This design comes from an exercise in tuning for small area on the open sky130 flow, not from production work. RTL that was checked went through simulation tests only; none was proved equivalent to the original. Not every run is shown, and edits may drop behaviour that the tests do not exercise. For runs 2, 4, 10 and 11, only the layout was checked, not whether the RTL still works. No activity file was given, so power comes from the tool's default toggle rates.

`design/flow/config.mk`:
```
export PLATFORM = sky130hd
export DESIGN_NAME = ALU
export DESIGN_NICKNAME = ALU
export VERILOG_FILES = /design/flow/design.v
export SDC_FILE = /design/flow/constraint.sdc
export NUM_CORES = 4
export LEC_CHECK = 0
export CAP_MARGIN = 20
export CORE_MARGIN = 2
export CORE_UTILIZATION = 40
export SLEW_MARGIN = 20
```
`design/flow/constraint.sdc`:
```
create_clock -name core_clock -period 5.0 [get_ports {clk}]
set_input_delay 1.0000 -clock core_clock [delete_from_list [all_inputs] [get_ports {clk}]]
set_output_delay 1.0000 -clock core_clock [all_outputs]
set_load 0.01 [all_outputs]
```
`design/flow/design.v`:
```
module ALU (
input             clk               ,   
input             rst_n             ,   
input             dcd_req           ,   
input      [3:0]  dcd_opcode        ,   
input      [11:0] dcd_mem_addr      ,   
input      [2:0]  dcd_src_reg_1_addr,   
input      [2:0]  dcd_src_reg_2_addr,   
input      [2:0]  dcd_dst_reg_addr  ,   
input      [15:0] dcd_const         ,   
output reg        dcd_ack           ,   
input      [31:0] data_mem_rd_data  ,   
output reg        data_mem_cen      ,   
output reg        data_mem_rw       ,   
output reg [11:0] data_mem_addr     ,   
output reg [31:0] data_mem_rw_data  ,   
input      [15:0] reg_0_rd_data     ,   
input             reg_0_ack         ,   
output reg        reg_0_req         ,   
output            reg_0_rw          ,   
output reg [2:0]  reg_0_addr        ,   
input      [15:0] reg_1_rd_data     ,   
input             reg_1_ack         ,   
output reg        reg_1_req         ,   
output reg        reg_1_rw          ,   
output reg [2:0]  reg_1_addr        ,   
output reg [15:0] reg_1_wr_data     ,   
output reg        pc_jump_req       ,   
output reg [11:0] pc_jump_addr          
);
localparam LOAD = 4'b0000;
localparam LOAD_const = 4'b0001;
localparam STORE = 4'b0010;
localparam STORE_const = 4'b0011;
localparam ADD = 4'b0100;
localparam SUBSTRACT = 4'b0101;
localparam AND = 4'b0110;
localparam OR = 4'b0111;
localparam JUMP = 4'b1000;
localparam JUMP_IF_EQ = 4'b1001;
reg dcd_req_delay;  
reg cen_delay;  
wire alu_start;  
always@(posedge clk or negedge rst_n)
if(~rst_n) dcd_req_delay <= 0; else
           dcd_req_delay <= dcd_req;
assign alu_start = dcd_req & ~dcd_req_delay;
always@(posedge clk or negedge rst_n)
if(~rst_n) cen_delay <= 0; else
           cen_delay <= data_mem_cen;
always @(posedge clk or negedge rst_n)
if(~rst_n) data_mem_cen <= 0; else
if(data_mem_cen) data_mem_cen <= 0; else
if (((dcd_opcode == LOAD) & alu_start) | ((dcd_opcode == STORE_const) & alu_start) | ((dcd_opcode == STORE) & (reg_0_req & reg_0_ack))) data_mem_cen <= 1;
always @(posedge clk or negedge rst_n)
if(~rst_n) data_mem_rw <= 0; else
if(alu_start) data_mem_rw <= (dcd_opcode == LOAD);
always @(posedge clk or negedge rst_n)
if(~rst_n) data_mem_addr <= 0; else
if(alu_start) data_mem_addr <= (dcd_mem_addr);
always @(posedge clk or negedge rst_n)
if(~rst_n) data_mem_rw_data <= 0; else
if((alu_start) & (dcd_opcode == STORE_const))       data_mem_rw_data <= dcd_const; else
if((reg_0_req & reg_0_ack) & (dcd_opcode == STORE)) data_mem_rw_data <= reg_0_rd_data;
always @(posedge clk or negedge rst_n)
if(~rst_n) reg_0_req <= 0; else
if(reg_0_ack) reg_0_req <= 0; else
if((dcd_opcode != STORE_const) & (dcd_opcode != JUMP) & (dcd_opcode != LOAD) & (dcd_opcode != LOAD_const) & alu_start) reg_0_req <= 1;
assign reg_0_rw = 1;
always @(posedge clk or negedge rst_n)
if(~rst_n) reg_0_addr <= 0; else
if(alu_start) reg_0_addr <= (dcd_src_reg_1_addr);
always @(posedge clk or negedge rst_n)
if(~rst_n) reg_1_req <= 0; else
if(((dcd_opcode == ADD) | (dcd_opcode == SUBSTRACT) | (dcd_opcode == AND) | (dcd_opcode == OR)) & (reg_1_req & reg_1_ack & reg_1_rw)) reg_1_req <= 1; else
if(reg_1_ack) reg_1_req <= 0; else
if(((dcd_opcode == LOAD_const) | (dcd_opcode == ADD) | (dcd_opcode == SUBSTRACT) | (dcd_opcode == AND) | (dcd_opcode == OR)) & (alu_start | (reg_1_req & reg_1_ack))) reg_1_req <= 1; else
if((dcd_opcode == LOAD) & cen_delay) reg_1_req <= 1; 
always @(posedge clk or negedge rst_n)
if(~rst_n) reg_1_rw <= 0; else
if ( ((dcd_opcode == ADD) | (dcd_opcode == SUBSTRACT) | (dcd_opcode == AND) | (dcd_opcode == OR)) & alu_start) reg_1_rw <= 1; else
if (alu_start & (dcd_opcode == LOAD_const)) reg_1_rw <= 0; else
if(((dcd_opcode == ADD) | (dcd_opcode == SUBSTRACT) | (dcd_opcode == AND) | (dcd_opcode == OR)) & reg_1_req & reg_1_ack) reg_1_rw <= 0; else
if((cen_delay) & (dcd_opcode == LOAD)) reg_1_rw <= 0;  
always @(posedge clk or negedge rst_n)
if(~rst_n)                                         reg_1_wr_data <= 0; else
if(reg_1_req & reg_1_ack & reg_1_rw) begin
if(dcd_opcode == ADD)                              reg_1_wr_data <= reg_0_rd_data + reg_1_rd_data; else
if(dcd_opcode == SUBSTRACT)                        reg_1_wr_data <= reg_0_rd_data - reg_1_rd_data; else 
if(dcd_opcode == AND)                              reg_1_wr_data <= reg_0_rd_data & reg_1_rd_data; else 
if(dcd_opcode == OR)                               reg_1_wr_data <= reg_0_rd_data | reg_1_rd_data; 
end
else if(alu_start & (dcd_opcode == LOAD_const))                       reg_1_wr_data <= dcd_const; else 
if((cen_delay) & (dcd_opcode == LOAD))             reg_1_wr_data <= data_mem_rd_data; 
always @(posedge clk or negedge rst_n)
if(~rst_n) reg_1_addr <= 0; else
if(((dcd_opcode == ADD) | (dcd_opcode == SUBSTRACT) | (dcd_opcode == AND) | (dcd_opcode == OR)) & (reg_1_req & reg_1_ack & reg_1_rw)) reg_1_addr <= dcd_dst_reg_addr; else
if(alu_start & ((dcd_opcode == LOAD_const) | (dcd_opcode == LOAD))) reg_1_addr <= dcd_dst_reg_addr; else
if(alu_start) reg_1_addr <= (dcd_src_reg_2_addr);
always @(posedge clk or negedge rst_n)
if(~rst_n) pc_jump_req <= 0; else
if(pc_jump_req) pc_jump_req <= 0; else  
if((alu_start) & (dcd_opcode == JUMP))        pc_jump_req <= 1; else 
if((reg_0_req & reg_0_ack) & (dcd_opcode == JUMP_IF_EQ)) pc_jump_req <= (dcd_const == reg_0_rd_data) ? 1 : 0;
always @(posedge clk or negedge rst_n)
if(~rst_n)    pc_jump_addr <= 0; else
if(alu_start) pc_jump_addr <= (dcd_mem_addr);
always @(posedge clk or negedge rst_n)
if(~rst_n)                                                                                                                       dcd_ack <= 0; else
if(dcd_ack)                                                                                                                      dcd_ack <= 0; else
if(((dcd_opcode == LOAD) | (dcd_opcode == LOAD_const)) & (reg_1_rw == 0) & (reg_1_ack))                                          dcd_ack <= 1; else
if(((dcd_opcode == STORE) | (dcd_opcode == STORE_const)) & (data_mem_cen))                                                       dcd_ack <= 1; else
if(((dcd_opcode == ADD) | (dcd_opcode == SUBSTRACT) | (dcd_opcode == AND) | (dcd_opcode == OR)) & (reg_1_rw == 0) & (reg_1_ack)) dcd_ack <= 1; else
if((dcd_opcode == JUMP) & (alu_start))                                                                                           dcd_ack <= 1; else  
if((dcd_opcode == JUMP_IF_EQ) & (reg_0_req & reg_0_ack))                                                                         dcd_ack <= 1; 
endmodule  
```
`design/flow/run.sh`:
```
#!/bin/bash
# synth_recipe.tcl (not shown) runs the flow's synth.tcl, then flattens the netlist and writes it again
# the make line also repeats each setting of config.mk as NAME=value (left out here)
make -C /OpenROAD-flow-scripts/flow DESIGN_CONFIG=/design/flow/config.mk WORK_HOME=/design/flow/orfs CLKGATE_MAP_FILE= SYNTH_SCRIPT=/design/flow/synth_recipe.tcl finish
```
==> run notes, run 1 <==
- Synth area leaders: dfrtp_1 26%, ha_1 10%, nand2_1 7.3%
- Worst hold endpoint: dcd_ack
- Worst Path Buf+Inv: 3
- Synth Area in Simple Gates: 0.207
- Worst hold stages: 1
- Synth Area in Adders: 0.110
- Vias in the first global route: 5672
- Max_cap viols: 0
- Seq/Total Area, Yosys: 0.258
- Most numerous cell in the Yosys netlist: nand2_1
- Comb_multi_in: 579
- Num sequential: 59
- Stages on worst setup path: 10
- Max Used Layer: met4
- Non-clk invs: 49
- Actual slew at the worst max-slew pin: 995 ps
- Cells after DPL: 1044
- Reg2reg end: reg_1_wr_data[12]
- Hold_buf cts: 0
- Clock latency (worst-skew pair): approximately 340 ps
- DP HPWL: 15900 um
- GR peak layer: met2
- Die Height: 124 um
- Clk tree area frac: 0.0355
- Clock power frac: 0.284
- ANT nets after route: 0
- Min Tclk post-route: 3780 ps
- Period utilisation layout: 0.756
- Synthesized area: 5730 sq um
- Setup Skew: 9.20 ps
- Fin Setup TNS: 0 ps
- Root Buffer Master: clkbuf_16
- Commonest non-fill, non-tap cell in the layout: clkdlybuf4s50_1
- Largest class: multi-input combinational cells
- Hold WS: ~430 ps
- Distinct cells, synth: 72
- Area leader, netlist: dfrtp_1
- Initial Util: 0.411
- Max Clock Freq: 0.265 GHz
- Input/output buffers: roughly 160
- Core Util, Final: 0.547
- Most used cell, CP: a21oi_1
- Avg Cell Area, Syn: between 7 and 8 sq um
- Grt ovf: 0
- Mapped Cells: roughly 740
- Post-CTS Setup Repair Bufs: 0
- Largest regs: data_mem_rw_data x16, reg_1_wr_data x16, pc_jump_addr x12
- Most frequent cells in the layout: 161 x clkdlybuf4s50_1, 112 x nand2_1, 62 x a21oi_1
- IO Pins: a little under 200
- Compound-gate portion of the synthesized area: 0.241
- Area of the multi-input gates: about 3700 sq um
- N_diodes: 0
- GPL Wtd Cong: about 0.98
- Number of enable flip-flop cells after synthesis: 0
- Synth Area in XOR/XNOR: 0.0351
- Fillcell total: 1348
- WP data required: 5230 ps
- DRT Pass-1 Iters: 5
- Pin count of the biggest net entering global routing: 40
- Final setup violation count: 0
- Sequential power: approximately 650 uW
- Vias: ~5900
- FF-to-FF Start: reg_1_rw
- Worst vdd ir: 0.000142 V
- Leakage power: 0.00340 uW
- Slew Limit Fails: 0
- Clock Power: 586 uW
- Crit path max-delay family: compound AO/OA/AOI/OAI gates
- Buffer share of cell area: 0.227
- Clock Sinks: 59
- Worst setup margin: 1220 ps
- WL met1: 9000 um
- Top cell type's share of synthesized area: 0.258
- H-tree lvl count: 3
- Post-layout net count: roughly 1000
- Core area: 13900 sq um
- Top_reg_cell synth: dfrtp_1
- CP Class: input pin to flop
- Switch share: 0.350
- Mux cell area share after synthesis: 0.0485
- Critical Path Max Stage Delay: approximately 730 ps
- Non-CTS buffers: 177
- Sequential Power Share: 0.313
- Via/cell ratio: 5.59
- Total Power: 2060 uW
- Reg2reg setup slack: between 2000 and 2500 ps
- Total internal power: 1340 uW
- CTS buffer count: 9
- Layout cells sized above 1: 0.0534
- # clk buffers: 10
- Outcome: no timing/DRC/antenna violations
- Initial antenna violation count: 0
- Final hold viol count: 0
- Combinational share of power: 0.402
- CP max FO: 7
- Die Area: 15300 sq um
- Clk pin slew, worst setup/hold paths: 60 ps
- Place WS: 820 ps
- Crit. Startpoint: reg_0_rd_data[1]
- First-pass GRT wire length: 31300 um
- TritonCTS clock tree: built
- Slew headroom: 0.337
- Worst path slowest cell: a2111oi_0
- Metal2 WL: between 9000 and 10000 um
- CP Cell Sequence: clkdlybuf4s50_1, inv_1, ha_1, o21bai_1, o211ai_1, buf_4, a2111oi_0, mux2_2, a21oi_1, a21oi_1
- Yosys reg bits: 59
- Post-cts resize count: 0
- DRC errors left: 0
- Psw: 721 uW
- # Taps: 180
- Total combinational power: roughly 830 uW
- Largest family of logic cells by synthesized area: compound AO/OA/AOI/OAI gates
- Yosys warnings: 1
- Met3 Use GR: 0.0472
- CP Capture Point: reg_1_wr_data[11]
- RSZ-0062 raised after global routing: false
- Pwr/cell area: 270 nW/um^2
- R2R depth: 7
- Total area of sequential cells: 1480 sq um
- Area added between synthesis and finish: 33.0%
- Seq/total area: 0.194
- Worst Hold Class: flop to flop
- Ys async rst share: 1.00
- Synth cell count leaders: 112 x nand2_1, 62 x a21oi_1, 59 x dfrtp_1, 49 x inv_1, 48 x nor2_1
- Critical path launch point type: input pin
- Met3 WL post-DR: 1450 um
- GR Util met2: 0.456
- Critical path capture point type: flop
- Hold_sp: dcd_ack
- Top pwr grp: combinational logic
- Iter 0 DRT Violations: roughly 450
- Die width: 124 um
- Post-DP Area: 7350 sq um
- Fraction of area in multi-input gates: 0.490
- CP arrival: 4010 ps
- Cell area after layout: 7620 sq um
- GR Layer Usage met1: 0.354
- Clk buf depth: 2
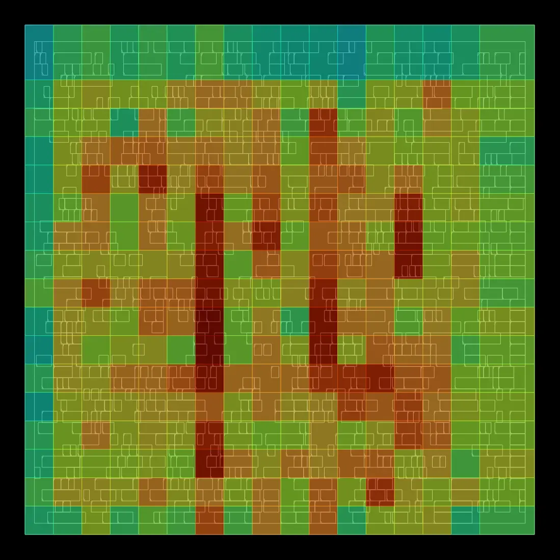
**Above:** run 1 (congestion heat map).
GRT Total Usage: 0.272
wire per inst: 19.7 um

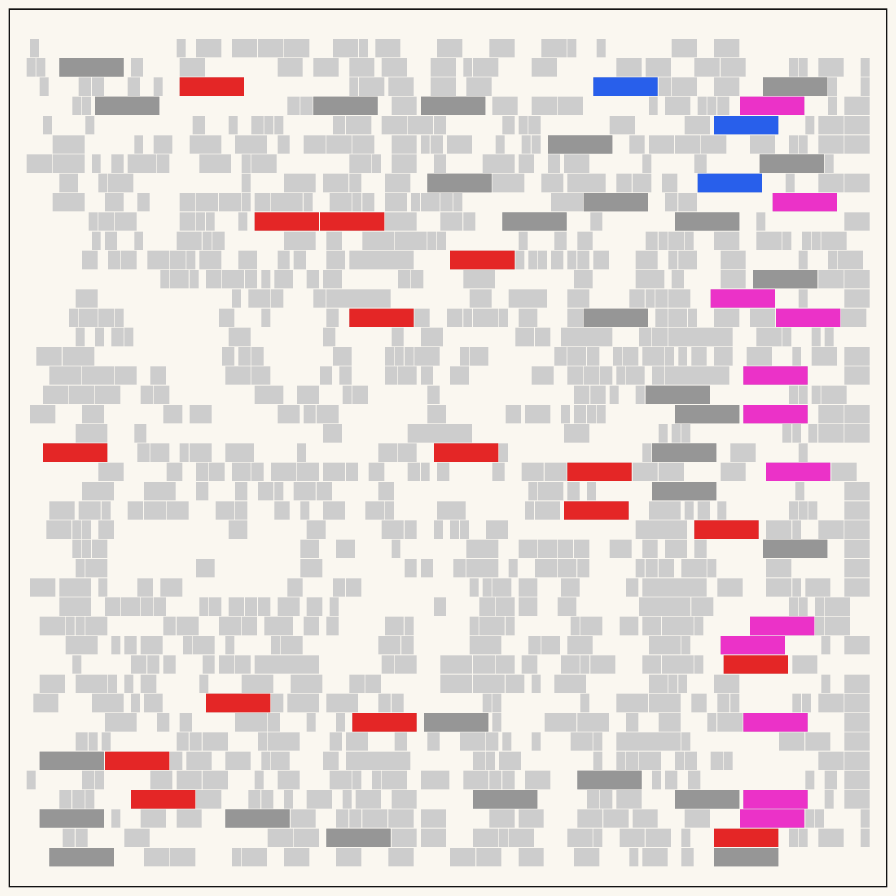
**Above:** run 1 (where the registers sit).
Other sequential cells in the stronger grey, the rest of the logic in the fainter grey.
| signal | colour | flops |
|---|---|---|
| reg_1_wr_data | red | 16 |
| pc_jump_addr | magenta | 12 |
| reg_1_addr | blue | 3 |

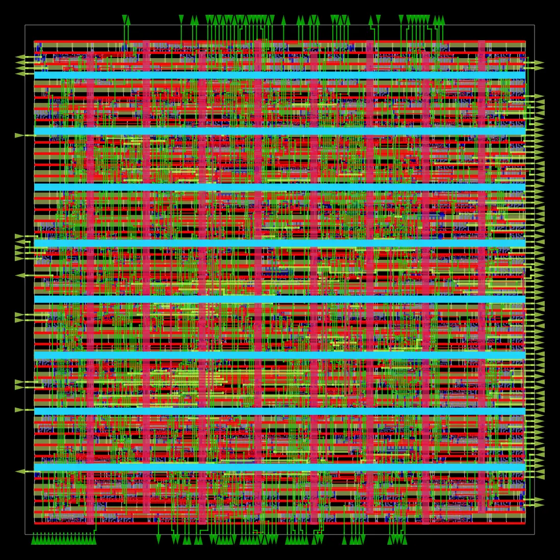
**Above:** run 1 (full-chip view from the flow's report step).
Rows: 43
non-filler cells, final: 1060
wirelength, routed: 20900 um

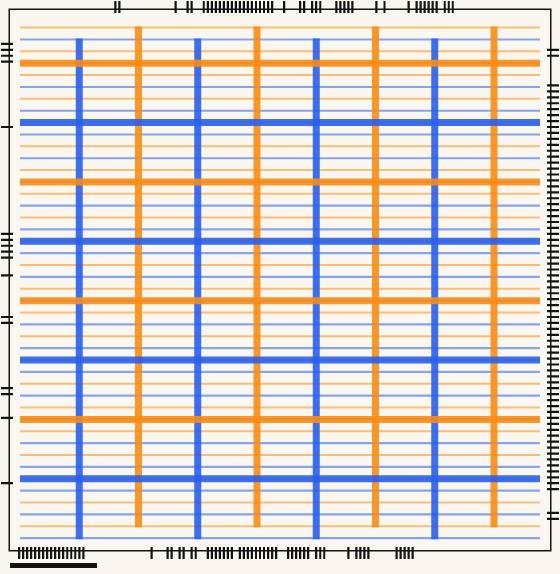
**Above:** run 1 (PDN straps and rails).
Scale bar: 20 um. Pins as bars on the die edge.
| net | colour |
|---|---|
| VSS | blue |
| VDD | orange |
met5 straps: 8
met1 rails: 44
met4 straps: 8
signal pins: 196

## Run 2: what changed since run 1
==> design/flow/design.v (replaced) <==
module ALU (
input             clk               ,   
input             rst_n             ,   
input             dcd_req           ,   
input      [3:0]  dcd_opcode        ,   
input      [11:0] dcd_mem_addr      ,   
input      [2:0]  dcd_src_reg_1_addr,   
input      [2:0]  dcd_src_reg_2_addr,   
input      [2:0]  dcd_dst_reg_addr  ,   
input      [15:0] dcd_const         ,   
output reg        dcd_ack           ,   
input      [31:0] data_mem_rd_data  ,   
output reg        data_mem_cen      ,   
output            data_mem_rw       ,   
output     [11:0] data_mem_addr     ,   
output     [31:0] data_mem_rw_data  ,   
input      [15:0] reg_0_rd_data     ,   
input             reg_0_ack         ,   
output reg        reg_0_req         ,   
output            reg_0_rw          ,   
output reg [2:0]  reg_0_addr        ,   
input      [15:0] reg_1_rd_data     ,   
input             reg_1_ack         ,   
output reg        reg_1_req         ,   
output reg        reg_1_rw          ,   
output     [2:0]  reg_1_addr        ,   
output reg [15:0] reg_1_wr_data     ,   
output reg        pc_jump_req       ,   
output     [11:0] pc_jump_addr          
);
wire [3:0] op = dcd_opcode;
wire op_alu = op[2];                               
reg  dcd_req_delay;                                
reg  cen_delay;                                    
wire alu_start = dcd_req & ~dcd_req_delay;         
assign data_mem_addr    = dcd_mem_addr;
assign pc_jump_addr     = dcd_mem_addr;
assign data_mem_rw      = ~op[1];
assign data_mem_rw_data = {16'h0000, op[0] ? dcd_const : reg_0_rd_data};
assign reg_0_rw         = 1'b1;
assign reg_1_addr       = reg_1_rw ? dcd_src_reg_2_addr : dcd_dst_reg_addr;
wire eq = (dcd_const == reg_0_rd_data);
wire        sub = op[0] & ~op[1];
wire [15:0] a   = reg_0_rd_data;
wire [15:0] b   = reg_1_rd_data ^ {16{sub}};
wire [15:0] s = a + b + {15'd0, sub};
wire [15:0] logic_res = op[0] ? (reg_0_rd_data | reg_1_rd_data) : (reg_0_rd_data & reg_1_rd_data);
wire [15:0] alu_res   = op[1] ? logic_res : s;
always @(posedge clk or negedge rst_n)
if (~rst_n) begin
  dcd_req_delay <= 1'b0;
  cen_delay     <= 1'b0;
  data_mem_cen  <= 1'b0;
  reg_0_req     <= 1'b0;
  reg_1_req     <= 1'b0;
  reg_1_rw      <= 1'b0;
  pc_jump_req   <= 1'b0;
  dcd_ack       <= 1'b0;
end else begin
  dcd_req_delay <= dcd_req;
  cen_delay     <= data_mem_cen;
  data_mem_cen  <= (alu_start & ~op[3] & ~op[2] & ~(op[1] ^ op[0]))
                 | (reg_0_ack & ~op[2] & op[1] & ~op[0]);
  reg_0_req     <= ~reg_0_ack & (reg_0_req | (alu_start & (op[2] | (op[1] & ~op[0]) | (op[3] & op[0]))));
  reg_1_req     <= reg_1_ack ? reg_1_rw
                 : (reg_1_req | (alu_start & (op[2] | (~op[3] & ~op[1] & op[0]))) | (cen_delay & ~op[1]));
  reg_1_rw      <= alu_start ? op_alu : (reg_1_rw & ~reg_1_ack);
  pc_jump_req   <= (alu_start & op[3] & ~op[0]) | (reg_0_ack & op[3] & op[0] & eq);
  dcd_ack       <= (~reg_1_rw & reg_1_ack) | (op[1] & data_mem_cen)
                 | (alu_start & op[3] & ~op[0]) | (reg_0_ack & op[3] & op[0]);
end
always @(posedge clk)
  reg_0_addr <= dcd_src_reg_1_addr;
always @(posedge clk)
  if (reg_1_rw)       reg_1_wr_data <= alu_res;
  else if (op_alu)    reg_1_wr_data <= reg_1_wr_data;
  else if (op[0])     reg_1_wr_data <= dcd_const;
  else                reg_1_wr_data <= data_mem_rd_data[15:0];
endmodule  
==> design/flow/flow/run.sh (new file) <==
#!/bin/bash
# Standard ORFS layout, with the smallest buffer (buf_1) used for the port buffers.
set -euo pipefail
export BUFFER_PORTS_ARGS="-buffer_cell sky130_fd_sc_hd__buf_1"
bash standard.sh > standard_flow.log 2>&1
==> design/flow/standard.sh (new file) <==
#!/bin/bash
# synth_recipe.tcl (not shown) runs the flow's synth.tcl, then flattens the netlist and writes it again
# the make line also repeats each setting of config.mk as NAME=value (left out here)
make -C /OpenROAD-flow-scripts/flow DESIGN_CONFIG=/design/flow/config.mk WORK_HOME=/design/flow/orfs CLKGATE_MAP_FILE= SYNTH_SCRIPT=/design/flow/synth_recipe.tcl "${@:-finish}"
removed: design/flow/run.sh
==> run 2 against run 1 <==
Against the previous run:
- global-route usage down 7.5 points
- flip-flop and latch count down 32
- worst hold slack better by 12 ps
- clock power down 77%
- largest power group unchanged
- wire length down 58%
- critical endpoint is now reg_1_wr_data[13]
- non-clock buffer count down 47
- critical path type unchanged
- power down 63%
==> run notes, run 2 <==
- Outcome: no timing/DRC/antenna violations
- Clock Sinks: 27 (-54%)
- Met3 WL post-DR: 770 um (-47%)
- Synth Area in Adders: 0.122 (+0.0124)
- Combinational share of power: 0.459 (+0.057)
- Top_reg_cell synth: edfxtp_1
- Post-layout net count: 606 (-41%)
- N_diodes: 0 (unchanged)
- Initial antenna violation count: 0 (unchanged)
- Total area of sequential cells: 741 sq um (-50%)
- Setup Skew: 5.92 ps (-3.28 ps)
- Root Buffer Master: clkbuf_8
- Area added between synthesis and finish: 10.6%
- Layout cells sized above 1: 0.0612 (+0.00777)
- Cells after DPL: 572 (-45%)
- Largest class: multi-input combinational cells
- Clock Power: 136 uW (-77%)
- Stages on worst setup path: 12 (+2)
- Place WS: 956 ps (+137 ps)
- CP Class: input pin to flop
- Die width: 93.5 um (-24%)
- Worst vdd ir: 0.0000784 V (-45%)
- Core Util, Final: 0.458 (-0.0892)
- Cell area after layout: 3540 sq um (-54%)
- H-tree lvl count: 1 (-2)
- Top cell type's share of synthesized area: 0.150 (-0.107)
- Fin Setup TNS: 0 ps (unchanged)
- Max_cap viols: 0 (unchanged)
- Synth Area in Simple Gates: 0.132 (-0.0744)
- Rows: 32 (-26%)
- WL met1: 3800 um (-58%)
- Met3 Use GR: 0.0201 (-0.0270)
- Fraction of area in multi-input gates: 0.579 (+0.0881)
- Hold_buf cts: 0 (unchanged)
- Total Power: 755 uW (-63%)
- Clock power frac: 0.181 (-0.103)
- Reg2reg setup slack: 2460 ps (+110 ps)
- # clk buffers: 3 (-7)
- Worst setup margin: 1250 ps (+28.7 ps)
- Wirelength, routed: 8770 um (-58%)
- Max Used Layer: met4
- Via/cell ratio: 5.18 (-7.3%)
- Clk buf depth: 2 (unchanged)
- Input/output buffers: 126 (-22%)
- Max Clock Freq: 0.267 GHz (+0.76%)
- Sequential Power Share: 0.361 (+0.048)
- Ys async rst share: 0.296 (-0.704)
- CP Capture Point: reg_1_wr_data[13]
- Iter 0 DRT Violations: 96 (-78%)
- Seq/total area: 0.209 (+0.0157)
- Largest regs: reg_1_wr_data x16, reg_0_addr x3
- Pwr/cell area: 213 nW/um^2 (-21%)
- Compound-gate portion of the synthesized area: 0.186 (-0.0557)
- GPL Wtd Cong: 0.865 (-12%)
- Vias in the first global route: 2793 (-51%)
- Final setup violation count: 0 (unchanged)
- Clock latency (worst-skew pair): 280 ps (-60 ps)
- Slew Limit Fails: 0 (unchanged)
- Worst Path Buf+Inv: 3 (unchanged)
- Mapped Cells: 384 (-48%)
- ANT nets after route: 0 (unchanged)
- Slew headroom: 0.394 (+0.0571)
- WP data required: 5050 ps (-180 ps)
- Initial Util: 0.414 (+0.00285)
- Metal2 WL: 4040 um (-59%)
- CP max FO: 14 (+7)
- DRC errors left: 0 (unchanged)
- Synth cell count leaders: 42 x buf_4, 37 x nand2_1, 32 x o21ai_0, 27 x a21oi_1, 24 x xnor2_1
- Pin count of the biggest net entering global routing: 59 (+48%)
- Distinct cells, synth: 53 (-26%)
- CP Cell Sequence: buf_1, inv_1, ha_1, buf_4, xor2_1, ha_1, a21oi_1, o21ai_1, o31ai_4, a2bb2oi_1, mux2i_1, nor3_2
- IO Pins: 196 (unchanged)
- FF-to-FF Start: reg_1_rw
- Post-CTS Setup Repair Bufs: 0 (unchanged)
- Min Tclk post-route: 3750 ps (-28.7 ps)
- Commonest non-fill, non-tap cell in the layout: buf_1
- RSZ-0062 raised after global routing: false
- Total internal power: 459 uW (-66%)
- Psw: 295 uW (-59%)
- Most numerous cell in the Yosys netlist: buf_4
- Leakage power: 0.00139 uW (-59%)
- R2R depth: 5 (-2)
- Area of the multi-input gates: 2050 sq um (-45%)
- Vias: 2985 (-50%)
- Non-clk invs: 19 (-61%)
- Hold WS: 443 ps (+12.1 ps)
- DP HPWL: 7040 um (-56%)
- DRT Pass-1 Iters: 4 (-1)
- Worst Hold Class: flop to flop
- Crit. Startpoint: dcd_opcode[1]
- Worst hold stages: 0 (-1)
- Actual slew at the worst max-slew pin: 909 ps (-85.7 ps)
- Critical path launch point type: input pin
- Period utilisation layout: 0.750 (-0.00573)
- Post-cts resize count: 0 (unchanged)
- Top pwr grp: combinational logic
- GRT Total Usage: 0.198 (-0.0745)
- Grt ovf: 0 (unchanged)
- Die Area: 8730 sq um (-43%)
- Largest family of logic cells by synthesized area: compound AO/OA/AOI/OAI gates
- Critical path capture point type: flop
- Comb_multi_in: 294 (-49%)
- CTS buffer count: 3 (-6)
- Yosys warnings: 1 (unchanged)
- Total combinational power: 346 uW (-58%)
- Synth area leaders: edfxtp_1 15%, buf_4 9.9%, ha_1 7.8%
- Non-filler cells, final: 576 (-46%)
- CP arrival: 3800 ps (-210 ps)
- Worst path slowest cell: ha_1
- Switch share: 0.391 (+0.0411)
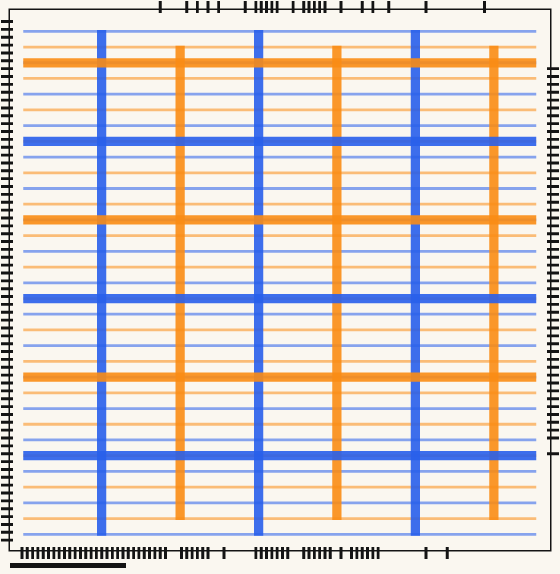
**Above:** run 2 (PDN straps and rails).
Scale bar: 20 um. Pins as bars on the die edge.
| net | colour |
|---|---|
| VDD | orange |
| VSS | blue |
met5 straps: 6
rows: 32
met4 straps: 6
met1 rails: 33
signal pins: 196

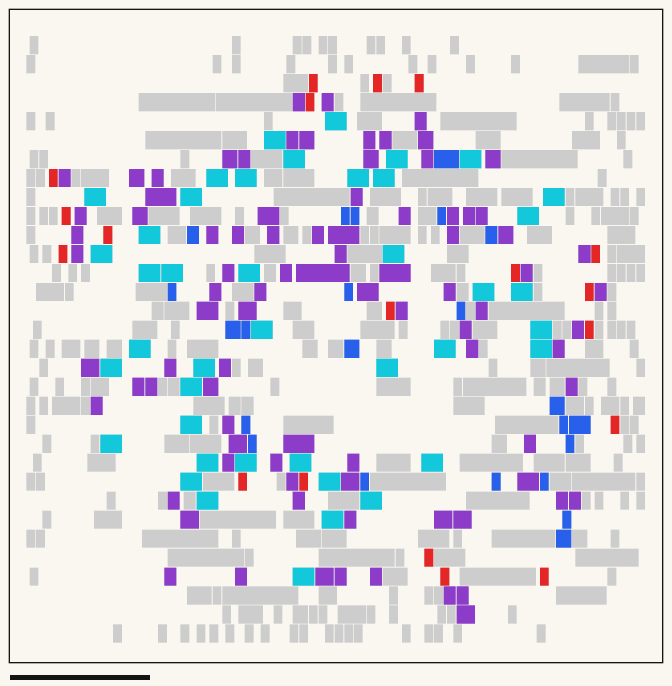
**Above:** run 2 (logic cells by family).
Scale bar: 20 um.
| family | colour | cells |
|---|---|---|
| inv cells | red | 19 |
| xor and xnor cells | cyan | 42 |
| aoi and oai cells | purple | 88 |
| nor cells | blue | 23 |

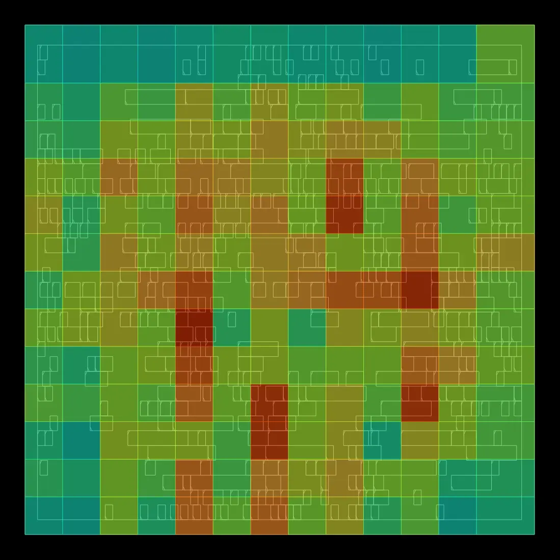
**Above:** run 2 (congestion heat map).
GR peak layer: met2
GR Util met2: 0.328
wire per inst: 15.2 um
GR Layer Usage met1: 0.272

## Run 3: what changed since run 2
--- a/design/flow/design.v
+++ b/design/flow/design.v
@@ -44,5 +44,12 @@
 wire [15:0] a   = reg_0_rd_data;
 wire [15:0] b   = reg_1_rd_data ^ {16{sub}};
-wire [15:0] s = a + b + {15'd0, sub};
+wire [16:0] c;
+wire [15:0] s;
+assign c[0] = sub;
+genvar i;
+generate for (i = 0; i < 16; i = i + 1) begin : g_add
+  assign s[i]   = a[i] ^ b[i] ^ c[i];
+  assign c[i+1] = (a[i] & b[i]) | (a[i] & c[i]) | (b[i] & c[i]);
+end endgenerate
 wire [15:0] logic_res = op[0] ? (reg_0_rd_data | reg_1_rd_data) : (reg_0_rd_data & reg_1_rd_data);
 wire [15:0] alu_res   = op[1] ? logic_res : s;
==> design/flow/run.sh (new file) <==
#!/bin/bash
# synth_recipe.tcl (not shown) runs the flow's synth.tcl, then flattens the netlist and writes it again
# the make line also repeats each setting of config.mk as NAME=value (left out here)
make -C /OpenROAD-flow-scripts/flow DESIGN_CONFIG=/design/flow/config.mk WORK_HOME=/design/flow/orfs CLKGATE_MAP_FILE= SYNTH_SCRIPT=/design/flow/synth_recipe.tcl finish
removed: design/flow/flow/run.sh
removed: design/flow/standard.sh
==> run 3 against run 2 <==
Against the previous run:
- now fails the layout checks on negative setup slack
- design area is 15% higher
- fmax is 46% lower
- combinational power is 5% higher
- flip-flop and latch count stayed put
- synthesized cell count is 19% lower
- clock-buffer cell count stayed put
- global-route usage is 2.1 points higher
- critical path type unchanged
==> run notes, run 3 <==
- Cells after DPL: 494 (-14%)
- Area of the multi-input gates: 1680 sq um (-18%)
- Clock latency (worst-skew pair): 290 ps (about the same)
- Num sequential: 27
- Synth area leaders: edfxtp_1 18%, buf_4 11%, fa_1 10%
- CP Capture Point: reg_1_wr_data[15]
- Largest register FFs: 16
- Top cell type's share of synthesized area: 0.175 (+0.0251)
- Mapped Cells: 310 (-19%)
- Largest family of logic cells by synthesized area: compound AO/OA/AOI/OAI gates
- Ys async rst share: 0.296 (unchanged)
- Hold_buf cts: 0 (unchanged)
- Non-clk invs: 17 (-2)
- Vias: 2479 (-17%)
- Critical path launch point type: input pin
- CP Cell Sequence: buf_8, inv_8, buf_6, ha_4, mux2_4, fa_2, fa_2, inv_2, fa_2, fa_2, fa_2, fa_2, fa_2, fa_2, fa_2, fa_2, fa_2, fa_2, fa_2, fa_2, xnor2_1, or3_1, a41oi_2
- # clk buffers: 3 (unchanged)
- CP arrival: 7120 ps (+3320 ps)
- Worst Hold Class: flop to flop
- Place WS: -2790 ps (-3740 ps)
- Fin Setup TNS: -7190 ps (-7190 ps)
- R2R depth: 2 (-3)
- Worst vdd ir: 0.000111 V (+41%)
- CTS buffer count: 3 (unchanged)
- TritonCTS clock tree: built
- ANT nets after route: 0 (unchanged)
- Combinational share of power: 0.468 (+0.009)
- N_diodes: 0 (unchanged)
- Max_cap viols: 0 (unchanged)
- WP data required: 5140 ps (+90 ps)
- Period utilisation layout: 1.40 (+0.646)
- Sequential Power Share: 0.349 (-0.012)
- Final setup violation count: 6 (+6)
- Worst hold stages: 0 (unchanged)
- Clock Sinks: 27 (unchanged)
- Top pwr grp: combinational logic
- # Taps: 80
- GR peak layer: met2
- Layout cells sized above 1: 0.131 (+0.0698)
- Clk pin slew, worst setup/hold paths: 120 ps
- Post-CTS Setup Repair Bufs: 1 (+1)
- Most numerous cell in the Yosys netlist: buf_4
- Violated checks: negative setup slack
- Slew headroom: 0.312 (-0.0820)
- DRC errors left: 0 (unchanged)
- GR Util met2: 0.371 (+0.0433)
- DP HPWL: 6390 um (-9.2%)
- Commonest non-fill, non-tap cell in the layout: clkdlybuf4s50_1
- Root Buffer Master: clkbuf_8
- Die width: 86.8 um (-7.1%)
- Critical path capture point type: flop
- RSZ-0062 raised after global routing: true
- H-tree lvl count: 1 (unchanged)
- Grt ovf: 0 (unchanged)
- Input/output buffers: 126 (unchanged)
- Clk tree area frac: 0.0117
- Vias in the first global route: 2422 (-13%)
- Compound-gate portion of the synthesized area: 0.198 (+0.0118)
- Worst setup margin: -1980 ps (-3230 ps)
- Slew Limit Fails: 0 (unchanged)
- Total internal power: 519 uW (+13%)
- Post-DP Area: 3990 sq um
- Crit. Startpoint: dcd_opcode[1]
- Metal2 WL: 4110 um (+1.8%)
- Total combinational power: 363 uW (+5%)
- Worst Path Buf+Inv: 4 (+1)
- Actual slew at the worst max-slew pin: 1030 ps (+123 ps)
- Fraction of area in multi-input gates: 0.412 (-0.167)
- CP max FO: 3 (-11)
- Pin count of the biggest net entering global routing: 40 (-32%)
- Max Used Layer: met4
- Core Util, Final: 0.607 (+0.149)
- Setup Skew: 7.94 ps (+2.02 ps)
- Distinct cells, synth: 41 (-23%)
- FF-to-FF Start: reg_1_rw
- Non-filler cells, final: 500 (-13%)
- DRT Pass-1 Iters: 4 (unchanged)
- Post-layout net count: 550 (-9.2%)
- Met3 WL post-DR: 406 um (-47%)
- Initial Util: 0.408 (-0.00599)
- Initial antenna violation count: 0 (unchanged)
- Reg2reg setup slack: 3050 ps (+590 ps)
- Outcome: finished with violations
- Synth Area in Adders: 0.140 (+0.0176)
- Core area: between 6000 and 7000 sq um
- WL met1: 3660 um (-3.8%)
- Top_reg_cell synth: edfxtp_1
- Pwr/cell area: 190 nW/um^2 (-11%)
- Fillcell total: approximately 600
- Number of enable flip-flop cells after synthesis: 16
- Max Clock Freq: 0.143 GHz (-46%)
- Synth Area in Simple Gates: 0.0899 (-0.0423)
- Largest class: multi-input combinational cells
- Hold WS: 435 ps (-8.26 ps)
- Avg Cell Area, Syn: 8.85 sq um
- Yosys warnings: 1 (unchanged)
- Min Tclk post-route: 6980 ps (+3230 ps)
- Total Power: 775 uW (+2.7%)
- Cell area after layout: 4080 sq um (+15%)
- Reg2reg end: reg_1_wr_data[4]
- Comb_multi_in: 223 (-24%)
- Post-cts resize count: 18 (+18)
- CP Class: input pin to flop
- Yosys reg bits: 27
- Wirelength, routed: 8280 um (-5.6%)
- Stages on worst setup path: 23 (+11)
- Via/cell ratio: 4.96 (-4.3%)
- Synth cell count leaders: 42 x buf_4, 41 x o21ai_0, 30 x xnor2_1, 29 x nand2_1, 16 x edfxtp_1
- Iter 0 DRT Violations: 95 (-1.0%)
- Leakage power: 0.00158 uW (+13%)
- Switch share: 0.330 (-0.0611)
- Clock power frac: 0.183 (+0.002)
- Most used cell, CP: fa_2
- Clk buf depth: 2 (unchanged)
- Psw: 256 uW (-13%)
- Area added between synthesis and finish: 48.7%
- IO Pins: 196 (unchanged)
- Rows: 30 (-6.3%)
- Seq/total area: 0.182 (-0.0277)
- First-pass GRT wire length: about 13000 um
- GPL Wtd Cong: 0.773 (-11%)
- GR Layer Usage met1: 0.303 (+0.0315)
- Die Area: 7540 sq um (-14%)
- Clock Power: 142 uW (+4%)
- Total area of sequential cells: 741 sq um (unchanged)
- Worst path slowest cell: fa_2
- Met3 Use GR: 0.0200 (-0.000145)
- Largest regs: reg_1_wr_data x16, reg_0_addr x3
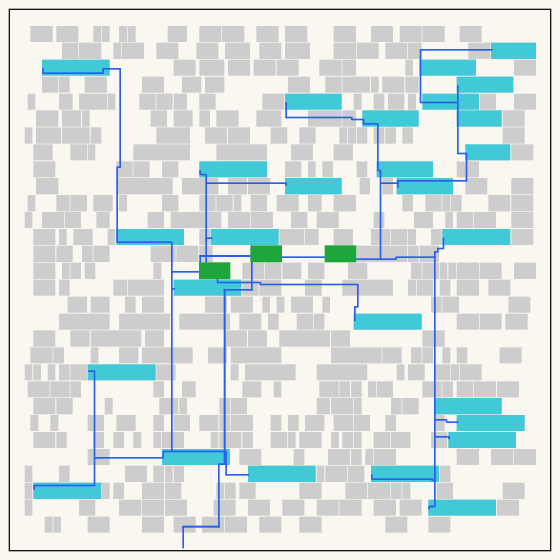
**Above:** run 3 (routed clock nets over the placement).
[clock wires] blue | length: 471 um
[clock-net drivers] green | count: 3
[flip-flops] cyan | count: 27
routed clock nets: 4

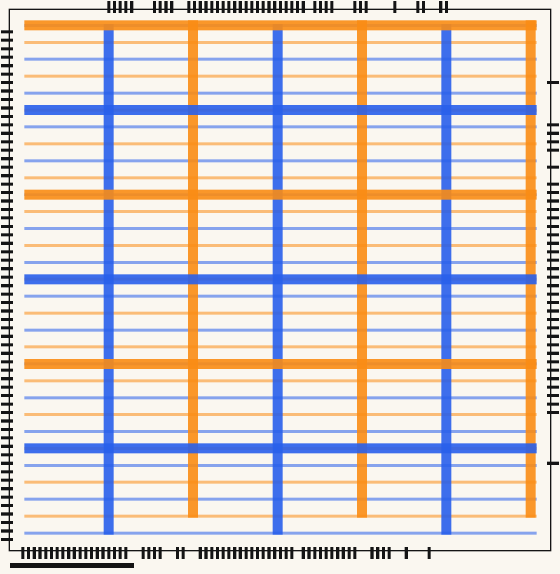
**Above:** run 3 (PDN straps and rails).
Scale bar: 20 um. Pins as bars on the die edge.
| net | colour |
|---|---|
| VSS | blue |
| VDD | orange |
met5 straps: 6
met4 straps: 6
met1 rails: 31
signal pins: 196
rows: 30

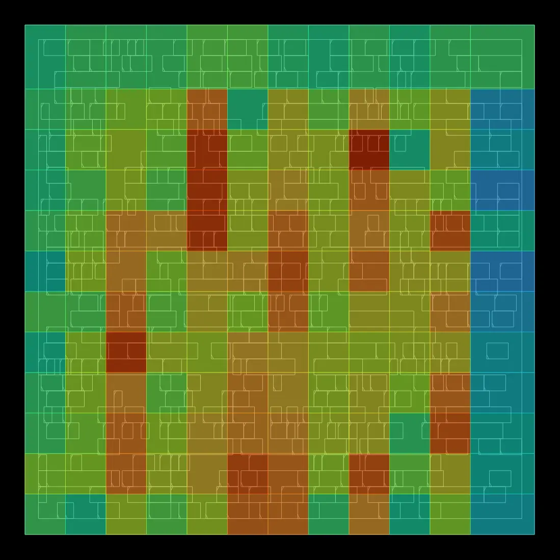
**Above:** run 3 (congestion heat map).
GRT Total Usage: 0.218
wire per inst: 16.6 um

## Run 4: what changed since run 3
--- a/design/flow/design.v
+++ b/design/flow/design.v
@@ -44,11 +44,31 @@
 wire [15:0] a   = reg_0_rd_data;
 wire [15:0] b   = reg_1_rd_data ^ {16{sub}};
-wire [16:0] c;
+wire [16:0] c;           
+wire [15:0] s0;          
 wire [15:0] s;
-assign c[0] = sub;
 genvar i;
 generate for (i = 0; i < 16; i = i + 1) begin : g_add
-  assign s[i]   = a[i] ^ b[i] ^ c[i];
-  assign c[i+1] = (a[i] & b[i]) | (a[i] & c[i]) | (b[i] & c[i]);
+  wire ci = (i == 0) ? sub : (i == 6 || i == 11) ? 1'b0 : c[i];
+  assign s0[i]  = a[i] ^ b[i] ^ ci;
+  assign c[i+1] = (a[i] & b[i]) | (a[i] & ci) | (b[i] & ci);
+end endgenerate
+assign s[5:0] = s0[5:0];
+wire c6 = c[6];
+wire [4:0] t1;
+assign t1[0] = 1'b1;
+generate for (i = 1; i < 5; i = i + 1) begin : g_t1
+  assign t1[i] = t1[i-1] & s0[6+i-1];
+end endgenerate
+generate for (i = 0; i < 5; i = i + 1) begin : g_s1
+  assign s[6+i] = s0[6+i] ^ (c6 & t1[i]);
+end endgenerate
+wire c11 = c[11] | (c6 & t1[4] & s0[10]);
+wire [4:0] t2;
+assign t2[0] = 1'b1;
+generate for (i = 1; i < 5; i = i + 1) begin : g_t2
+  assign t2[i] = t2[i-1] & s0[11+i-1];
+end endgenerate
+generate for (i = 0; i < 5; i = i + 1) begin : g_s2
+  assign s[11+i] = s0[11+i] ^ (c11 & t2[i]);
 end endgenerate
 wire [15:0] logic_res = op[0] ? (reg_0_rd_data | reg_1_rd_data) : (reg_0_rd_data & reg_1_rd_data);
==> design/flow/flow/run.sh (new file) <==
#!/bin/bash
# Standard ORFS layout, with the smallest buffer (buf_1) used for the port buffers.
set -euo pipefail
export BUFFER_PORTS_ARGS="-buffer_cell sky130_fd_sc_hd__buf_1"
bash standard.sh > standard_flow.log 2>&1
==> design/flow/standard.sh (new file) <==
#!/bin/bash
# synth_recipe.tcl (not shown) runs the flow's synth.tcl, then flattens the netlist and writes it again
# the make line also repeats each setting of config.mk as NAME=value (left out here)
make -C /OpenROAD-flow-scripts/flow DESIGN_CONFIG=/design/flow/config.mk WORK_HOME=/design/flow/orfs CLKGATE_MAP_FILE= SYNTH_SCRIPT=/design/flow/synth_recipe.tcl "${@:-finish}"
removed: design/flow/run.sh
==> run 4 against run 3 <==
Against the previous run:
- the run now finishes clean
- clock skew grew 0.61 ps
- first-iteration DRC count shrank 16%
- setup slack gained 2200 ps
- clock power is essentially flat
- via count shrank 0.77%
- register-to-register slack gained 80 ps
- non-clock buffer count shrank 12
- wire length shrank 9.8%
- worst hold slack gained 12 ps
- combinational power shrank 17%
- global-route usage shrank 4.1 points
- largest power group unchanged
- highest routed layer unchanged
==> run notes, run 4 <==
- Period utilisation layout: 0.947 (-0.449)
- Die Area: 7960 sq um (+5.6%)
- Metal2 WL: 3580 um (-13%)
- Sequential Power Share: 0.379 (+0.030)
- ANT nets after route: 0 (unchanged)
- Actual slew at the worst max-slew pin: 962 ps (-69.4 ps)
- GR Util met2: 0.302 (-0.0696)
- Largest register FFs: 16 (unchanged)
- Layout cells sized above 1: 0.0807 (-0.0503)
- Number of enable flip-flop cells after synthesis: 16 (unchanged)
- Combinational share of power: 0.422 (-0.046)
- Total Power: 716 uW (-7.6%)
- Hold WS: 447 ps (+12.1 ps)
- Input/output buffers: 126 (unchanged)
- H-tree lvl count: 1 (unchanged)
- Top pwr grp: combinational logic
- Total internal power: 452 uW (-13%)
- Synth cell count leaders: 42 x buf_4, 24 x xnor2_1, 20 x o21ai_0, 16 x edfxtp_1
- Stages on worst setup path: 19 (-17%)
- Met3 Use GR: 0.0175 (-0.00246)
- Clk tree area frac: 0.0151 (+0.00347)
- Psw: 264 uW (+3.1%)
- N_diodes: 0 (unchanged)
- Clk pin slew, worst setup/hold paths: 120 ps (about the same)
- Synth area leaders: edfxtp_1 17%, buf_4 11%, fa_1 8.3%
- Worst setup margin: 267 ps (+2250 ps)
- GRT Total Usage: 0.178 (-0.0406)
- Grt ovf: 0 (unchanged)
- Fin Setup TNS: 0 ps (+7190 ps)
- Outcome: no timing/DRC/antenna violations
- CP Cell Sequence: clkbuf_2, inv_4, ha_1, mux2_2, fa_1, fa_1, inv_2, fa_2, fa_1, inv_1, fa_1, and3_1, and3_1, ha_1, nand2b_1, ha_1, xnor2_1, o211ai_1, o21ai_0
- Initial antenna violation count: 0 (unchanged)
- Via/cell ratio: 4.84 (-2.3%)
- Most numerous cell in the Yosys netlist: buf_4
- CP arrival: 4770 ps (-2350 ps)
- Initial Util: 0.407 (-0.00129)
- Worst Path Buf+Inv: 4 (unchanged)
- Core Util, Final: 0.464 (-0.144)
- Final setup violation count: 0 (-6)
- GR peak layer: met2
- Critical path launch point type: input pin
- # clk buffers: 3 (unchanged)
- Clk buf depth: 2 (unchanged)
- Seq/total area: 0.224 (+0.0423)
- Yosys warnings: 1 (unchanged)
- Cells after DPL: 504 (+2.0%)
- Pwr/cell area: 216 nW/um^2 (+14%)
- Clock Power: 142 uW (about the same)
- TritonCTS clock tree: built
- Post-layout net count: 542 (-1.5%)
- Reg2reg setup slack: 3130 ps (+80 ps)
- Post-cts resize count: 0 (-18)
- Core area: 7140 sq um (+6.2%)
- GPL Wtd Cong: 0.856 (+11%)
- Yosys reg bits: 27 (unchanged)
- Wirelength, routed: 7470 um (-9.8%)
- Worst path slowest cell: fa_1
- Worst Hold Class: flop to flop
- Most used cell, CP: fa_1
- CP Class: input pin to flop
- Clock latency (worst-skew pair): 290 ps (about the same)
- Vias in the first global route: 2202 (-9.1%)
- Leakage power: 0.00131 uW (-17%)
- Fillcell total: 755 (+24%)
- Total area of sequential cells: 741 sq um (unchanged)
- Max Clock Freq: 0.211 GHz (+47%)
- Switch share: 0.368 (+0.0382)
- Num sequential: 27 (unchanged)
- Worst vdd ir: 0.0000953 V (-14%)
- Synth Area in Adders: 0.153 (+0.0138)
- Crit. Startpoint: dcd_opcode[1]
- Top_reg_cell synth: edfxtp_1
- Area added between synthesis and finish: 13.9%
- Synth Area in Simple Gates: 0.0866 (-0.00327)
- Largest family of logic cells by synthesized area: compound AO/OA/AOI/OAI gates
- FF-to-FF Start: reg_1_rw
- RSZ-0062 raised after global routing: false
- Post-CTS Setup Repair Bufs: 0 (-1)
- Hold_buf cts: 0 (unchanged)
- Slew Limit Fails: 0 (unchanged)
- Non-filler cells, final: 508 (+1.6%)
- WP data required: 5030 ps (-110 ps)
- Vias: 2460 (-0.77%)
- GR Layer Usage met1: 0.234 (-0.0692)
- CTS buffer count: 3 (unchanged)
- R2R depth: 1 (-1)
- Max_cap viols: 0 (unchanged)
- Total combinational power: 302 uW (-17%)
- Reg2reg end: reg_1_wr_data[10]
- CP Capture Point: reg_1_wr_data[12]
- Die width: 89.2 um (+2.8%)
- Slew headroom: 0.358 (+0.0463)
- Met3 WL post-DR: 490 um (+21%)
- IO Pins: 196 (unchanged)
- Avg Cell Area, Syn: 9.34 sq um (+5.5%)
- DP HPWL: 5810 um (-9.1%)
- First-pass GRT wire length: 10700 um (-16%)
- Wire per inst: 14.7 um (-11%)
- # Taps: 99 (+24%)
- Pin count of the biggest net entering global routing: 51 (+28%)
- Iter 0 DRT Violations: 80 (-16%)
- Post-DP Area: 3250 sq um (-18%)
- Clock Sinks: 27 (unchanged)
- Compound-gate portion of the synthesized area: 0.156 (-0.0411)
- Rows: 31 (+3.3%)
- DRC errors left: 0 (unchanged)
- Largest regs: reg_1_wr_data x16, reg_0_addr x3
- Mapped Cells: 311 (+0.32%)
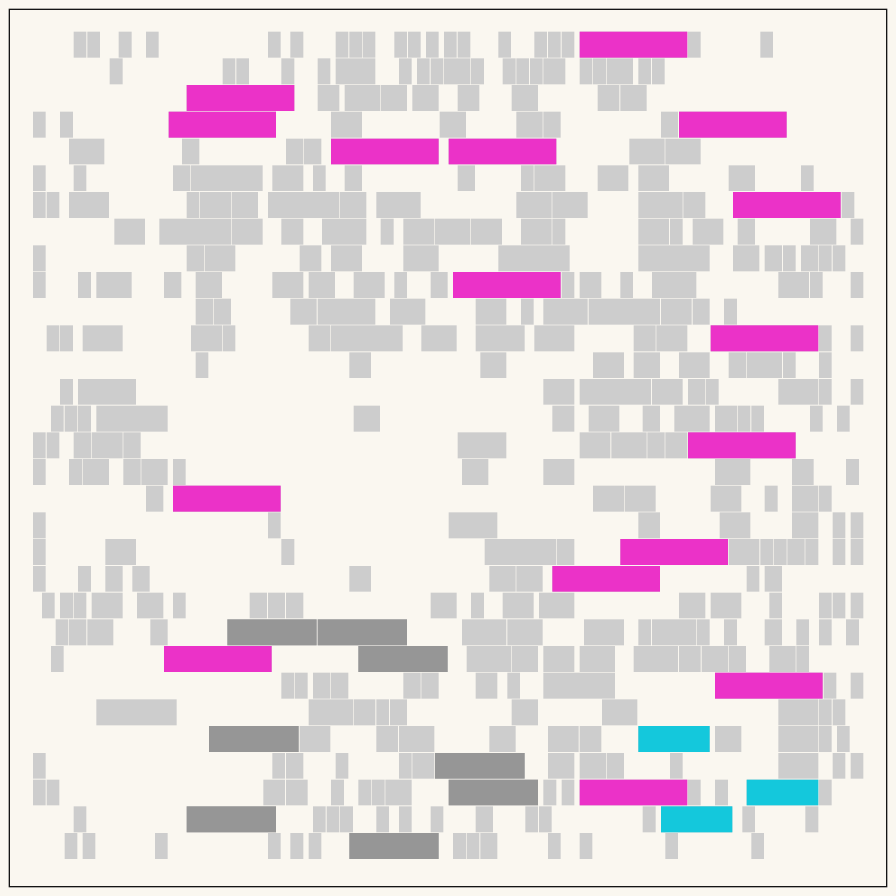
**Above:** run 4 (where the registers sit).
Other sequential cells in the stronger grey, the rest of the logic in the fainter grey.
| signal | colour | flops |
|---|---|---|
| reg_1_wr_data | magenta | 16 |
| reg_0_addr | cyan | 3 |
not coloured: 8

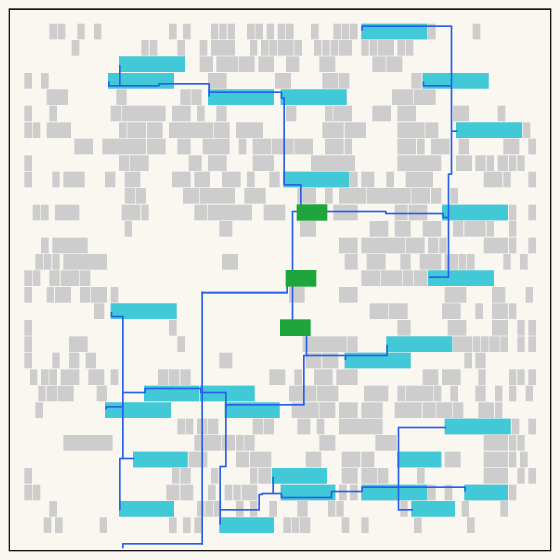
**Above:** run 4 (routed clock nets over the placement).
Setup Skew: 8.55 ps
Clock power frac: 0.199

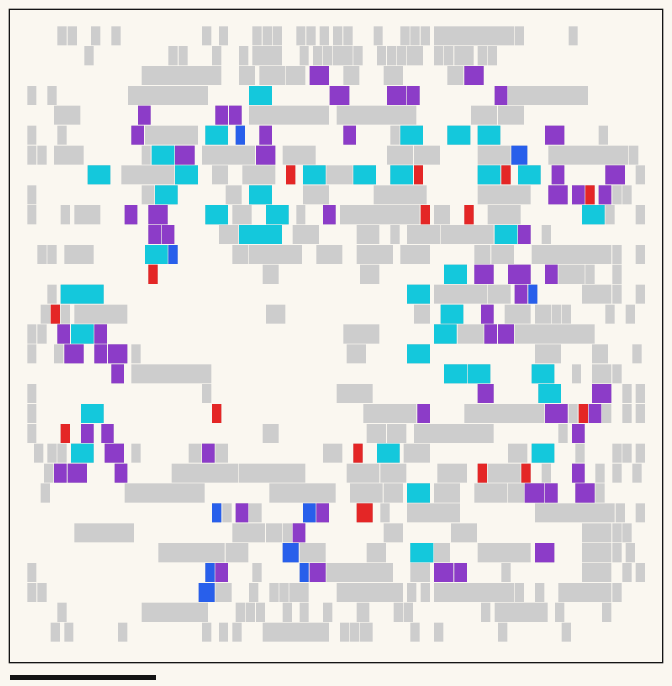
**Above:** run 4 (logic cells by family).
Scale bar: 20 um.
| family | colour | cells |
|---|---|---|
| inv cells | red | 15 |
| nor cells | blue | 10 |
| aoi and oai cells | purple | 64 |
| xor and xnor cells | cyan | 38 |

## Run 5: what changed since run 4
--- a/design/flow/design.v
+++ b/design/flow/design.v
@@ -37,5 +37,5 @@
 assign pc_jump_addr     = dcd_mem_addr;
 assign data_mem_rw      = ~op[1];
-assign data_mem_rw_data = {16'h0000, op[0] ? dcd_const : reg_0_rd_data};
+assign data_mem_rw_data = {16'h0000, reg_1_wr_data};    
 assign reg_0_rw         = 1'b1;
 assign reg_1_addr       = reg_1_rw ? dcd_src_reg_2_addr : dcd_dst_reg_addr;
@@ -72,5 +72,5 @@
   assign s[11+i] = s0[11+i] ^ (c11 & t2[i]);
 end endgenerate
-wire [15:0] logic_res = op[0] ? (reg_0_rd_data | reg_1_rd_data) : (reg_0_rd_data & reg_1_rd_data);
+wire [15:0] logic_res = (a & reg_1_rd_data) | ({16{op[0]}} & (a | reg_1_rd_data));    
 wire [15:0] alu_res   = op[1] ? logic_res : s;
 always @(posedge clk or negedge rst_n)
@@ -99,8 +99,14 @@
 always @(posedge clk)
   reg_0_addr <= dcd_src_reg_1_addr;
+wire sel_alu  = reg_1_rw;
+wire sel_hold = op[2] & ~reg_1_rw;
+wire sel_c    = ~op[2] & op[0];
+wire sel_m    = ~op[2] & ~op[1] & ~op[0];
+wire sel_r    = ~op[2] & op[1] & ~op[0];
 always @(posedge clk)
-  if (reg_1_rw)       reg_1_wr_data <= alu_res;
-  else if (op_alu)    reg_1_wr_data <= reg_1_wr_data;
-  else if (op[0])     reg_1_wr_data <= dcd_const;
-  else                reg_1_wr_data <= data_mem_rd_data[15:0];
+  reg_1_wr_data <= ({16{sel_alu}}  & alu_res)
+                 | ({16{sel_hold}} & reg_1_wr_data)
+                 | ({16{sel_c}}    & dcd_const)
+                 | ({16{sel_m}}    & data_mem_rd_data[15:0])
+                 | ({16{sel_r}}    & reg_0_rd_data);
 endmodule  
--- a/design/flow/flow/run.sh
+++ b/design/flow/flow/run.sh
@@ -3,3 +3,5 @@
 set -euo pipefail
 export BUFFER_PORTS_ARGS="-buffer_cell sky130_fd_sc_hd__buf_1"
+export REMOVE_ABC_BUFFERS=1
+export GPL_TIMING_DRIVEN=0
 bash standard.sh > standard_flow.log 2>&1
==> run 5 against run 4 <==
Against the previous run:
- sequential share of layout area fell by 3.6 points
- worst hold slack lost 29 ps
- critical path depth decreased by 2
- non-clock buffer count shrank 5
- global-route usage grew 2.3 points
- largest power group unchanged
==> run notes, run 5 <==
- Outcome: no timing/DRC/antenna violations
- CP Cell Sequence: buf_12, clkinvlp_4, ha_4, buf_4, xor2_1, ha_1, fa_1, fa_1, fa_1, inv_1, fa_1, inv_1, ha_1, nand2b_1, ha_1, o211ai_1, nand3_1
- First-pass GRT wire length: 11700 um (+8.6%)
- Final hold viol count: 0
- Post-layout net count: 535 (-1.3%)
- Max Clock Freq: 0.213 GHz (+0.64%)
- Worst Hold Class: flop to flop
- Slew headroom: 0.353 (-0.00529)
- Root Buffer Master: clkbuf_8
- Metal2 WL: 3630 um (+1.3%)
- Psw: 284 uW (+7.6%)
- Num sequential: 27 (unchanged)
- Initial antenna violation count: 0 (unchanged)
- Vias: 2547 (+3.5%)
- Top pwr grp: combinational logic
- FF-to-FF Start: reg_1_rw
- Top_reg_cell synth: dfxtp_1
- Hold_sp: data_mem_cen
- Largest class: multi-input combinational cells
- WL met1: 3390 um
- Post-cts resize count: 4 (+4)
- Die width: 88.0 um (-1.4%)
- Critical path capture point type: flop
- DRC errors left: 0 (unchanged)
- Fillcell total: 720 (-4.6%)
- Reg2reg end: reg_1_wr_data[2]
- Setup Skew: 4.07 ps (-4.48 ps)
- Seq/Total Area, Yosys: 0.206
- Clk pin slew, worst setup/hold paths: 110 ps (about the same)
- Buffer share of cell area: 0.175
- Clk tree area frac: 0.0158 (+0.000629)
- Max Used Layer: met5
- Total area of sequential cells: 581 sq um (-22%)
- Area of the multi-input gates: 1720 sq um
- Most used cell, CP: fa_1
- DP HPWL: 6060 um (+4.3%)
- Number of enable flip-flop cells after synthesis: 0 (-16)
- Rows: 30 (-3.2%)
- Largest family of logic cells by synthesized area: buffers and inverters
- Cell area after layout: just over 3000 sq um
- ANT nets after route: 0 (unchanged)
- Comb_multi_in: 218
- Worst vdd ir: 0.000112 V (+18%)
- TritonCTS clock tree: built
- Synthesized area: about 2800 sq um
- Final setup violation count: 0 (unchanged)
- Fin Setup TNS: 0 ps (unchanged)
- CP max FO: 36
- Non-CTS buffers: 132
- WP data required: 5170 ps (+140 ps)
- Synth area leaders: buf_4 15%, dfxtp_1 13%, fa_1 8.5%
- Initial Util: 0.415 (+0.00801)
- Pin count of the biggest net entering global routing: 37 (-27%)
- H-tree lvl count: 1 (unchanged)
- IO Pins: 196 (unchanged)
- Non-clk invs: 21
- Critical path launch point type: input pin
- Hold_buf cts: 0 (unchanged)
- Crit. Startpoint: dcd_opcode[1]
- N_diodes: 0 (unchanged)
- Via/cell ratio: 5.11 (+5.6%)
- Cells after DPL: 489 (-3.0%)
- Max_cap viols: 0 (unchanged)
- Seq/total area: 0.187 (-0.0364)
- Wirelength, routed: 8080 um (+8.3%)
- Actual slew at the worst max-slew pin: 970 ps (+7.94 ps)
- Die Height: 88.0 um
- Met3 WL post-DR: 953 um (+94%)
- Yosys warnings: 1 (unchanged)
- Pwr/cell area: 233 nW/um^2 (+7.6%)
- CP Class: input pin to flop
- Combinational share of power: 0.439 (+0.017)
- Min Tclk post-route: 4700 ps
- CTS buffer count: 3 (unchanged)
- Input/output buffers: 126 (unchanged)
- RSZ-0062 raised after global routing: false
- Sequential Power Share: 0.373 (-0.006)
- Clock latency (worst-skew pair): 280 ps (about the same)
- Total Power: 721 uW (+0.74%)
- Post-CTS Setup Repair Bufs: 0 (unchanged)
- Largest register FFs: 16 (unchanged)
- Top cell type's share of synthesized area: 0.154
- Total combinational power: 317 uW (+5%)
- CP arrival: 4870 ps (+100 ps)
- Slew Limit Fails: 0 (unchanged)
- # Taps: 96 (-3.0%)
- Clock power frac: 0.188 (-0.011)
- Area added between synthesis and finish: 9.85%
- Most frequent cells in the layout: 124 x buf_1, 27 x xnor2_1, 22 x nand2_1
- Place WS: -916 ps
- Ys async rst share: 0.296
- Synth Area in Simple Gates: 0.122 (+0.0355)
- Layout cells sized above 1: 0.0597 (-0.0210)
- Reg2reg setup slack: 2850 ps (-280 ps)
- Clock Sinks: 27 (unchanged)
- Critical Path Max Stage Delay: 430 ps
- Period utilisation layout: 0.941 (-0.00607)
- Die Area: 7740 sq um (-2.8%)
- Leakage power: 0.00120 uW (-8.2%)
- Synth cell count leaders: 58 x buf_4, 27 x xnor2_1, 22 x nand2_1, 20 x inv_1, 19 x dfxtp_1
- GPL Wtd Cong: 0.730 (-15%)
- Largest Register: reg_1_wr_data
- Total internal power: 438 uW (-3.3%)
- Worst Path Buf+Inv: 5 (+1)
- CP Capture Point: reg_1_wr_data[11]
- GR peak layer: met2
- # clk buffers: 3 (unchanged)
- Stages on worst setup path: 17 (-2)
- Iter 0 DRT Violations: 221 (+180%)
- Crit path max-delay family: adder cells
- Compound-gate portion of the synthesized area: 0.172 (+0.0158)
- Synth Area in XOR/XNOR: 0.118
- Grt ovf: 0 (unchanged)
- Mux cell area share after synthesis: 0.0195
- Avg Cell Area, Syn: 8.65 sq um (-7.4%)
- Largest regs: reg_1_wr_data x16, reg_0_addr x3
- Area leader, netlist: buf_4
- Post-DP Area: 2970 sq um (-8.6%)
- Switch share: 0.393 (+0.0250)
- Worst setup margin: 297 ps (+30.3 ps)
- DRT Pass-1 Iters: 5
- Yosys reg bits: 27 (unchanged)
- Synth Area in Adders: 0.147 (-0.00602)
- Clock Power: 136 uW (-4%)
- Clk buf depth: 2 (unchanged)
- Worst path slowest cell: fa_1
- Hold WS: 418 ps (-29.1 ps)
- Distinct cells, synth: 45
- Most numerous cell in the Yosys netlist: buf_4
- Vias in the first global route: 2210 (+0.36%)
- Core area: 6790 sq um (-4.8%)
- Wire per inst: 16.2 um (+10%)
- R2R depth: 5 (+4)
- Mapped Cells: 326 (+4.8%)
- Worst hold endpoint: cen_delay
- Worst hold stages: 0
- Sequential power: 269 uW
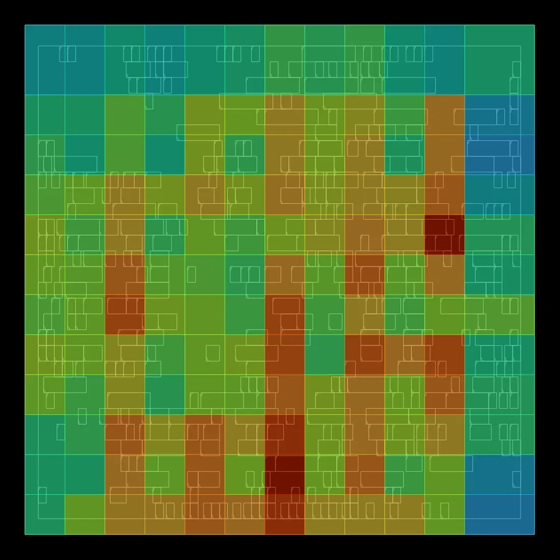
**Above:** run 5 (congestion heat map).
GR Util met2: 0.309
Core Util, Final: 0.456
GRT Total Usage: 0.201
GR Layer Usage met1: 0.264
met3 Use GR: 0.0829

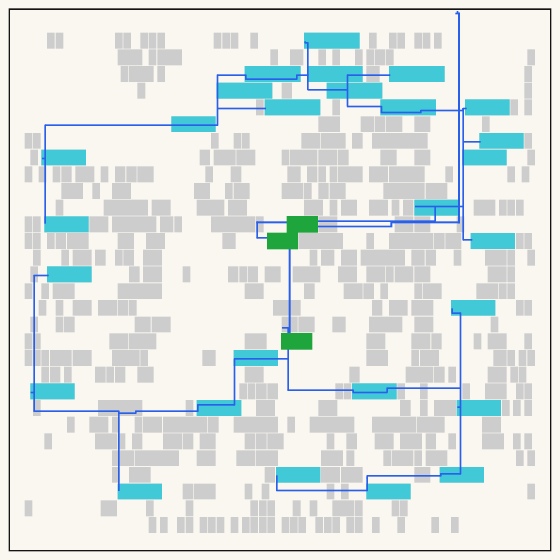
**Above:** run 5 (routed clock nets over the placement).
[clock wires] blue | length: 468 um
[flip-flops] cyan | count: 27
[clock-net drivers] green | count: 3
flops lie: widely spread

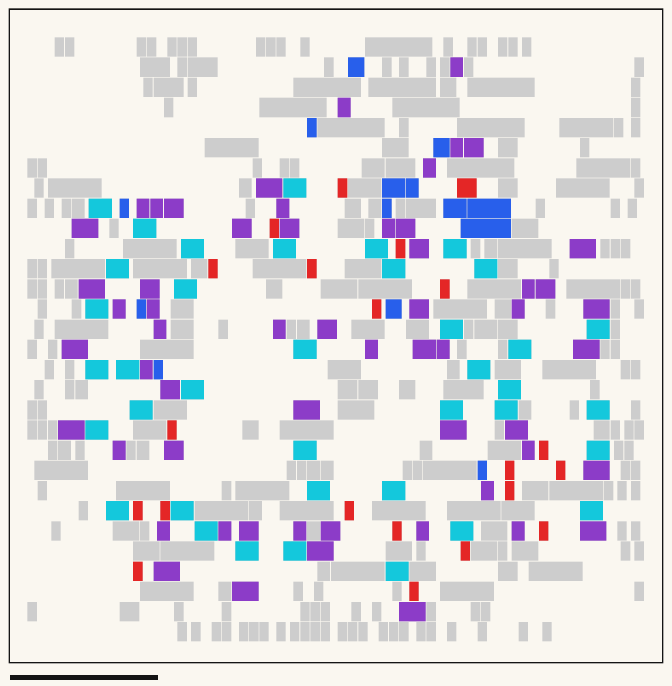
**Above:** run 5 (logic cells by family).
Scale bar: 20 um.
fraction of area in multi-input gates: 0.556
non-filler cells, final: 498
commonest non-fill, non-tap cell in the layout: buf_1

## Run 6: what changed since run 5
==> design/flow/flow/run.sh (replaced) <==
#!/bin/bash
# Standard ORFS layout, with the smallest buffer (buf_1) used for the port buffers.
set -euo pipefail
export BUFFER_PORTS_ARGS="-buffer_cell sky130_fd_sc_hd__buf_1"
bash standard.sh > standard_flow.log 2>&1
==> run 6 against run 5 <==
Against the previous run:
- clock power is essentially flat
- combinational power is essentially flat
- flip-flop and latch count is the same
- fmax grew 2.5%
- utilization shrank 0.31 points
- sequential share of layout area grew 0.13 points
- via count grew 0.39%
- first-iteration DRC count shrank 40%
- non-clock buffer count grew 4
- worst hold slack lost 5.7 ps
- sequential power is essentially flat
- power grew 0.29%
- largest cell class unchanged
- largest power group unchanged
==> run notes, run 6 <==
- R2R depth: 4 (-1)
- Fin Setup TNS: 0 ps (unchanged)
- Reg2reg setup slack: 2810 ps (-40 ps)
- Commonest non-fill, non-tap cell in the layout: buf_1
- CP Cell Sequence: buf_1, inv_1, ha_2, mux2i_1, fa_1, fa_1, inv_1, fa_1, fa_1, inv_1, fa_1, and3b_1, and3_1, ha_1, nand2b_1, a21boi_0, o311ai_0, nand3_1
- CP arrival: 4750 ps (-120 ps)
- Rows: 30 (unchanged)
- Largest family of logic cells by synthesized area: buffers and inverters
- CTS buffer count: 3 (unchanged)
- Final setup violation count: 0 (unchanged)
- Psw: 287 uW (+1.1%)
- Fillcell total: 717 (-0.42%)
- GR peak layer: met2
- Ys async rst share: 0.296 (unchanged)
- Critical path launch point type: input pin
- Sequential power: 269 uW (about the same)
- Critical Path Max Stage Delay: 440 ps (about the same)
- Critical path capture point type: flop
- DP HPWL: 5980 um (-1.4%)
- Worst hold stages: 0 (unchanged)
- Most numerous cell in the Yosys netlist: buf_4
- Most used cell, CP: fa_1
- Total area of sequential cells: 581 sq um (unchanged)
- GRT Total Usage: 0.199 (-0.00207)
- N_diodes: 0 (unchanged)
- Cells after DPL: 498 (+1.8%)
- Root Buffer Master: clkbuf_8
- Total Power: 724 uW (+0.29%)
- GR Layer Usage met1: 0.275 (+0.0107)
- Area leader, netlist: buf_4
- Area added between synthesis and finish: 9.10%
- Slew Limit Fails: 0 (unchanged)
- Buffer share of cell area: 0.178 (+0.00324)
- Reg2reg end: reg_1_wr_data[7]
- Place WS: 36.6 ps (+953 ps)
- Worst Path Buf+Inv: 4 (-1)
- Synth Area in XOR/XNOR: 0.118 (unchanged)
- Compound-gate portion of the synthesized area: 0.172 (unchanged)
- Input/output buffers: 126 (unchanged)
- Most frequent cells in the layout: 126 x buf_1, 27 x xnor2_1, 22 x nand2_1
- # Taps: 96 (unchanged)
- Met3 WL post-DR: 607 um (-36%)
- Vias: 2557 (+0.39%)
- Sequential Power Share: 0.372 (about the same)
- Leakage power: 0.00121 uW (+0.58%)
- Top cell type's share of synthesized area: 0.154 (unchanged)
- Hold WS: 412 ps (-5.69 ps)
- Met3 Use GR: 0.0368 (-0.0462)
- Cell area after layout: 3080 sq um (-0.69%)
- Max Clock Freq: 0.218 GHz (+2.5%)
- Worst Hold Class: flop to flop
- DRT Pass-1 Iters: 8 (+3)
- First-pass GRT wire length: 11900 um (+1.6%)
- Yosys warnings: 1 (unchanged)
- WP data required: 5160 ps (about the same)
- Seq/total area: 0.189 (+0.00130)
- Actual slew at the worst max-slew pin: 920 ps (-50.7 ps)
- Largest class: multi-input combinational cells
- Initial Util: 0.415 (unchanged)
- ANT nets after route: 0 (unchanged)
- CP Capture Point: reg_1_wr_data[13]
- Min Tclk post-route: 4590 ps (-115 ps)
- Synth area leaders: buf_4 15%, dfxtp_1 13%, fa_1 8.5%
- Worst hold endpoint: cen_delay
- FF-to-FF Start: reg_1_rw
- Hold_buf cts: 0 (unchanged)
- Core area: 6790 sq um (unchanged)
- Clock Power: 137 uW (about the same)
- GR Util met2: 0.329 (+0.0193)
- TritonCTS clock tree: built
- Fraction of area in multi-input gates: 0.552 (-0.00388)
- Layout cells sized above 1: 0.0542 (-0.00551)
- Clock power frac: 0.190 (+0.002)
- CP Class: input pin to flop
- Synth Area in Simple Gates: 0.122 (unchanged)
- Worst path slowest cell: fa_1
- Iter 0 DRT Violations: 133 (-40%)
- Mapped Cells: 326 (unchanged)
- Vias in the first global route: 2345 (+6.1%)
- Max Used Layer: met4
- Pin count of the biggest net entering global routing: 36 (-2.7%)
- Post-DP Area: 3020 sq um (+1.7%)
- DRC errors left: 0 (unchanged)
- # clk buffers: 3 (unchanged)
- Crit path max-delay family: adder cells
- Total combinational power: 317 uW (about the same)
- Die Height: 88.0 um (unchanged)
- Outcome: no timing/DRC/antenna violations
- Switch share: 0.397 (+0.00323)
- Die width: 88.0 um (unchanged)
- Non-CTS buffers: 136 (+3.0%)
- Wire per inst: 15.4 um (-5.1%)
- Mux cell area share after synthesis: 0.0195 (unchanged)
- WL met1: 3470 um (+2.4%)
- Period utilisation layout: 0.918 (-0.0229)
- Largest register FFs: 16 (unchanged)
- Post-CTS Setup Repair Bufs: 0 (unchanged)
- Avg Cell Area, Syn: 8.65 sq um (unchanged)
- Metal2 WL: 3610 um (-0.58%)
- Crit. Startpoint: dcd_opcode[1]
- Grt ovf: 0 (unchanged)
- CP max FO: 5 (-86%)
- RSZ-0062 raised after global routing: false
- Top_reg_cell synth: dfxtp_1
- Max_cap viols: 0 (unchanged)
- Total internal power: 437 uW (-0.24%)
- Hold_sp: data_mem_cen
- Yosys reg bits: 27 (unchanged)
- Final hold viol count: 0 (unchanged)
- Via/cell ratio: 5.09 (-0.41%)
- Pwr/cell area: 235 nW/um^2 (+0.99%)
- Synth Area in Adders: 0.147 (unchanged)
- Clk buf depth: 2 (unchanged)
- H-tree lvl count: 1 (unchanged)
- Synth cell count leaders: 58 x buf_4, 27 x xnor2_1, 22 x nand2_1, 20 x inv_1, 19 x dfxtp_1
- Slew headroom: 0.387 (+0.0338)
- Combinational share of power: 0.439 (about the same)
- Largest Register: reg_1_wr_data
- Post-cts resize count: 0 (-4)
- Clock latency (worst-skew pair): 280 ps (about the same)
- Post-layout net count: 539 (+0.75%)
- Largest regs: reg_1_wr_data x16, reg_0_addr x3
- GPL Wtd Cong: 0.878 (+20%)
- Area of the multi-input gates: 1700 sq um (-1.4%)
- Top pwr grp: combinational logic
- Clk tree area frac: 0.0159 (+0.000109)
- Num sequential: 27 (unchanged)
- Initial antenna violation count: 0 (unchanged)
- Distinct cells, synth: 45 (unchanged)
- Comb_multi_in: 218 (unchanged)
- Number of enable flip-flop cells after synthesis: 0 (unchanged)
- Stages on worst setup path: 18 (+1)
- Clock Sinks: 27 (unchanged)
- Worst vdd ir: 0.000128 V (+14%)
- Seq/Total Area, Yosys: 0.206 (unchanged)
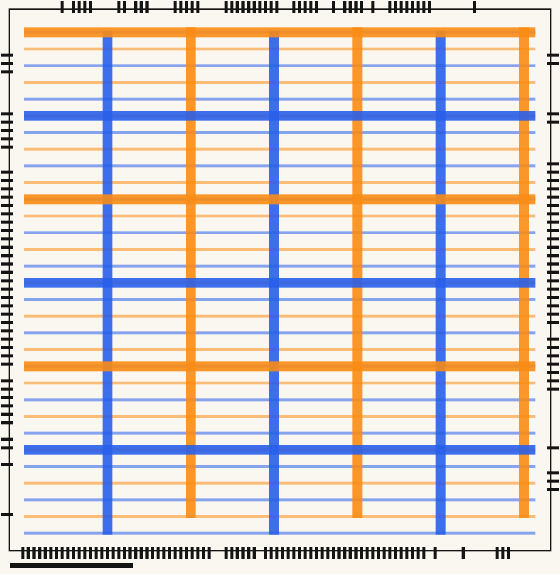
**Above:** run 6 (PDN straps and rails).
Scale bar: 20 um. Pins as bars on the die edge.
| net | colour |
|---|---|
| VSS | blue |
| VDD | orange |
signal pins: 196
met4 straps: 6
rows: 30
met1 rails: 31

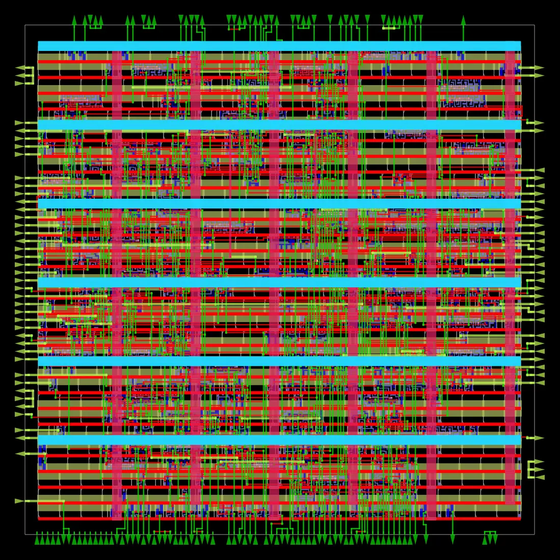
**Above:** run 6 (full-chip view from the flow's report step).
wirelength, routed: 7740 um
IO Pins: 196
non-filler cells, final: 502
Die Area: 7740 sq um
Core Util, Final: 0.453

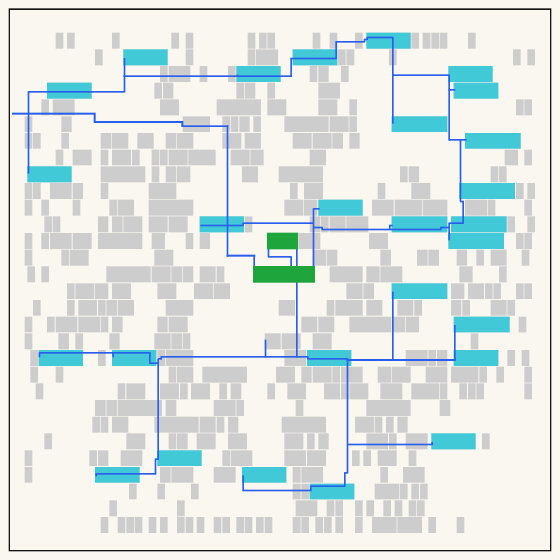
**Above:** run 6 (routed clock nets over the placement).
[flip-flops] cyan | count: 27
[clock wires] blue | length: 465 um
[clock-net drivers] green | count: 3
routed clock nets: 4

## Run 7: what changed since run 6
--- a/design/flow/config.mk
+++ b/design/flow/config.mk
@@ -6,6 +6,6 @@
 export NUM_CORES = 4
 export LEC_CHECK = 0
-export CAP_MARGIN = 20
+export CAP_MARGIN = 0
 export CORE_MARGIN = 2
 export CORE_UTILIZATION = 40
-export SLEW_MARGIN = 20
+export SLEW_MARGIN = 0
==> run 7 against run 6 <==
Against the previous run:
- still clean
- cell count is the same
- synthesized cell count is the same
- first-iteration DRC count unchanged
- wire length is the same
- clock power hardly changed
- design area did not move
- clock-buffer cell count unchanged
- global-route usage unchanged
- largest power group unchanged
==> run notes, run 7 <==
- Reg2reg setup slack: 2810 ps (about the same)
- H-tree lvl count: 1 (unchanged)
- Wirelength, routed: 7740 um (unchanged)
- Iter 0 DRT Violations: 133 (unchanged)
- Met3 WL post-DR: 607 um (unchanged)
- Largest class: multi-input combinational cells
- Initial antenna violation count: 0 (unchanged)
- Clock Power: 137 uW (about the same)
- GR Util met2: 0.329 (unchanged)
- WL met1: 3470 um (unchanged)
- Max_cap viols: 0 (unchanged)
- Avg Cell Area, Syn: 8.65 sq um (unchanged)
- Hold_buf cts: 0 (unchanged)
- Leakage power: 0.00121 uW (unchanged)
- Worst hold endpoint: cen_delay
- Cells after DPL: 498 (unchanged)
- Clock power frac: 0.190 (about the same)
- Commonest non-fill, non-tap cell in the layout: buf_1
- Min Tclk post-route: 4590 ps (unchanged)
- Switch share: 0.397 (unchanged)
- Actual slew at the worst max-slew pin: 920 ps (unchanged)
- Distinct cells, synth: 45 (unchanged)
- Largest family of logic cells by synthesized area: buffers and inverters
- Most used cell, CP: fa_1
- FF-to-FF Start: reg_1_rw
- Clock Sinks: 27 (unchanged)
- Slew headroom: 0.387 (unchanged)
- Compound-gate portion of the synthesized area: 0.172 (unchanged)
- Vias: 2557 (unchanged)
- Die width: 88.0 um (unchanged)
- Via/cell ratio: 5.09 (unchanged)
- Seq/Total Area, Yosys: 0.206 (unchanged)
- Worst hold stages: 0 (unchanged)
- Psw: 287 uW (unchanged)
- Cell area after layout: 3080 sq um (unchanged)
- GPL Wtd Cong: 0.878 (unchanged)
- Die Area: 7740 sq um (unchanged)
- Total Power: 724 uW (unchanged)
- Num sequential: 27 (unchanged)
- N_diodes: 0 (unchanged)
- Core area: 6790 sq um (unchanged)
- Post-layout net count: 539 (unchanged)
- Most frequent cells in the layout: 126 x buf_1, 27 x xnor2_1, 22 x nand2_1
- Largest Register: reg_1_wr_data
- Sequential Power Share: 0.372 (about the same)
- Outcome: no timing/DRC/antenna violations
- Initial Util: 0.415 (unchanged)
- Crit path max-delay family: adder cells
- CP Capture Point: reg_1_wr_data[13]
- Metal2 WL: 3610 um (unchanged)
- Fin Setup TNS: 0 ps (unchanged)
- Worst path slowest cell: fa_1
- Reg2reg end: reg_1_wr_data[7]
- Period utilisation layout: 0.918 (unchanged)
- Critical path capture point type: flop
- Top cell type's share of synthesized area: 0.154 (unchanged)
- Synth Area in XOR/XNOR: 0.118 (unchanged)
- Final hold viol count: 0 (unchanged)
- RSZ-0062 raised after global routing: false
- Max Clock Freq: 0.218 GHz (unchanged)
- Synth cell count leaders: 58 x buf_4, 27 x xnor2_1, 22 x nand2_1, 20 x inv_1, 19 x dfxtp_1
- Synth Area in Simple Gates: 0.122 (unchanged)
- Core Util, Final: 0.453 (unchanged)
- Combinational share of power: 0.439 (about the same)
- Top_reg_cell synth: dfxtp_1
- Vias in the first global route: 2345 (unchanged)
- Area leader, netlist: buf_4
- GRT Total Usage: 0.199 (unchanged)
- Grt ovf: 0 (unchanged)
- ANT nets after route: 0 (unchanged)
- Clk tree area frac: 0.0159 (unchanged)
- Post-CTS Setup Repair Bufs: 0 (unchanged)
- Synth Area in Adders: 0.147 (unchanged)
- Post-cts resize count: 0 (unchanged)
- Worst Hold Class: flop to flop
- Number of enable flip-flop cells after synthesis: 0 (unchanged)
- First-pass GRT wire length: 11900 um (unchanged)
- Worst Path Buf+Inv: 4 (unchanged)
- Hold WS: 412 ps (unchanged)
- # clk buffers: 3 (unchanged)
- Stages on worst setup path: 18 (unchanged)
- Clock latency (worst-skew pair): 280 ps (about the same)
- DRT Pass-1 Iters: 8 (unchanged)
- Root Buffer Master: clkbuf_8
- Post-DP Area: 3020 sq um (unchanged)
- Fraction of area in multi-input gates: 0.552 (unchanged)
- Comb_multi_in: 218 (unchanged)
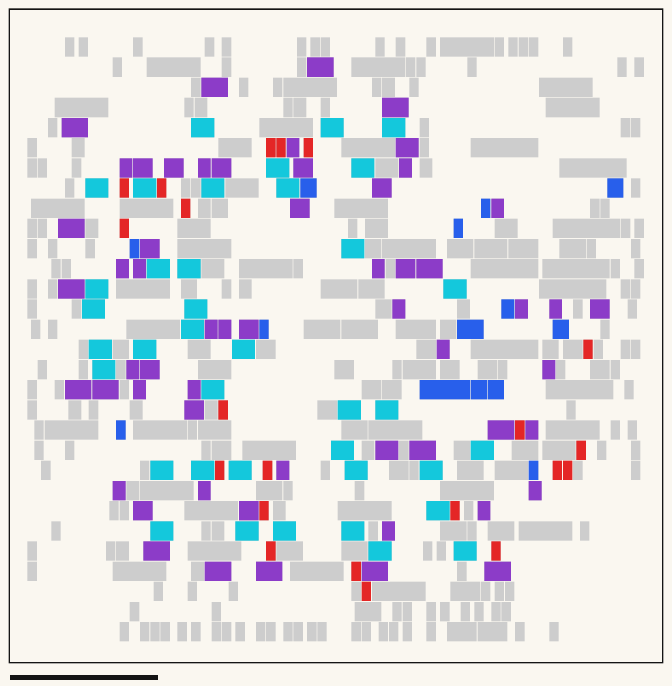
**Above:** run 7 (logic cells by family).
Scale bar: 20 um.
| family | colour | cells |
|---|---|---|
| nor cells | blue | 14 |
| aoi and oai cells | purple | 57 |
| inv cells | red | 21 |
| xor and xnor cells | cyan | 38 |

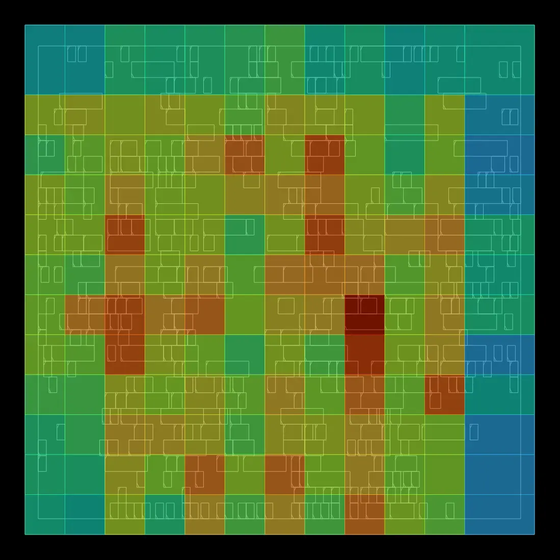
**Above:** run 7 (congestion heat map).
GR Layer Usage met1: 0.275
met3 Use GR: 0.0368
wire per inst: 15.4 um

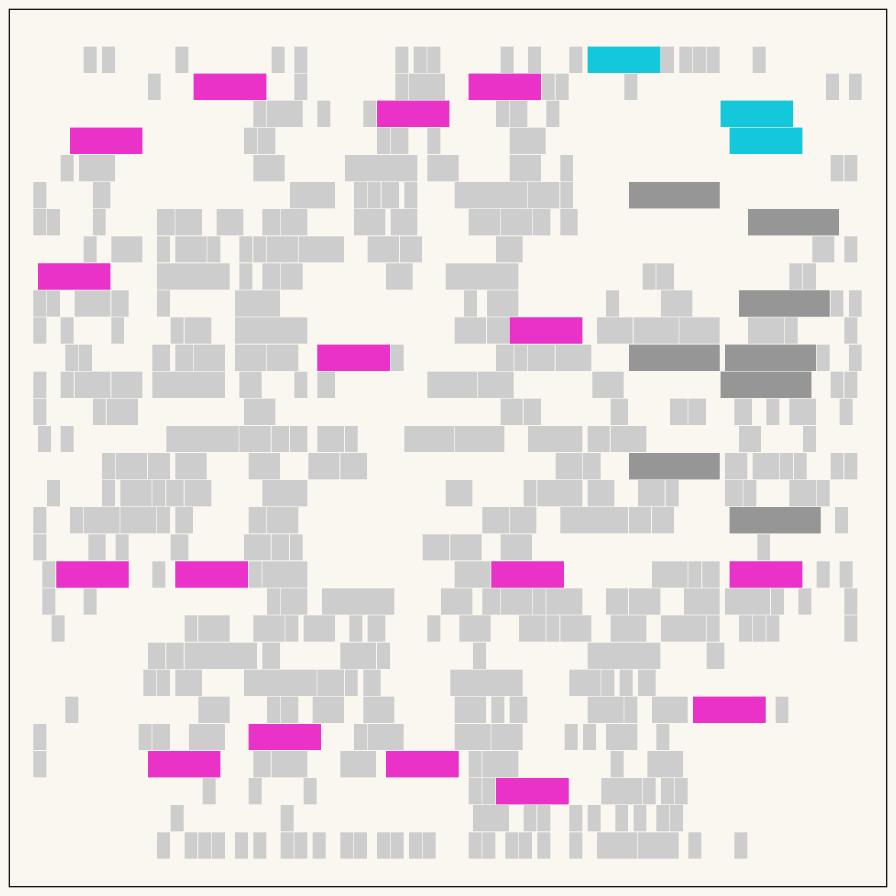
**Above:** run 7 (where the registers sit).
Other sequential cells in the stronger grey, the rest of the logic in the fainter grey.
sequential power: 269 uW
Seq/total area: 0.189
total area of sequential cells: 581 sq um

## Run 8: what changed since run 7
==> design/flow/flow/run.sh (replaced) <==
#!/bin/bash
# Standard ORFS layout with two changes: the smallest buffer (buf_1) for the
# port buffers, and an area-oriented ABC mapping script for synthesis.
set -euo pipefail
cp -r "$FLOW_HOME/scripts" ./orfs_scripts
cp flow/abc.script ./orfs_scripts/abc_speed.script
export SCRIPTS_DIR="$PWD/orfs_scripts"
export BUFFER_PORTS_ARGS="-buffer_cell sky130_fd_sc_hd__buf_1"
bash standard.sh > standard_flow.log 2>&1
==> design/flow/flow/abc.script (new file) <==
&get -n
&st
&dch
&nf
&st
&syn2
&dch -f
&nf -R 1000
&st
&dch -f
&nf -R 1000
&put
--- a/design/flow/config.mk
+++ b/design/flow/config.mk
@@ -6,6 +6,6 @@
 export NUM_CORES = 4
 export LEC_CHECK = 0
-export CAP_MARGIN = 0
+export CAP_MARGIN = 20
 export CORE_MARGIN = 2
 export CORE_UTILIZATION = 40
-export SLEW_MARGIN = 0
+export SLEW_MARGIN = 20
==> run 8 against run 7 <==
Against the previous run:
- highest routed layer unchanged
- setup slack worse by 95 ps
- critical path depth is 2 higher
- non-clock buffer count is 5 higher
- clock skew is 2.9 ps lower
- critical path type unchanged
- clock-buffer cell count stayed put
- flip-flop and latch count stayed put
- register-to-register slack better by 90 ps
==> run notes, run 8 <==
- Outcome: no timing/DRC/antenna violations
- CTS buffer count: 3
- Max Clock Freq: 0.214 GHz (-2.0%)
- Slew headroom: 0.422 (+0.0347)
- RSZ-0062 raised after global routing: false
- Largest regs: reg_1_wr_data x16, reg_0_addr x3
- Total combinational power: 309 uW
- Top cell type's share of synthesized area: 0.159 (+0.00468)
- Ys async rst share: 0.296
- Root Buffer Master: clkbuf_8
- Die width: 86.0 um (-2.2%)
- Crit path max-delay family: adder cells
- Largest family of logic cells by synthesized area: compound AO/OA/AOI/OAI gates
- Input/output buffers: 126
- Critical path capture point type: flop
- Met3 WL post-DR: 483 um (-20%)
- N_diodes: 0 (unchanged)
- # Taps: 77
- Total internal power: approximately 430 uW
- CP max FO: 5
- Psw: 281 uW (-2.1%)
- Stages on worst setup path: 20 (+2)
- Largest class: multi-input combinational cells
- Top pwr grp: combinational logic
- Switch share: 0.395 (-0.00200)
- Total Power: 712 uW (-1.6%)
- GR Layer Usage met1: 0.263 (-0.0116)
- Clock latency (worst-skew pair): 280 ps (about the same)
- Synth Area in Adders: 0.140 (-0.00776)
- Num sequential: 27 (unchanged)
- Sequential Power Share: 0.376 (+0.004)
- Worst path slowest cell: fa_1
- Initial antenna violation count: 0 (unchanged)
- Wire per inst: 15.0 um (-2.8%)
- Max_cap viols: 0 (unchanged)
- H-tree lvl count: 1 (unchanged)
- Top_reg_cell synth: dfxtp_1
- Worst Path Buf+Inv: 5 (+1)
- Reg2reg end: reg_1_wr_data[0]
- Mapped Cells: 321
- Worst setup margin: 317 ps
- Actual slew at the worst max-slew pin: 868 ps (-52.0 ps)
- Vias in the first global route: 2454 (+4.6%)
- IO Pins: 196
- Met3 Use GR: 0.0269 (-0.00981)
- GR Util met2: 0.357 (+0.0288)
- Buffer share of cell area: 0.191
- DP HPWL: 5790 um
- Most numerous cell in the Yosys netlist: buf_4
- TritonCTS clock tree: built
- Min Tclk post-route: 4680 ps (+94.6 ps)
- Yosys warnings: 1
- Fillcell total: 677
- Post-CTS Setup Repair Bufs: 0 (unchanged)
- Hold_buf cts: 0 (unchanged)
- CP arrival: ~4900 ps
- Worst Hold Class: flop to flop
- Iter 0 DRT Violations: 145 (+9.0%)
- Worst hold endpoint: cen_delay
- Place WS: -191 ps
- Critical Path Max Stage Delay: 450 ps
- GR peak layer: met2
- Post-DP Area: 3010 sq um (-0.41%)
- CP Class: input pin to flop
- Synthesized area: about 2700 sq um
- DRT Pass-1 Iters: 5 (-3)
- Avg Cell Area, Syn: 8.38 sq um (-3.1%)
- Compound-gate portion of the synthesized area: 0.198 (+0.0260)
- Pin count of the biggest net entering global routing: 30
- Grt ovf: 0 (unchanged)
- Synth cell count leaders: 57 x buf_4, 25 x nand2_1, 23 x xor2_1, 22 x o21ai_0, 20 x clkinv_1
- Number of enable flip-flop cells after synthesis: 0 (unchanged)
- Post-cts resize count: 0 (unchanged)
- Reg2reg setup slack: 2900 ps (+90 ps)
- Crit. Startpoint: dcd_opcode[1]
- GPL Wtd Cong: 0.793 (-9.7%)
- Worst hold stages: 0 (unchanged)
- GRT Total Usage: 0.203 (+0.00463)
- First-pass GRT wire length: 11900 um (+0.70%)
- Final hold viol count: 0 (unchanged)
- Sequential power: 268 uW (about the same)
- Clk tree area frac: 0.0159 (+0.0000778)
- Synth Area in XOR/XNOR: 0.107 (-0.0106)
- Layout cells sized above 1: 0.0542
- Synth Area in Simple Gates: 0.128 (+0.00637)
- Critical path launch point type: input pin
- Max Used Layer: met4
- # clk buffers: 3 (unchanged)
- Clk pin slew, worst setup/hold paths: between 100 and 150 ps
- Post-layout net count: 557 (+3.3%)
- Initial Util: 0.419 (+0.00375)
- Setup Skew: 2.92 ps
- Non-CTS buffers: 141
- Most used cell, CP: fa_1
- WL met1: 3270 um (-5.8%)
- Most frequent cells in the layout: 126 x buf_1, 25 x nand2_1, 23 x xor2_1
- Fraction of area in multi-input gates: 0.547 (-0.00547)
- Slew Limit Fails: 0
- CP Cell Sequence: buf_1, inv_2, ha_1, xnor2_1, fa_1, fa_1, clkinv_1, fa_1, fa_1, clkinv_1, fa_1, clkinv_1, and3_1, and3_1, ha_1, nand2b_1, and4_1, and3_1, o311ai_1, nand3_1
- Metal2 WL: 3700 um (+2.5%)
- DRC errors left: 0
- Combinational share of power: 0.435 (-0.004)
- Area added between synthesis and finish: 13.8%
- Leakage power: 0.00121 uW (+0.14%)
- R2R depth: 4
- Hold_sp: data_mem_cen
- Clock power frac: 0.189 (about the same)
- Fin Setup TNS: 0 ps (unchanged)
- Clk buf depth: 2
- Non-clk invs: 20
- Area of the multi-input gates: between 1500 and 2000 sq um
- Core area: 6420 sq um (-5.5%)
- Die Height: 86.0 um
- Area leader, netlist: buf_4
- Seq/total area: 0.190 (+0.000926)
- Pwr/cell area: 233 nW/um^2
- Mux cell area share after synthesis: 0.0205
- Yosys reg bits: 27
- Comb_multi_in: 232 (+6.4%)
- WP data required: 5170 ps
- Clock Power: 135 uW (about the same)
- Synth area leaders: buf_4 16%, dfxtp_1 14%, fa_1 8.9%
- CP Capture Point: reg_1_wr_data[15]
- Largest register FFs: 16
- Distinct cells, synth: 38 (-16%)
- Rows: 29
- ANT nets after route: 0 (unchanged)
- Total area of sequential cells: 581 sq um (unchanged)
- Period utilisation layout: 0.937 (+0.0189)
- Via/cell ratio: 5.17 (+1.4%)
- Vias: 2588 (+1.2%)
- Cells after DPL: 497 (-0.20%)
- FF-to-FF Start: reg_1_rw
- Commonest non-fill, non-tap cell in the layout: buf_1
- Final setup violation count: 0
- Seq/Total Area, Yosys: 0.216 (+0.00997)
- Worst vdd ir: 0.000100 V
- Clock Sinks: 27 (unchanged)
- Largest Register: reg_1_wr_data
- Hold WS: 427 ps (+15.0 ps)
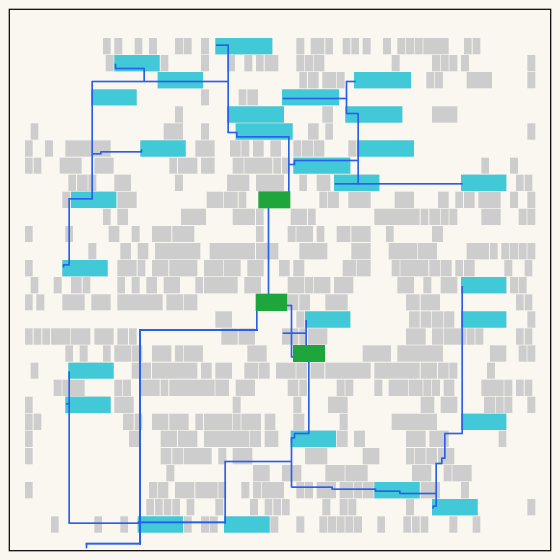
**Above:** run 8 (routed clock nets over the placement).
[clock-net drivers] green | count: 3
[clock wires] blue | length: 435 um
[flip-flops] cyan | count: 27
routed clock nets: 4
flops lie: widely spread

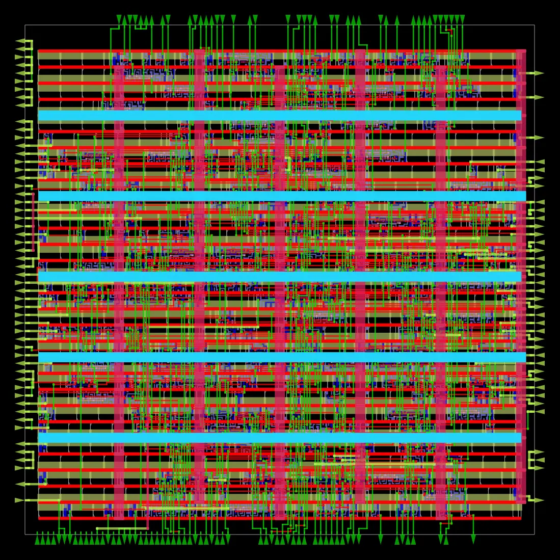
**Above:** run 8 (full-chip view from the flow's report step).
Die Area: 7390 sq um
non-filler cells, final: 501
Core Util, Final: 0.477
wirelength, routed: 7500 um
cell area after layout: 3060 sq um

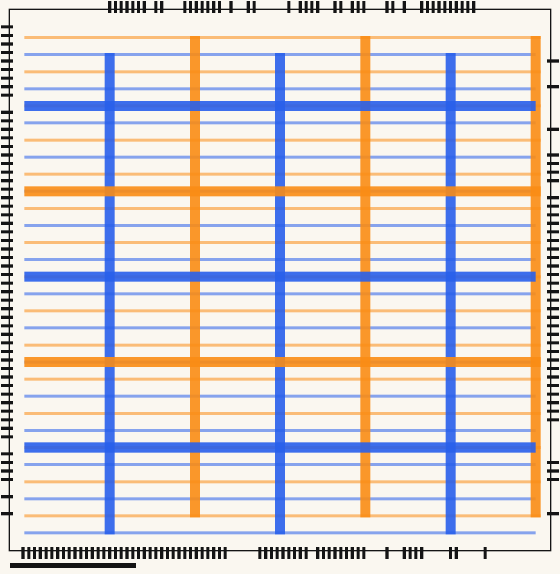
**Above:** run 8 (PDN straps and rails).
Scale bar: 20 um. Pins as bars on the die edge.
| net | colour |
|---|---|
| VSS | blue |
| VDD | orange |
met1 rails: 30
rows: 29
signal pins: 196
met4 straps: 6

## Run 9: what changed since run 8
==> design/flow/flow/abc.script (replaced) <==
&get -n
&st
&dch
&nf
&st
&syn2
&if -g -K 6
&synch2
&nf
&st
&dch -f
&nf -R 1000
&st
&dch -f
&nf -R 1000
&put
==> run 9 against run 8 <==
Against the previous run:
- wire length is 0.96% higher
- synthesized area is 1.9% lower
- combinational power is 3% lower
- setup slack improved by 17 ps
- flip-flop and latch count unchanged
- via count fell by 2.0%
- first-iteration DRC count is 4.8% lower
- worst hold slack improved by 26 ps
- non-clock buffer count decreased by 1
- fmax up 0.36%
- sequential share of layout area grew 0.39 points
- utilization down 0.42 points
- largest cell class unchanged
==> run notes, run 9 <==
- Worst hold stages: 0 (unchanged)
- Mux cell area share after synthesis: 0.0166 (-0.00388)
- Worst Path Buf+Inv: 4 (-1)
- Max_cap viols: 0 (unchanged)
- Stages on worst setup path: 19 (-5.0%)
- Clk buf depth: 2 (unchanged)
- Avg Cell Area, Syn: 8.74 sq um (+4.3%)
- Synth Area in Adders: 0.184 (+0.0444)
- Metal2 WL: 3700 um (unchanged)
- GRT Total Usage: 0.205 (+0.00210)
- Psw: 277 uW (-1.2%)
- Actual slew at the worst max-slew pin: 1060 ps (+190 ps)
- Post-cts resize count: 0 (unchanged)
- GPL Wtd Cong: 0.826 (+4.2%)
- Top cell type's share of synthesized area: 0.162 (+0.00302)
- Setup Skew: 1.77 ps (-1.15 ps)
- Met3 Use GR: 0.0399 (+0.0129)
- Clock latency (worst-skew pair): 280 ps (about the same)
- Combinational share of power: 0.426 (-0.009)
- Layout cells sized above 1: 0.0520 (-0.00227)
- DRC errors left: 0 (unchanged)
- Ys async rst share: 0.296 (unchanged)
- R2R depth: 5 (+1)
- Switch share: 0.393 (-0.00182)
- Clock power frac: 0.194 (+0.005)
- Worst hold endpoint: cen_delay
- Most frequent cells in the layout: 126 x buf_1, 23 x clkinv_1, 21 x nand2_1
- Wire per inst: 15.7 um (+5.2%)
- CP max FO: 4 (-1)
- IO Pins: 196 (unchanged)
- Reg2reg end: reg_1_wr_data[14]
- Area of the multi-input gates: 1610 sq um (-3.9%)
- Top pwr grp: combinational logic
- Hold WS: 453 ps (+25.9 ps)
- Largest regs: reg_1_wr_data x16, reg_0_addr x3
- RSZ-0062 raised after global routing: false
- # clk buffers: 4 (+1)
- Worst setup margin: 334 ps (+16.7 ps)
- Rows: 29 (unchanged)
- DRT Pass-1 Iters: 4 (-1)
- Largest register FFs: 16 (unchanged)
- Yosys reg bits: 27 (unchanged)
- Die Area: 7260 sq um (-1.8%)
- Comb_multi_in: 209 (-9.9%)
- Crit path max-delay family: adder cells
- Vias: 2536 (-2.0%)
- Pwr/cell area: 235 nW/um^2 (+1.2%)
- GR Layer Usage met1: 0.272 (+0.00865)
- Seq/Total Area, Yosys: 0.220 (+0.00410)
- Largest class: multi-input combinational cells
- Period utilisation layout: 0.933 (-0.00334)
- Critical path capture point type: flop
- Yosys warnings: 1 (unchanged)
- Die Height: 85.2 um (-0.90%)
- Met3 WL post-DR: 567 um (+17%)
- # Taps: 77 (unchanged)
- Initial Util: 0.416 (-0.00310)
- Slew headroom: 0.295 (-0.127)
- Num sequential: 27 (unchanged)
- Max Used Layer: met4
- Area leader, netlist: buf_4
- H-tree lvl count: 1 (unchanged)
- Die width: 85.2 um (-0.90%)
- Total Power: 706 uW (-0.78%)
- Core area: 6350 sq um (-1.1%)
- Place WS: -84.8 ps (+106 ps)
- Non-filler cells, final: 481 (-4.0%)
- Total combinational power: 301 uW (-3%)
- Buffer share of cell area: 0.193 (+0.00141)
- Clk pin slew, worst setup/hold paths: 110 ps (about the same)
- Number of enable flip-flop cells after synthesis: 0 (unchanged)
- Final setup violation count: 0 (unchanged)
- Synth Area in XOR/XNOR: 0.0896 (-0.0179)
- Synth Area in Simple Gates: 0.107 (-0.0217)
- Vias in the first global route: 2424 (-1.2%)
- CP Class: input pin to flop
- Most numerous cell in the Yosys netlist: buf_4
- Synth area leaders: buf_4 16%, dfxtp_1 14%, fa_1 9.1%
- Distinct cells, synth: 36 (-5.3%)
- Total area of sequential cells: 581 sq um (unchanged)
- Sequential Power Share: 0.380 (+0.004)
- Synth cell count leaders: 57 x buf_4, 24 x clkinv_1, 21 x nand2_1, 19 x dfxtp_1, 19 x xor2_1
- Hold_buf cts: 0 (unchanged)
- Cell area after layout: 3000 sq um (-2.0%)
- Compound-gate portion of the synthesized area: 0.184 (-0.0143)
- Slew Limit Fails: 0 (unchanged)
- Fraction of area in multi-input gates: 0.537 (-0.0105)
- Reg2reg setup slack: 2940 ps (+40 ps)
- Post-CTS Setup Repair Bufs: 0 (unchanged)
- Most used cell, CP: fa_1
- CTS buffer count: 3 (unchanged)
- Commonest non-fill, non-tap cell in the layout: buf_1
- Cells after DPL: 477 (-4.0%)
- Non-CTS buffers: 140 (-0.71%)
- Critical Path Max Stage Delay: 450 ps (about the same)
- WP data required: 5170 ps (about the same)
- Clock Power: 137 uW (about the same)
- Mapped Cells: 302 (-5.9%)
- ANT nets after route: 0 (unchanged)
- Fin Setup TNS: 0 ps (unchanged)
- Post-DP Area: 2950 sq um (-2.0%)
- Grt ovf: 0 (unchanged)
- Max Clock Freq: 0.214 GHz (+0.36%)
- Hold_sp: data_mem_cen
- Worst vdd ir: 0.000139 V (+39%)
- Min Tclk post-route: 4670 ps (-16.7 ps)
- Final hold viol count: 0 (unchanged)
- Non-clk invs: 24 (+20%)
- Input/output buffers: 126 (unchanged)
- WL met1: 3240 um (-1.0%)
- Worst Hold Class: flop to flop
- GR peak layer: met2
- TritonCTS clock tree: built
- Initial antenna violation count: 0 (unchanged)
- Outcome: no timing/DRC/antenna violations
- Leakage power: 0.00115 uW (-4.8%)
- GR Util met2: 0.347 (-0.00999)
- Worst path slowest cell: fa_1
- Wirelength, routed: 7570 um (+0.96%)
- Synthesized area: 2640 sq um (-1.9%)
- Top_reg_cell synth: dfxtp_1
- FF-to-FF Start: reg_1_rw
- Largest Register: reg_1_wr_data
- Fillcell total: 689 (+1.8%)
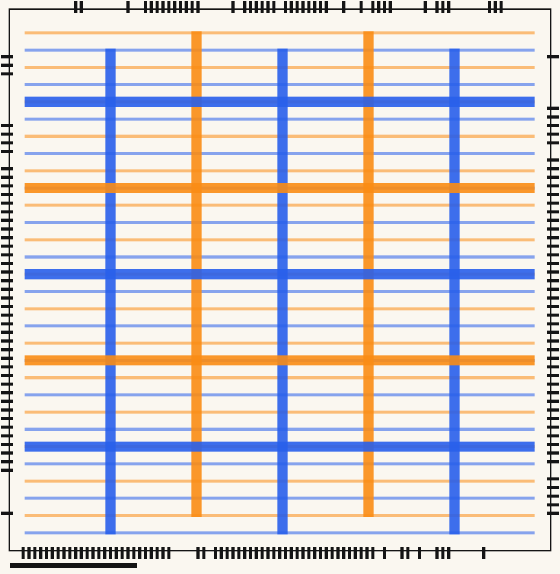
**Above:** run 9 (PDN straps and rails).
Scale bar: 20 um. Pins as bars on the die edge.
| net | colour |
|---|---|
| VDD | orange |
| VSS | blue |
signal pins: 196
met4 straps: 5

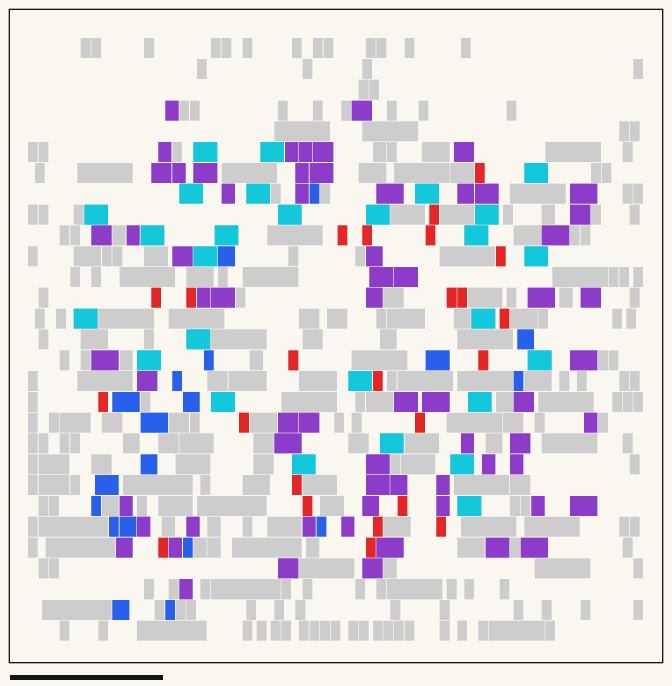
**Above:** run 9 (logic cells by family).
Scale bar: 20 um.
| family | colour | cells |
|---|---|---|
| aoi and oai cells | purple | 66 |
| inv cells | red | 24 |
| nor cells | blue | 19 |
| xor and xnor cells | cyan | 27 |

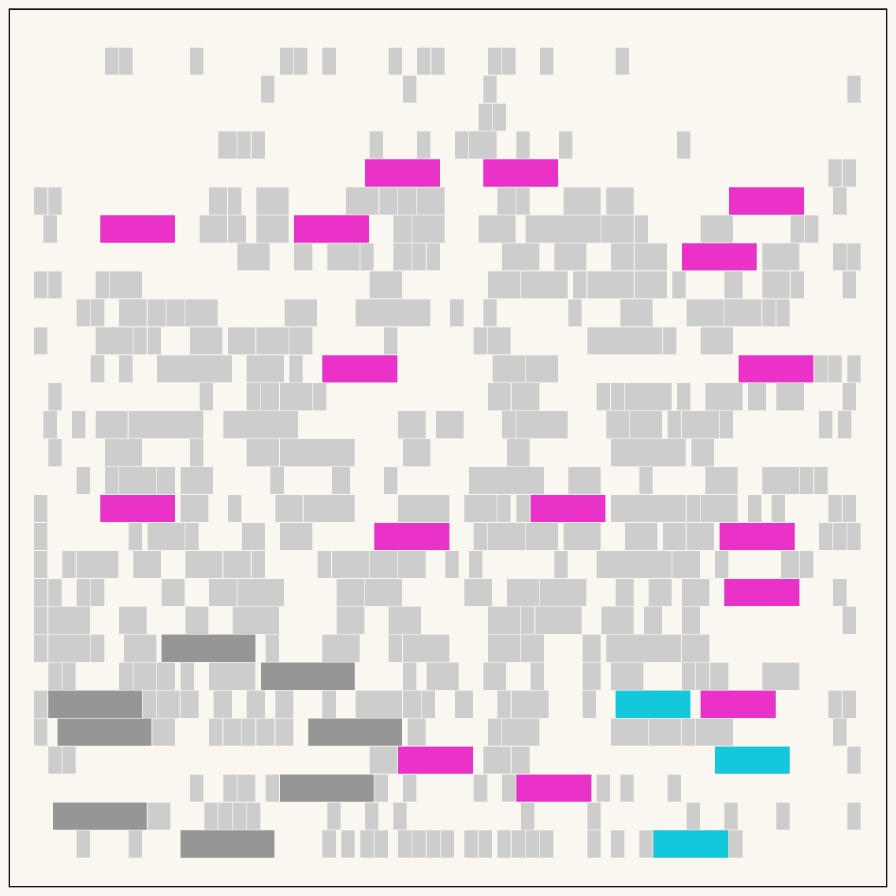
**Above:** run 9 (where the registers sit).
Other sequential cells in the stronger grey, the rest of the logic in the fainter grey.
sequential power: 268 uW
Core Util, Final: 0.472
Seq/total area: 0.194

## Run 10: what changed since run 9
--- a/design/flow/design.v
+++ b/design/flow/design.v
@@ -73,5 +73,5 @@
 end endgenerate
 wire [15:0] logic_res = (a & reg_1_rd_data) | ({16{op[0]}} & (a | reg_1_rd_data));    
-wire [15:0] alu_res   = op[1] ? logic_res : s;
+wire [15:0] alu_res = reg_1_rd_data;
 always @(posedge clk or negedge rst_n)
 if (~rst_n) begin
==> run 10 against run 9 <==
Against the previous run:
- sequential power shrank 2%
- clock power shrank 7%
- synthesized cell count is 33% lower
- worst hold slack worse by 30 ps
- via count fell by 32%
- sequential share of layout area grew 9.6 points
- critical path type is now flop to output pin
- largest cell class unchanged
- highest routed layer unchanged
==> run notes, run 10 <==
- Reg2reg setup slack: 3060 ps (+120 ps)
- Top pwr grp: registers
- Slew headroom: 0.440 (+0.145)
- Top_reg_cell synth: dfxtp_1
- CP max FO: 23 (+19)
- Hold WS: 423 ps (-30.1 ps)
- Metal2 WL: 2260 um (-39%)
- Clock latency (worst-skew pair): 270 ps (about the same)
- Combinational share of power: 0.285 (-0.141)
- Buffer share of cell area: 0.247 (+0.0541)
- Number of enable flip-flop cells after synthesis: 0 (unchanged)
- Clock power frac: 0.235 (+0.041)
- Ys async rst share: 0.296 (unchanged)
- GR peak layer: met2
- Worst setup margin: 2310 ps (+1970 ps)
- Clock Power: 128 uW (-7%)
- CTS buffer count: 3 (unchanged)
- Clk pin slew, worst setup/hold paths: 100 ps (about the same)
- Vias: 1737 (-32%)
- Worst path slowest cell: dfrtp_1
- Non-CTS buffers: 129 (-7.9%)
- Max Clock Freq: 0.372 GHz (+73%)
- H-tree lvl count: 1 (unchanged)
- Most frequent cells in the layout: 126 x buf_1, 26 x a22oi_1, 19 x dfxtp_1
- Most numerous cell in the Yosys netlist: buf_4
- Synth area leaders: buf_4 24%, dfxtp_1 22%, dfrtp_1 11%
- Total combinational power: 155 uW (-49%)
- Critical path capture point type: output pin
- RSZ-0062 raised after global routing: false
- Mapped Cells: 203 (-33%)
- IO Pins: 196 (unchanged)
- Total Power: 545 uW (-23%)
- TritonCTS clock tree: built
- Largest class: multi-input combinational cells
- # clk buffers: 3 (-1)
- Vias in the first global route: 1539 (-37%)
- Final hold viol count: 0 (unchanged)
- GPL Wtd Cong: 0.766 (-7.3%)
- GR Util met2: 0.304 (-0.0436)
- Post-cts resize count: 0 (unchanged)
- Yosys reg bits: 27 (unchanged)
- DRT Pass-1 Iters: 4 (unchanged)
- DRC errors left: 0 (unchanged)
- Yosys warnings: 1 (unchanged)
- Outcome: no timing/DRC/antenna violations
- Final setup violation count: 0 (unchanged)
- Non-clk invs: 11 (-54%)
- Worst hold endpoint: cen_delay
- Post-CTS Setup Repair Bufs: 0 (unchanged)
- R2R depth: 4 (-1)
- Avg Cell Area, Syn: 8.64 sq um (-1.2%)
- Switch share: 0.341 (-0.0523)
- Compound-gate portion of the synthesized area: 0.206 (+0.0223)
- Largest regs: reg_1_wr_data x16, reg_0_addr x3
- Largest register FFs: 16 (unchanged)
- Wire per inst: 13.8 um (-12%)
- Reg2reg end: reg_1_wr_data[4]
- Worst hold stages: 0 (unchanged)
- Slew Limit Fails: 0 (unchanged)
- Synth Area in Adders: 0.00714 (-0.177)
- Period utilisation layout: 0.538 (-0.395)
- Area of the multi-input gates: 776 sq um (-52%)
- WL met1: 2000 um (-38%)
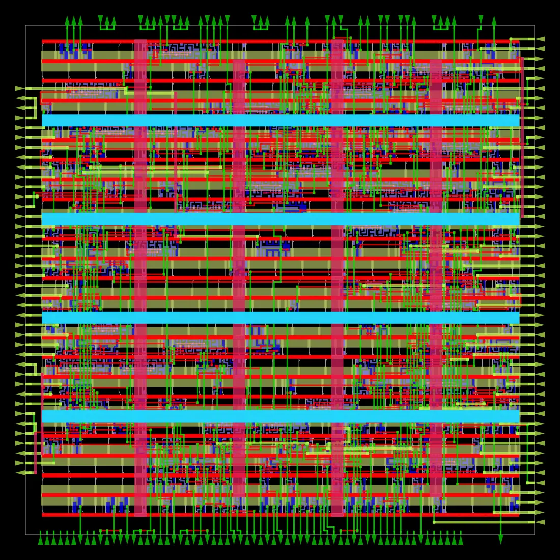
**Above:** run 10 (full-chip view from the flow's report step).
wirelength, routed: 4780 um
Rows: 24
cell area after layout: 2010 sq um
Core Util, Final: 0.467

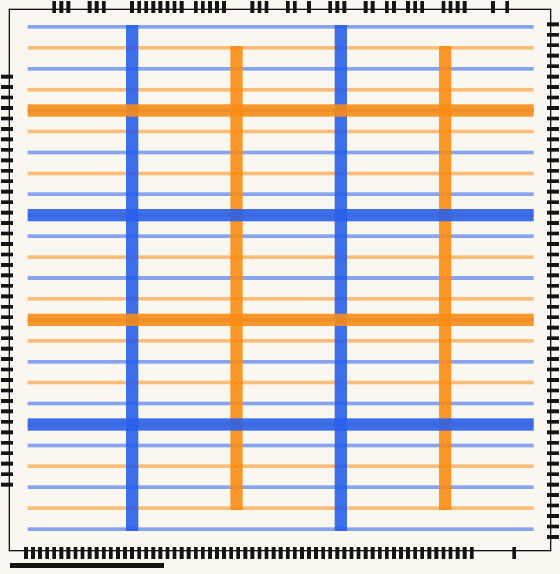
**Above:** run 10 (PDN straps and rails).
Scale bar: 20 um. Pins as bars on the die edge.
core area: 4290 sq um
die width: 70.2 um
worst vdd ir: 0.000101 V
Die Height: 70.2 um

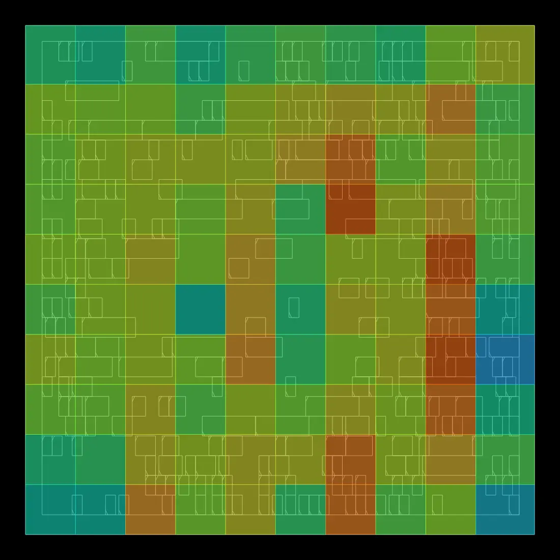
**Above:** run 10 (congestion heat map).
met3 Use GR: 0.0303
GR Layer Usage met1: 0.259
GRT Total Usage: 0.187

## Run 11: what changed since run 10
--- a/design/flow/design.v
+++ b/design/flow/design.v
@@ -32,5 +32,4 @@
 wire op_alu = op[2];                               
 reg  dcd_req_delay;                                
-reg  cen_delay;                                    
 wire alu_start = dcd_req & ~dcd_req_delay;         
 assign data_mem_addr    = dcd_mem_addr;
@@ -73,9 +72,8 @@
 end endgenerate
 wire [15:0] logic_res = (a & reg_1_rd_data) | ({16{op[0]}} & (a | reg_1_rd_data));    
-wire [15:0] alu_res = reg_1_rd_data;
+wire [15:0] alu_res   = op[1] ? logic_res : s;
 always @(posedge clk or negedge rst_n)
 if (~rst_n) begin
   dcd_req_delay <= 1'b0;
-  cen_delay     <= 1'b0;
   data_mem_cen  <= 1'b0;
   reg_0_req     <= 1'b0;
@@ -86,11 +84,11 @@
 end else begin
   dcd_req_delay <= dcd_req;
-  cen_delay     <= data_mem_cen;
   data_mem_cen  <= (alu_start & ~op[3] & ~op[2] & ~(op[1] ^ op[0]))
                  | (reg_0_ack & ~op[2] & op[1] & ~op[0]);
   reg_0_req     <= ~reg_0_ack & (reg_0_req | (alu_start & (op[2] | (op[1] & ~op[0]) | (op[3] & op[0]))));
   reg_1_req     <= reg_1_ack ? reg_1_rw
-                 : (reg_1_req | (alu_start & (op[2] | (~op[3] & ~op[1] & op[0]))) | (cen_delay & ~op[1]));
-  reg_1_rw      <= alu_start ? op_alu : (reg_1_rw & ~reg_1_ack);
+                 : (reg_1_req | (alu_start & (op[2] | (~op[3] & ~op[1] & op[0]))) | (reg_1_rw & ~op[2]));
+  reg_1_rw      <= alu_start ? op_alu
+                 : op[2] ? (reg_1_rw & ~reg_1_ack) : (data_mem_cen & ~op[1]);
   pc_jump_req   <= (alu_start & op[3] & ~op[0]) | (reg_0_ack & op[3] & op[0] & eq);
   dcd_ack       <= (~reg_1_rw & reg_1_ack) | (op[1] & data_mem_cen)
@@ -99,5 +97,5 @@
 always @(posedge clk)
   reg_0_addr <= dcd_src_reg_1_addr;
-wire sel_alu  = reg_1_rw;
+wire sel_alu  = op[2] & reg_1_rw;
 wire sel_hold = op[2] & ~reg_1_rw;
 wire sel_c    = ~op[2] & op[0];
==> design/flow/flow/abc.script (replaced) <==
&get -n
&st
&dch
&nf
&st
&syn2
&dch -f
&nf -R 1000
&st
&dch -f
&nf -R 1000
&put
==> run 11 against run 10 <==
Against the previous run:
- still clean
- clock-buffer cell count stayed put
- sequential share of layout area is 11 points lower
- design area is 52% higher
- register-to-register slack better by 190 ps
- critical path depth is 18 higher
- die area is 48% higher
- wire length is 68% higher
- clock skew is 12 ps higher
- first-iteration DRC count is 35% higher
- clock power is 45% higher
- critical path type is now input pin to flop
- largest cell class unchanged
- highest routed layer unchanged
==> run notes, run 11 <==
- Avg Cell Area, Syn: 8.61 sq um (-0.27%)
- Buffer share of cell area: 0.192 (-0.0552)
- Worst setup margin: 329 ps (-1980 ps)
- GRT Total Usage: 0.213 (+0.0251)
- Vias in the first global route: 2489 (+62%)
- Clock latency (worst-skew pair): 290 ps (+20 ps)
- CTS buffer count: 3 (unchanged)
- Largest regs: reg_1_wr_data x16, reg_0_addr x3
- Actual slew at the worst max-slew pin: 866 ps
- Yosys warnings: 1 (unchanged)
- CP max FO: 4 (-83%)
- Largest class: multi-input combinational cells
- H-tree lvl count: 1 (unchanged)
- DRT Pass-1 Iters: 5 (+1)
- Top pwr grp: combinational logic
- Critical path launch point type: input pin
- Total Power: 751 uW (+38%)
- Max Clock Freq: 0.214 GHz (-42%)
- TritonCTS clock tree: built
- Die width: 85.4 um (+22%)
- Largest register FFs: 16 (unchanged)
- Hold WS: 506 ps (+83.0 ps)
- R2R depth: 4 (unchanged)
- Slew headroom: 0.420 (-0.0196)
- Clk pin slew, worst setup/hold paths: 110 ps (about the same)
- Post-CTS Setup Repair Bufs: 0 (unchanged)
- Synth Area in Adders: 0.138 (+0.131)
- Reg2reg end: reg_1_wr_data[9]
- Reg2reg setup slack: 3250 ps (+190 ps)
- DRC errors left: 0 (unchanged)
- First-pass GRT wire length: roughly 12000 um
- Fillcell total: around 670
- Yosys reg bits: 26 (-3.7%)
- Core area: 6390 sq um (+49%)
- Number of enable flip-flop cells after synthesis: 0 (unchanged)
- Total combinational power: 312 uW (+100%)
- Most numerous cell in the Yosys netlist: buf_4
- CP arrival: 4860 ps
- Hold_sp: reg_1_wr_data[1]
- Area of the multi-input gates: 1670 sq um (+120%)
- IO Pins: 196 (unchanged)
- Wirelength, routed: 8030 um (+68%)
- # clk buffers: 3 (unchanged)
- Rows: 29 (+21%)
- Non-clk invs: 20 (+9)
- Switch share: 0.375 (+0.0342)
- Synth Area in XOR/XNOR: 0.112
- RSZ-0062 raised after global routing: false
- Met3 Use GR: 0.0292 (-0.00112)
- Slew Limit Fails: 0 (unchanged)
- Worst hold endpoint: reg_1_wr_data[1]
- Final hold viol count: 0 (unchanged)
- GR Util met2: 0.354 (+0.0507)
- Vias: 2685 (+55%)
- GR peak layer: met2
- Compound-gate portion of the synthesized area: 0.230 (+0.0234)
- Clock Power: 186 uW (+45%)
- GR Layer Usage met1: 0.291 (+0.0317)
- Combinational share of power: 0.415 (+0.130)
- WL met1: 3450 um (+73%)
- Seq/Total Area, Yosys: 0.209
- Top_reg_cell synth: dfxtp_1
- Metal2 WL: 3850 um (+71%)
- Synth area leaders: buf_4 16%, dfxtp_1 14%, fa_1 9.1%
- Worst hold stages: 2 (+2)
- Input/output buffers: roughly 130
- GPL Wtd Cong: 0.823 (+7.4%)
- Worst path slowest cell: fa_1
- Most frequent cells in the layout: 126 x buf_1, 23 x xor2_1, 21 x nand2_1
- Worst vdd ir: 0.000132 V (+31%)
- Post-cts resize count: 0 (unchanged)
- Clock power frac: 0.248 (+0.013)
- Final setup violation count: 0 (unchanged)
- Ys async rst share: 0.269 (-0.0271)
- Period utilisation layout: 0.934 (+0.396)
- Outcome: no timing/DRC/antenna violations
- Non-CTS buffers: 141 (+9.3%)
- Mapped Cells: 308 (+52%)
- Min Tclk post-route: about 4700 ps
- Wire per inst: 16.4 um (+19%)
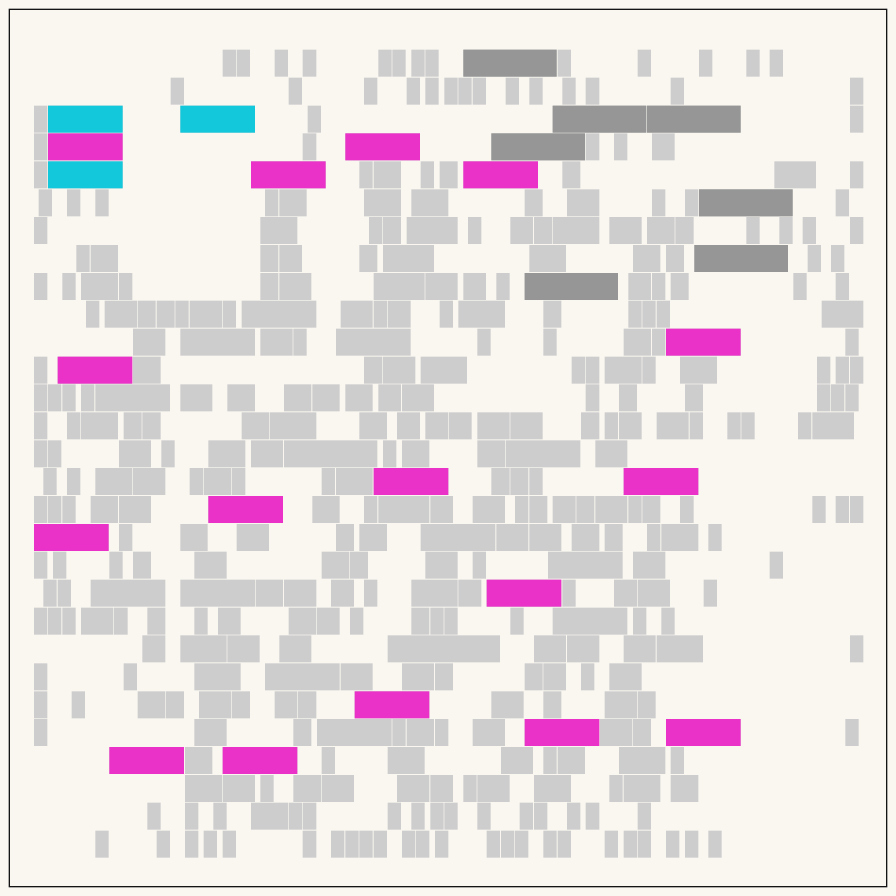
**Above:** run 11 (where the registers sit).
Other sequential cells in the stronger grey, the rest of the logic in the fainter grey.
| signal | colour | flops |
|---|---|---|
| reg_1_wr_data | magenta | 16 |
| reg_0_addr | cyan | 3 |

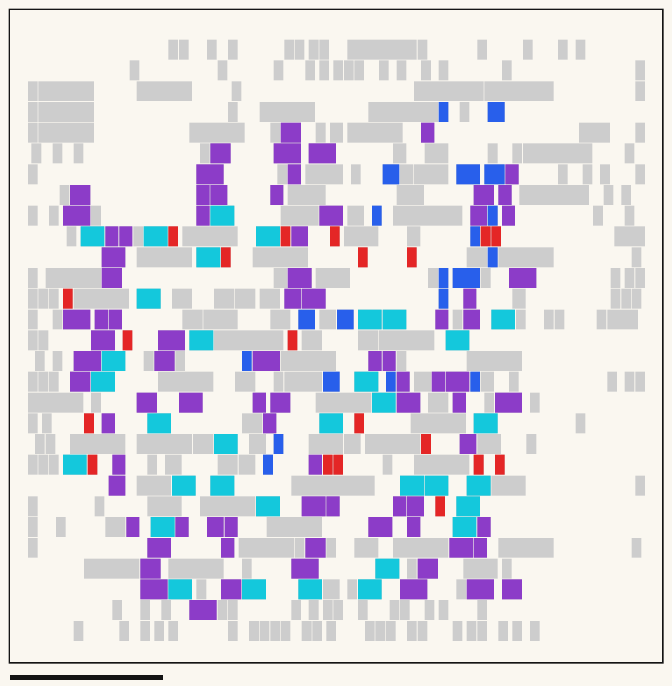
**Above:** run 11 (logic cells by family).
Scale bar: 20 um.
| family | colour | cells |
|---|---|---|
| xor and xnor cells | cyan | 34 |
| aoi and oai cells | purple | 83 |
| inv cells | red | 20 |
| nor cells | blue | 20 |

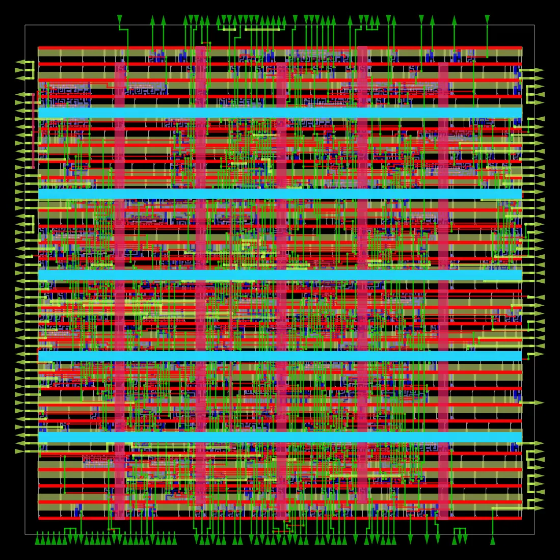
**Above:** run 11 (full-chip view from the flow's report step).
cell area after layout: 3060 sq um
Core Util, Final: 0.478
Die Height: 85.4 um
non-filler cells, final: 488
Die Area: 7300 sq um


==> gallery <==
Congestion heat map.
shot_01.png
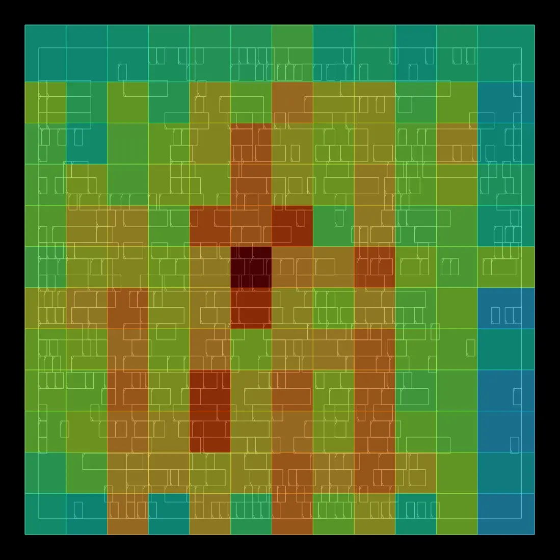
shot_02.png
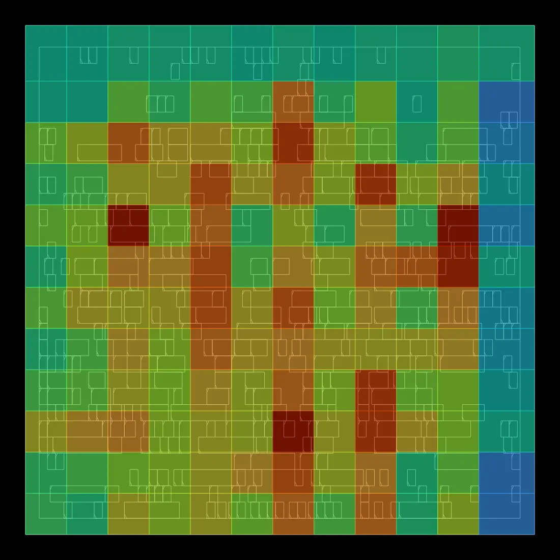
shot_03.png
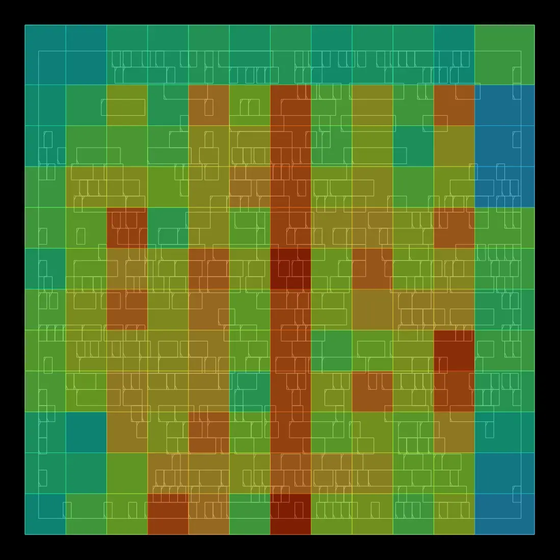
shot_04.png
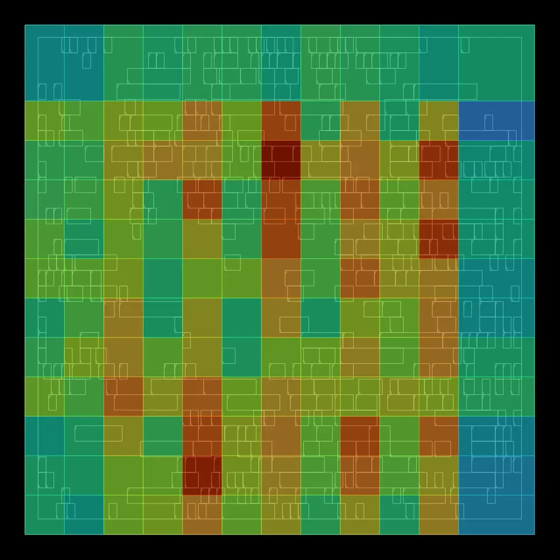
Run 8 is shot_03.png.
Run 4 is shot_04.png.
Run 11 is shot_01.png.
Run 9 is shot_02.png.


==> notes/layouts.md <==
Pictures saved along the way, in no particular order.

Routed clock nets over the placement.
(a)
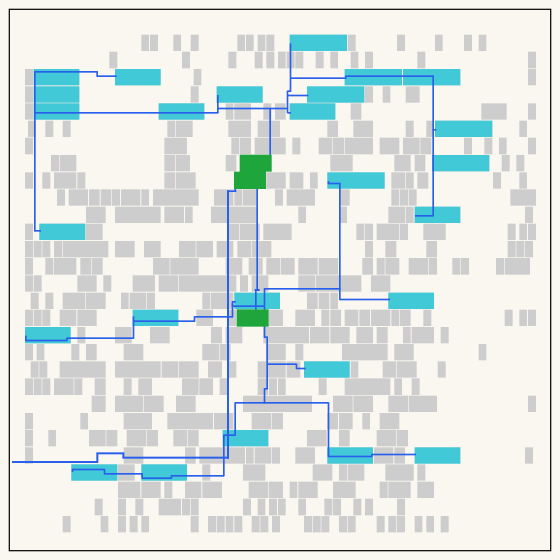
(b)
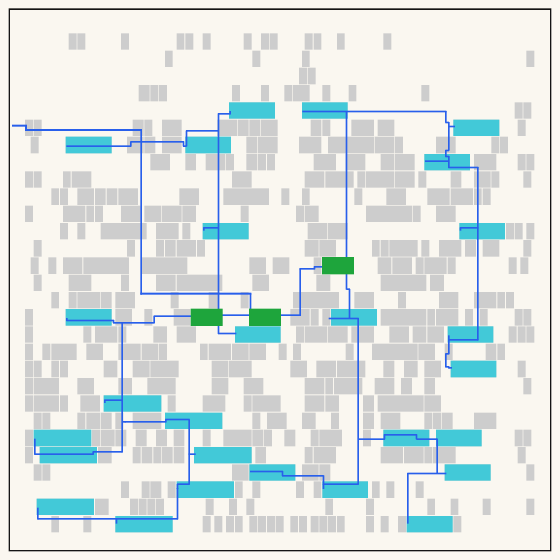
(c)
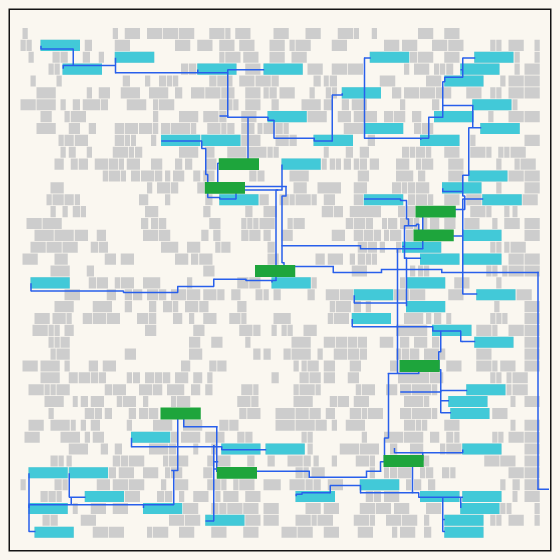
(d)
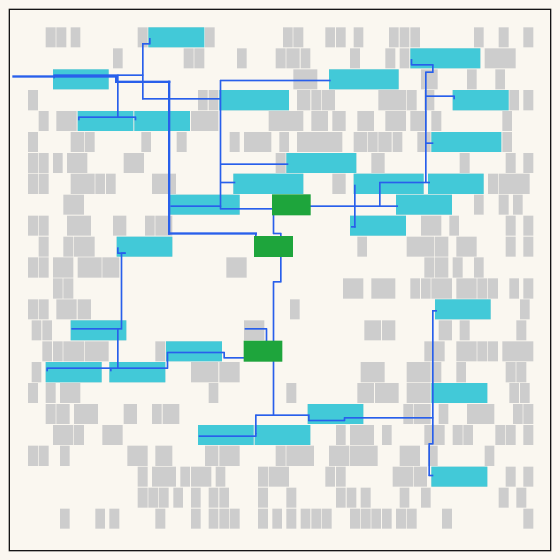
(e)
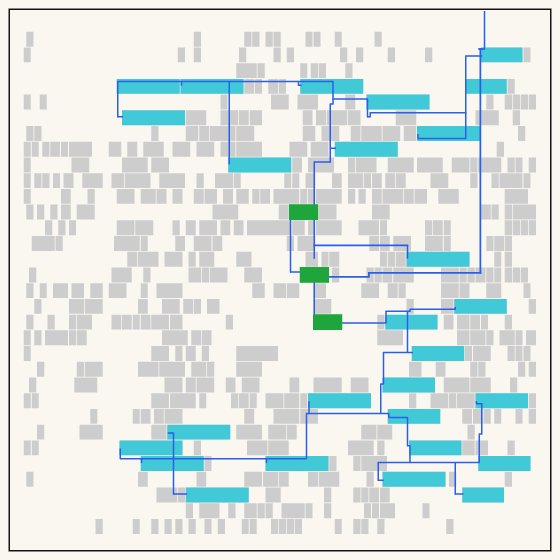
Run 9 is (b).
Run 11 is (a).
Run 1 is (c).
Run 10 is (d).
Run 2 is (e).
Of these, most sequential cells: (c)

-- port drivers added, routing unchanged --
No port has a modelled driver above. Below, the same layouts with a new extraction and two added sets of constraints. Step 1 sets driving cells, clkbuf_16 on the clock port and buf_2 on the other inputs (assumed; they add their load-dependent delay and slew). Step 2 times the ports against the registers' clock, not the clock port: input delays grow and output delays shrink by t, the midpoint of the rising clock arrivals with the driver on. a / b / c = ideal ports / drivers / drivers and shift; a / b = the first two.
run | shift t [ns] | slack for setup (ns)
run 1 | 0.380 | 1.221 / 1.234 / 0.854
run 2 | 0.307 | 1.250 / 1.259 / 0.952
run 3 | 0.311 | -1.980 / -1.998 / -2.310
run 4 | 0.311 | 0.267 / 0.273 / -0.038
run 5 | 0.307 | 0.297 / 0.257 / -0.050
run 6 | 0.303 | 0.412 / 0.415 / 0.112
run 7 | 0.303 | 0.412 / 0.415 / 0.112
run 8 | 0.306 | 0.317 / 0.320 / 0.014
run 9 | 0.309 | 0.334 / 0.341 / 0.032
run 10 | 0.295 | 2.308 / 2.283 / 2.393
run 11 | 0.313 | 0.329 / 0.325 / 0.012
Met with ideal ports but missed after step 2: setup timing in run 4 and run 5.
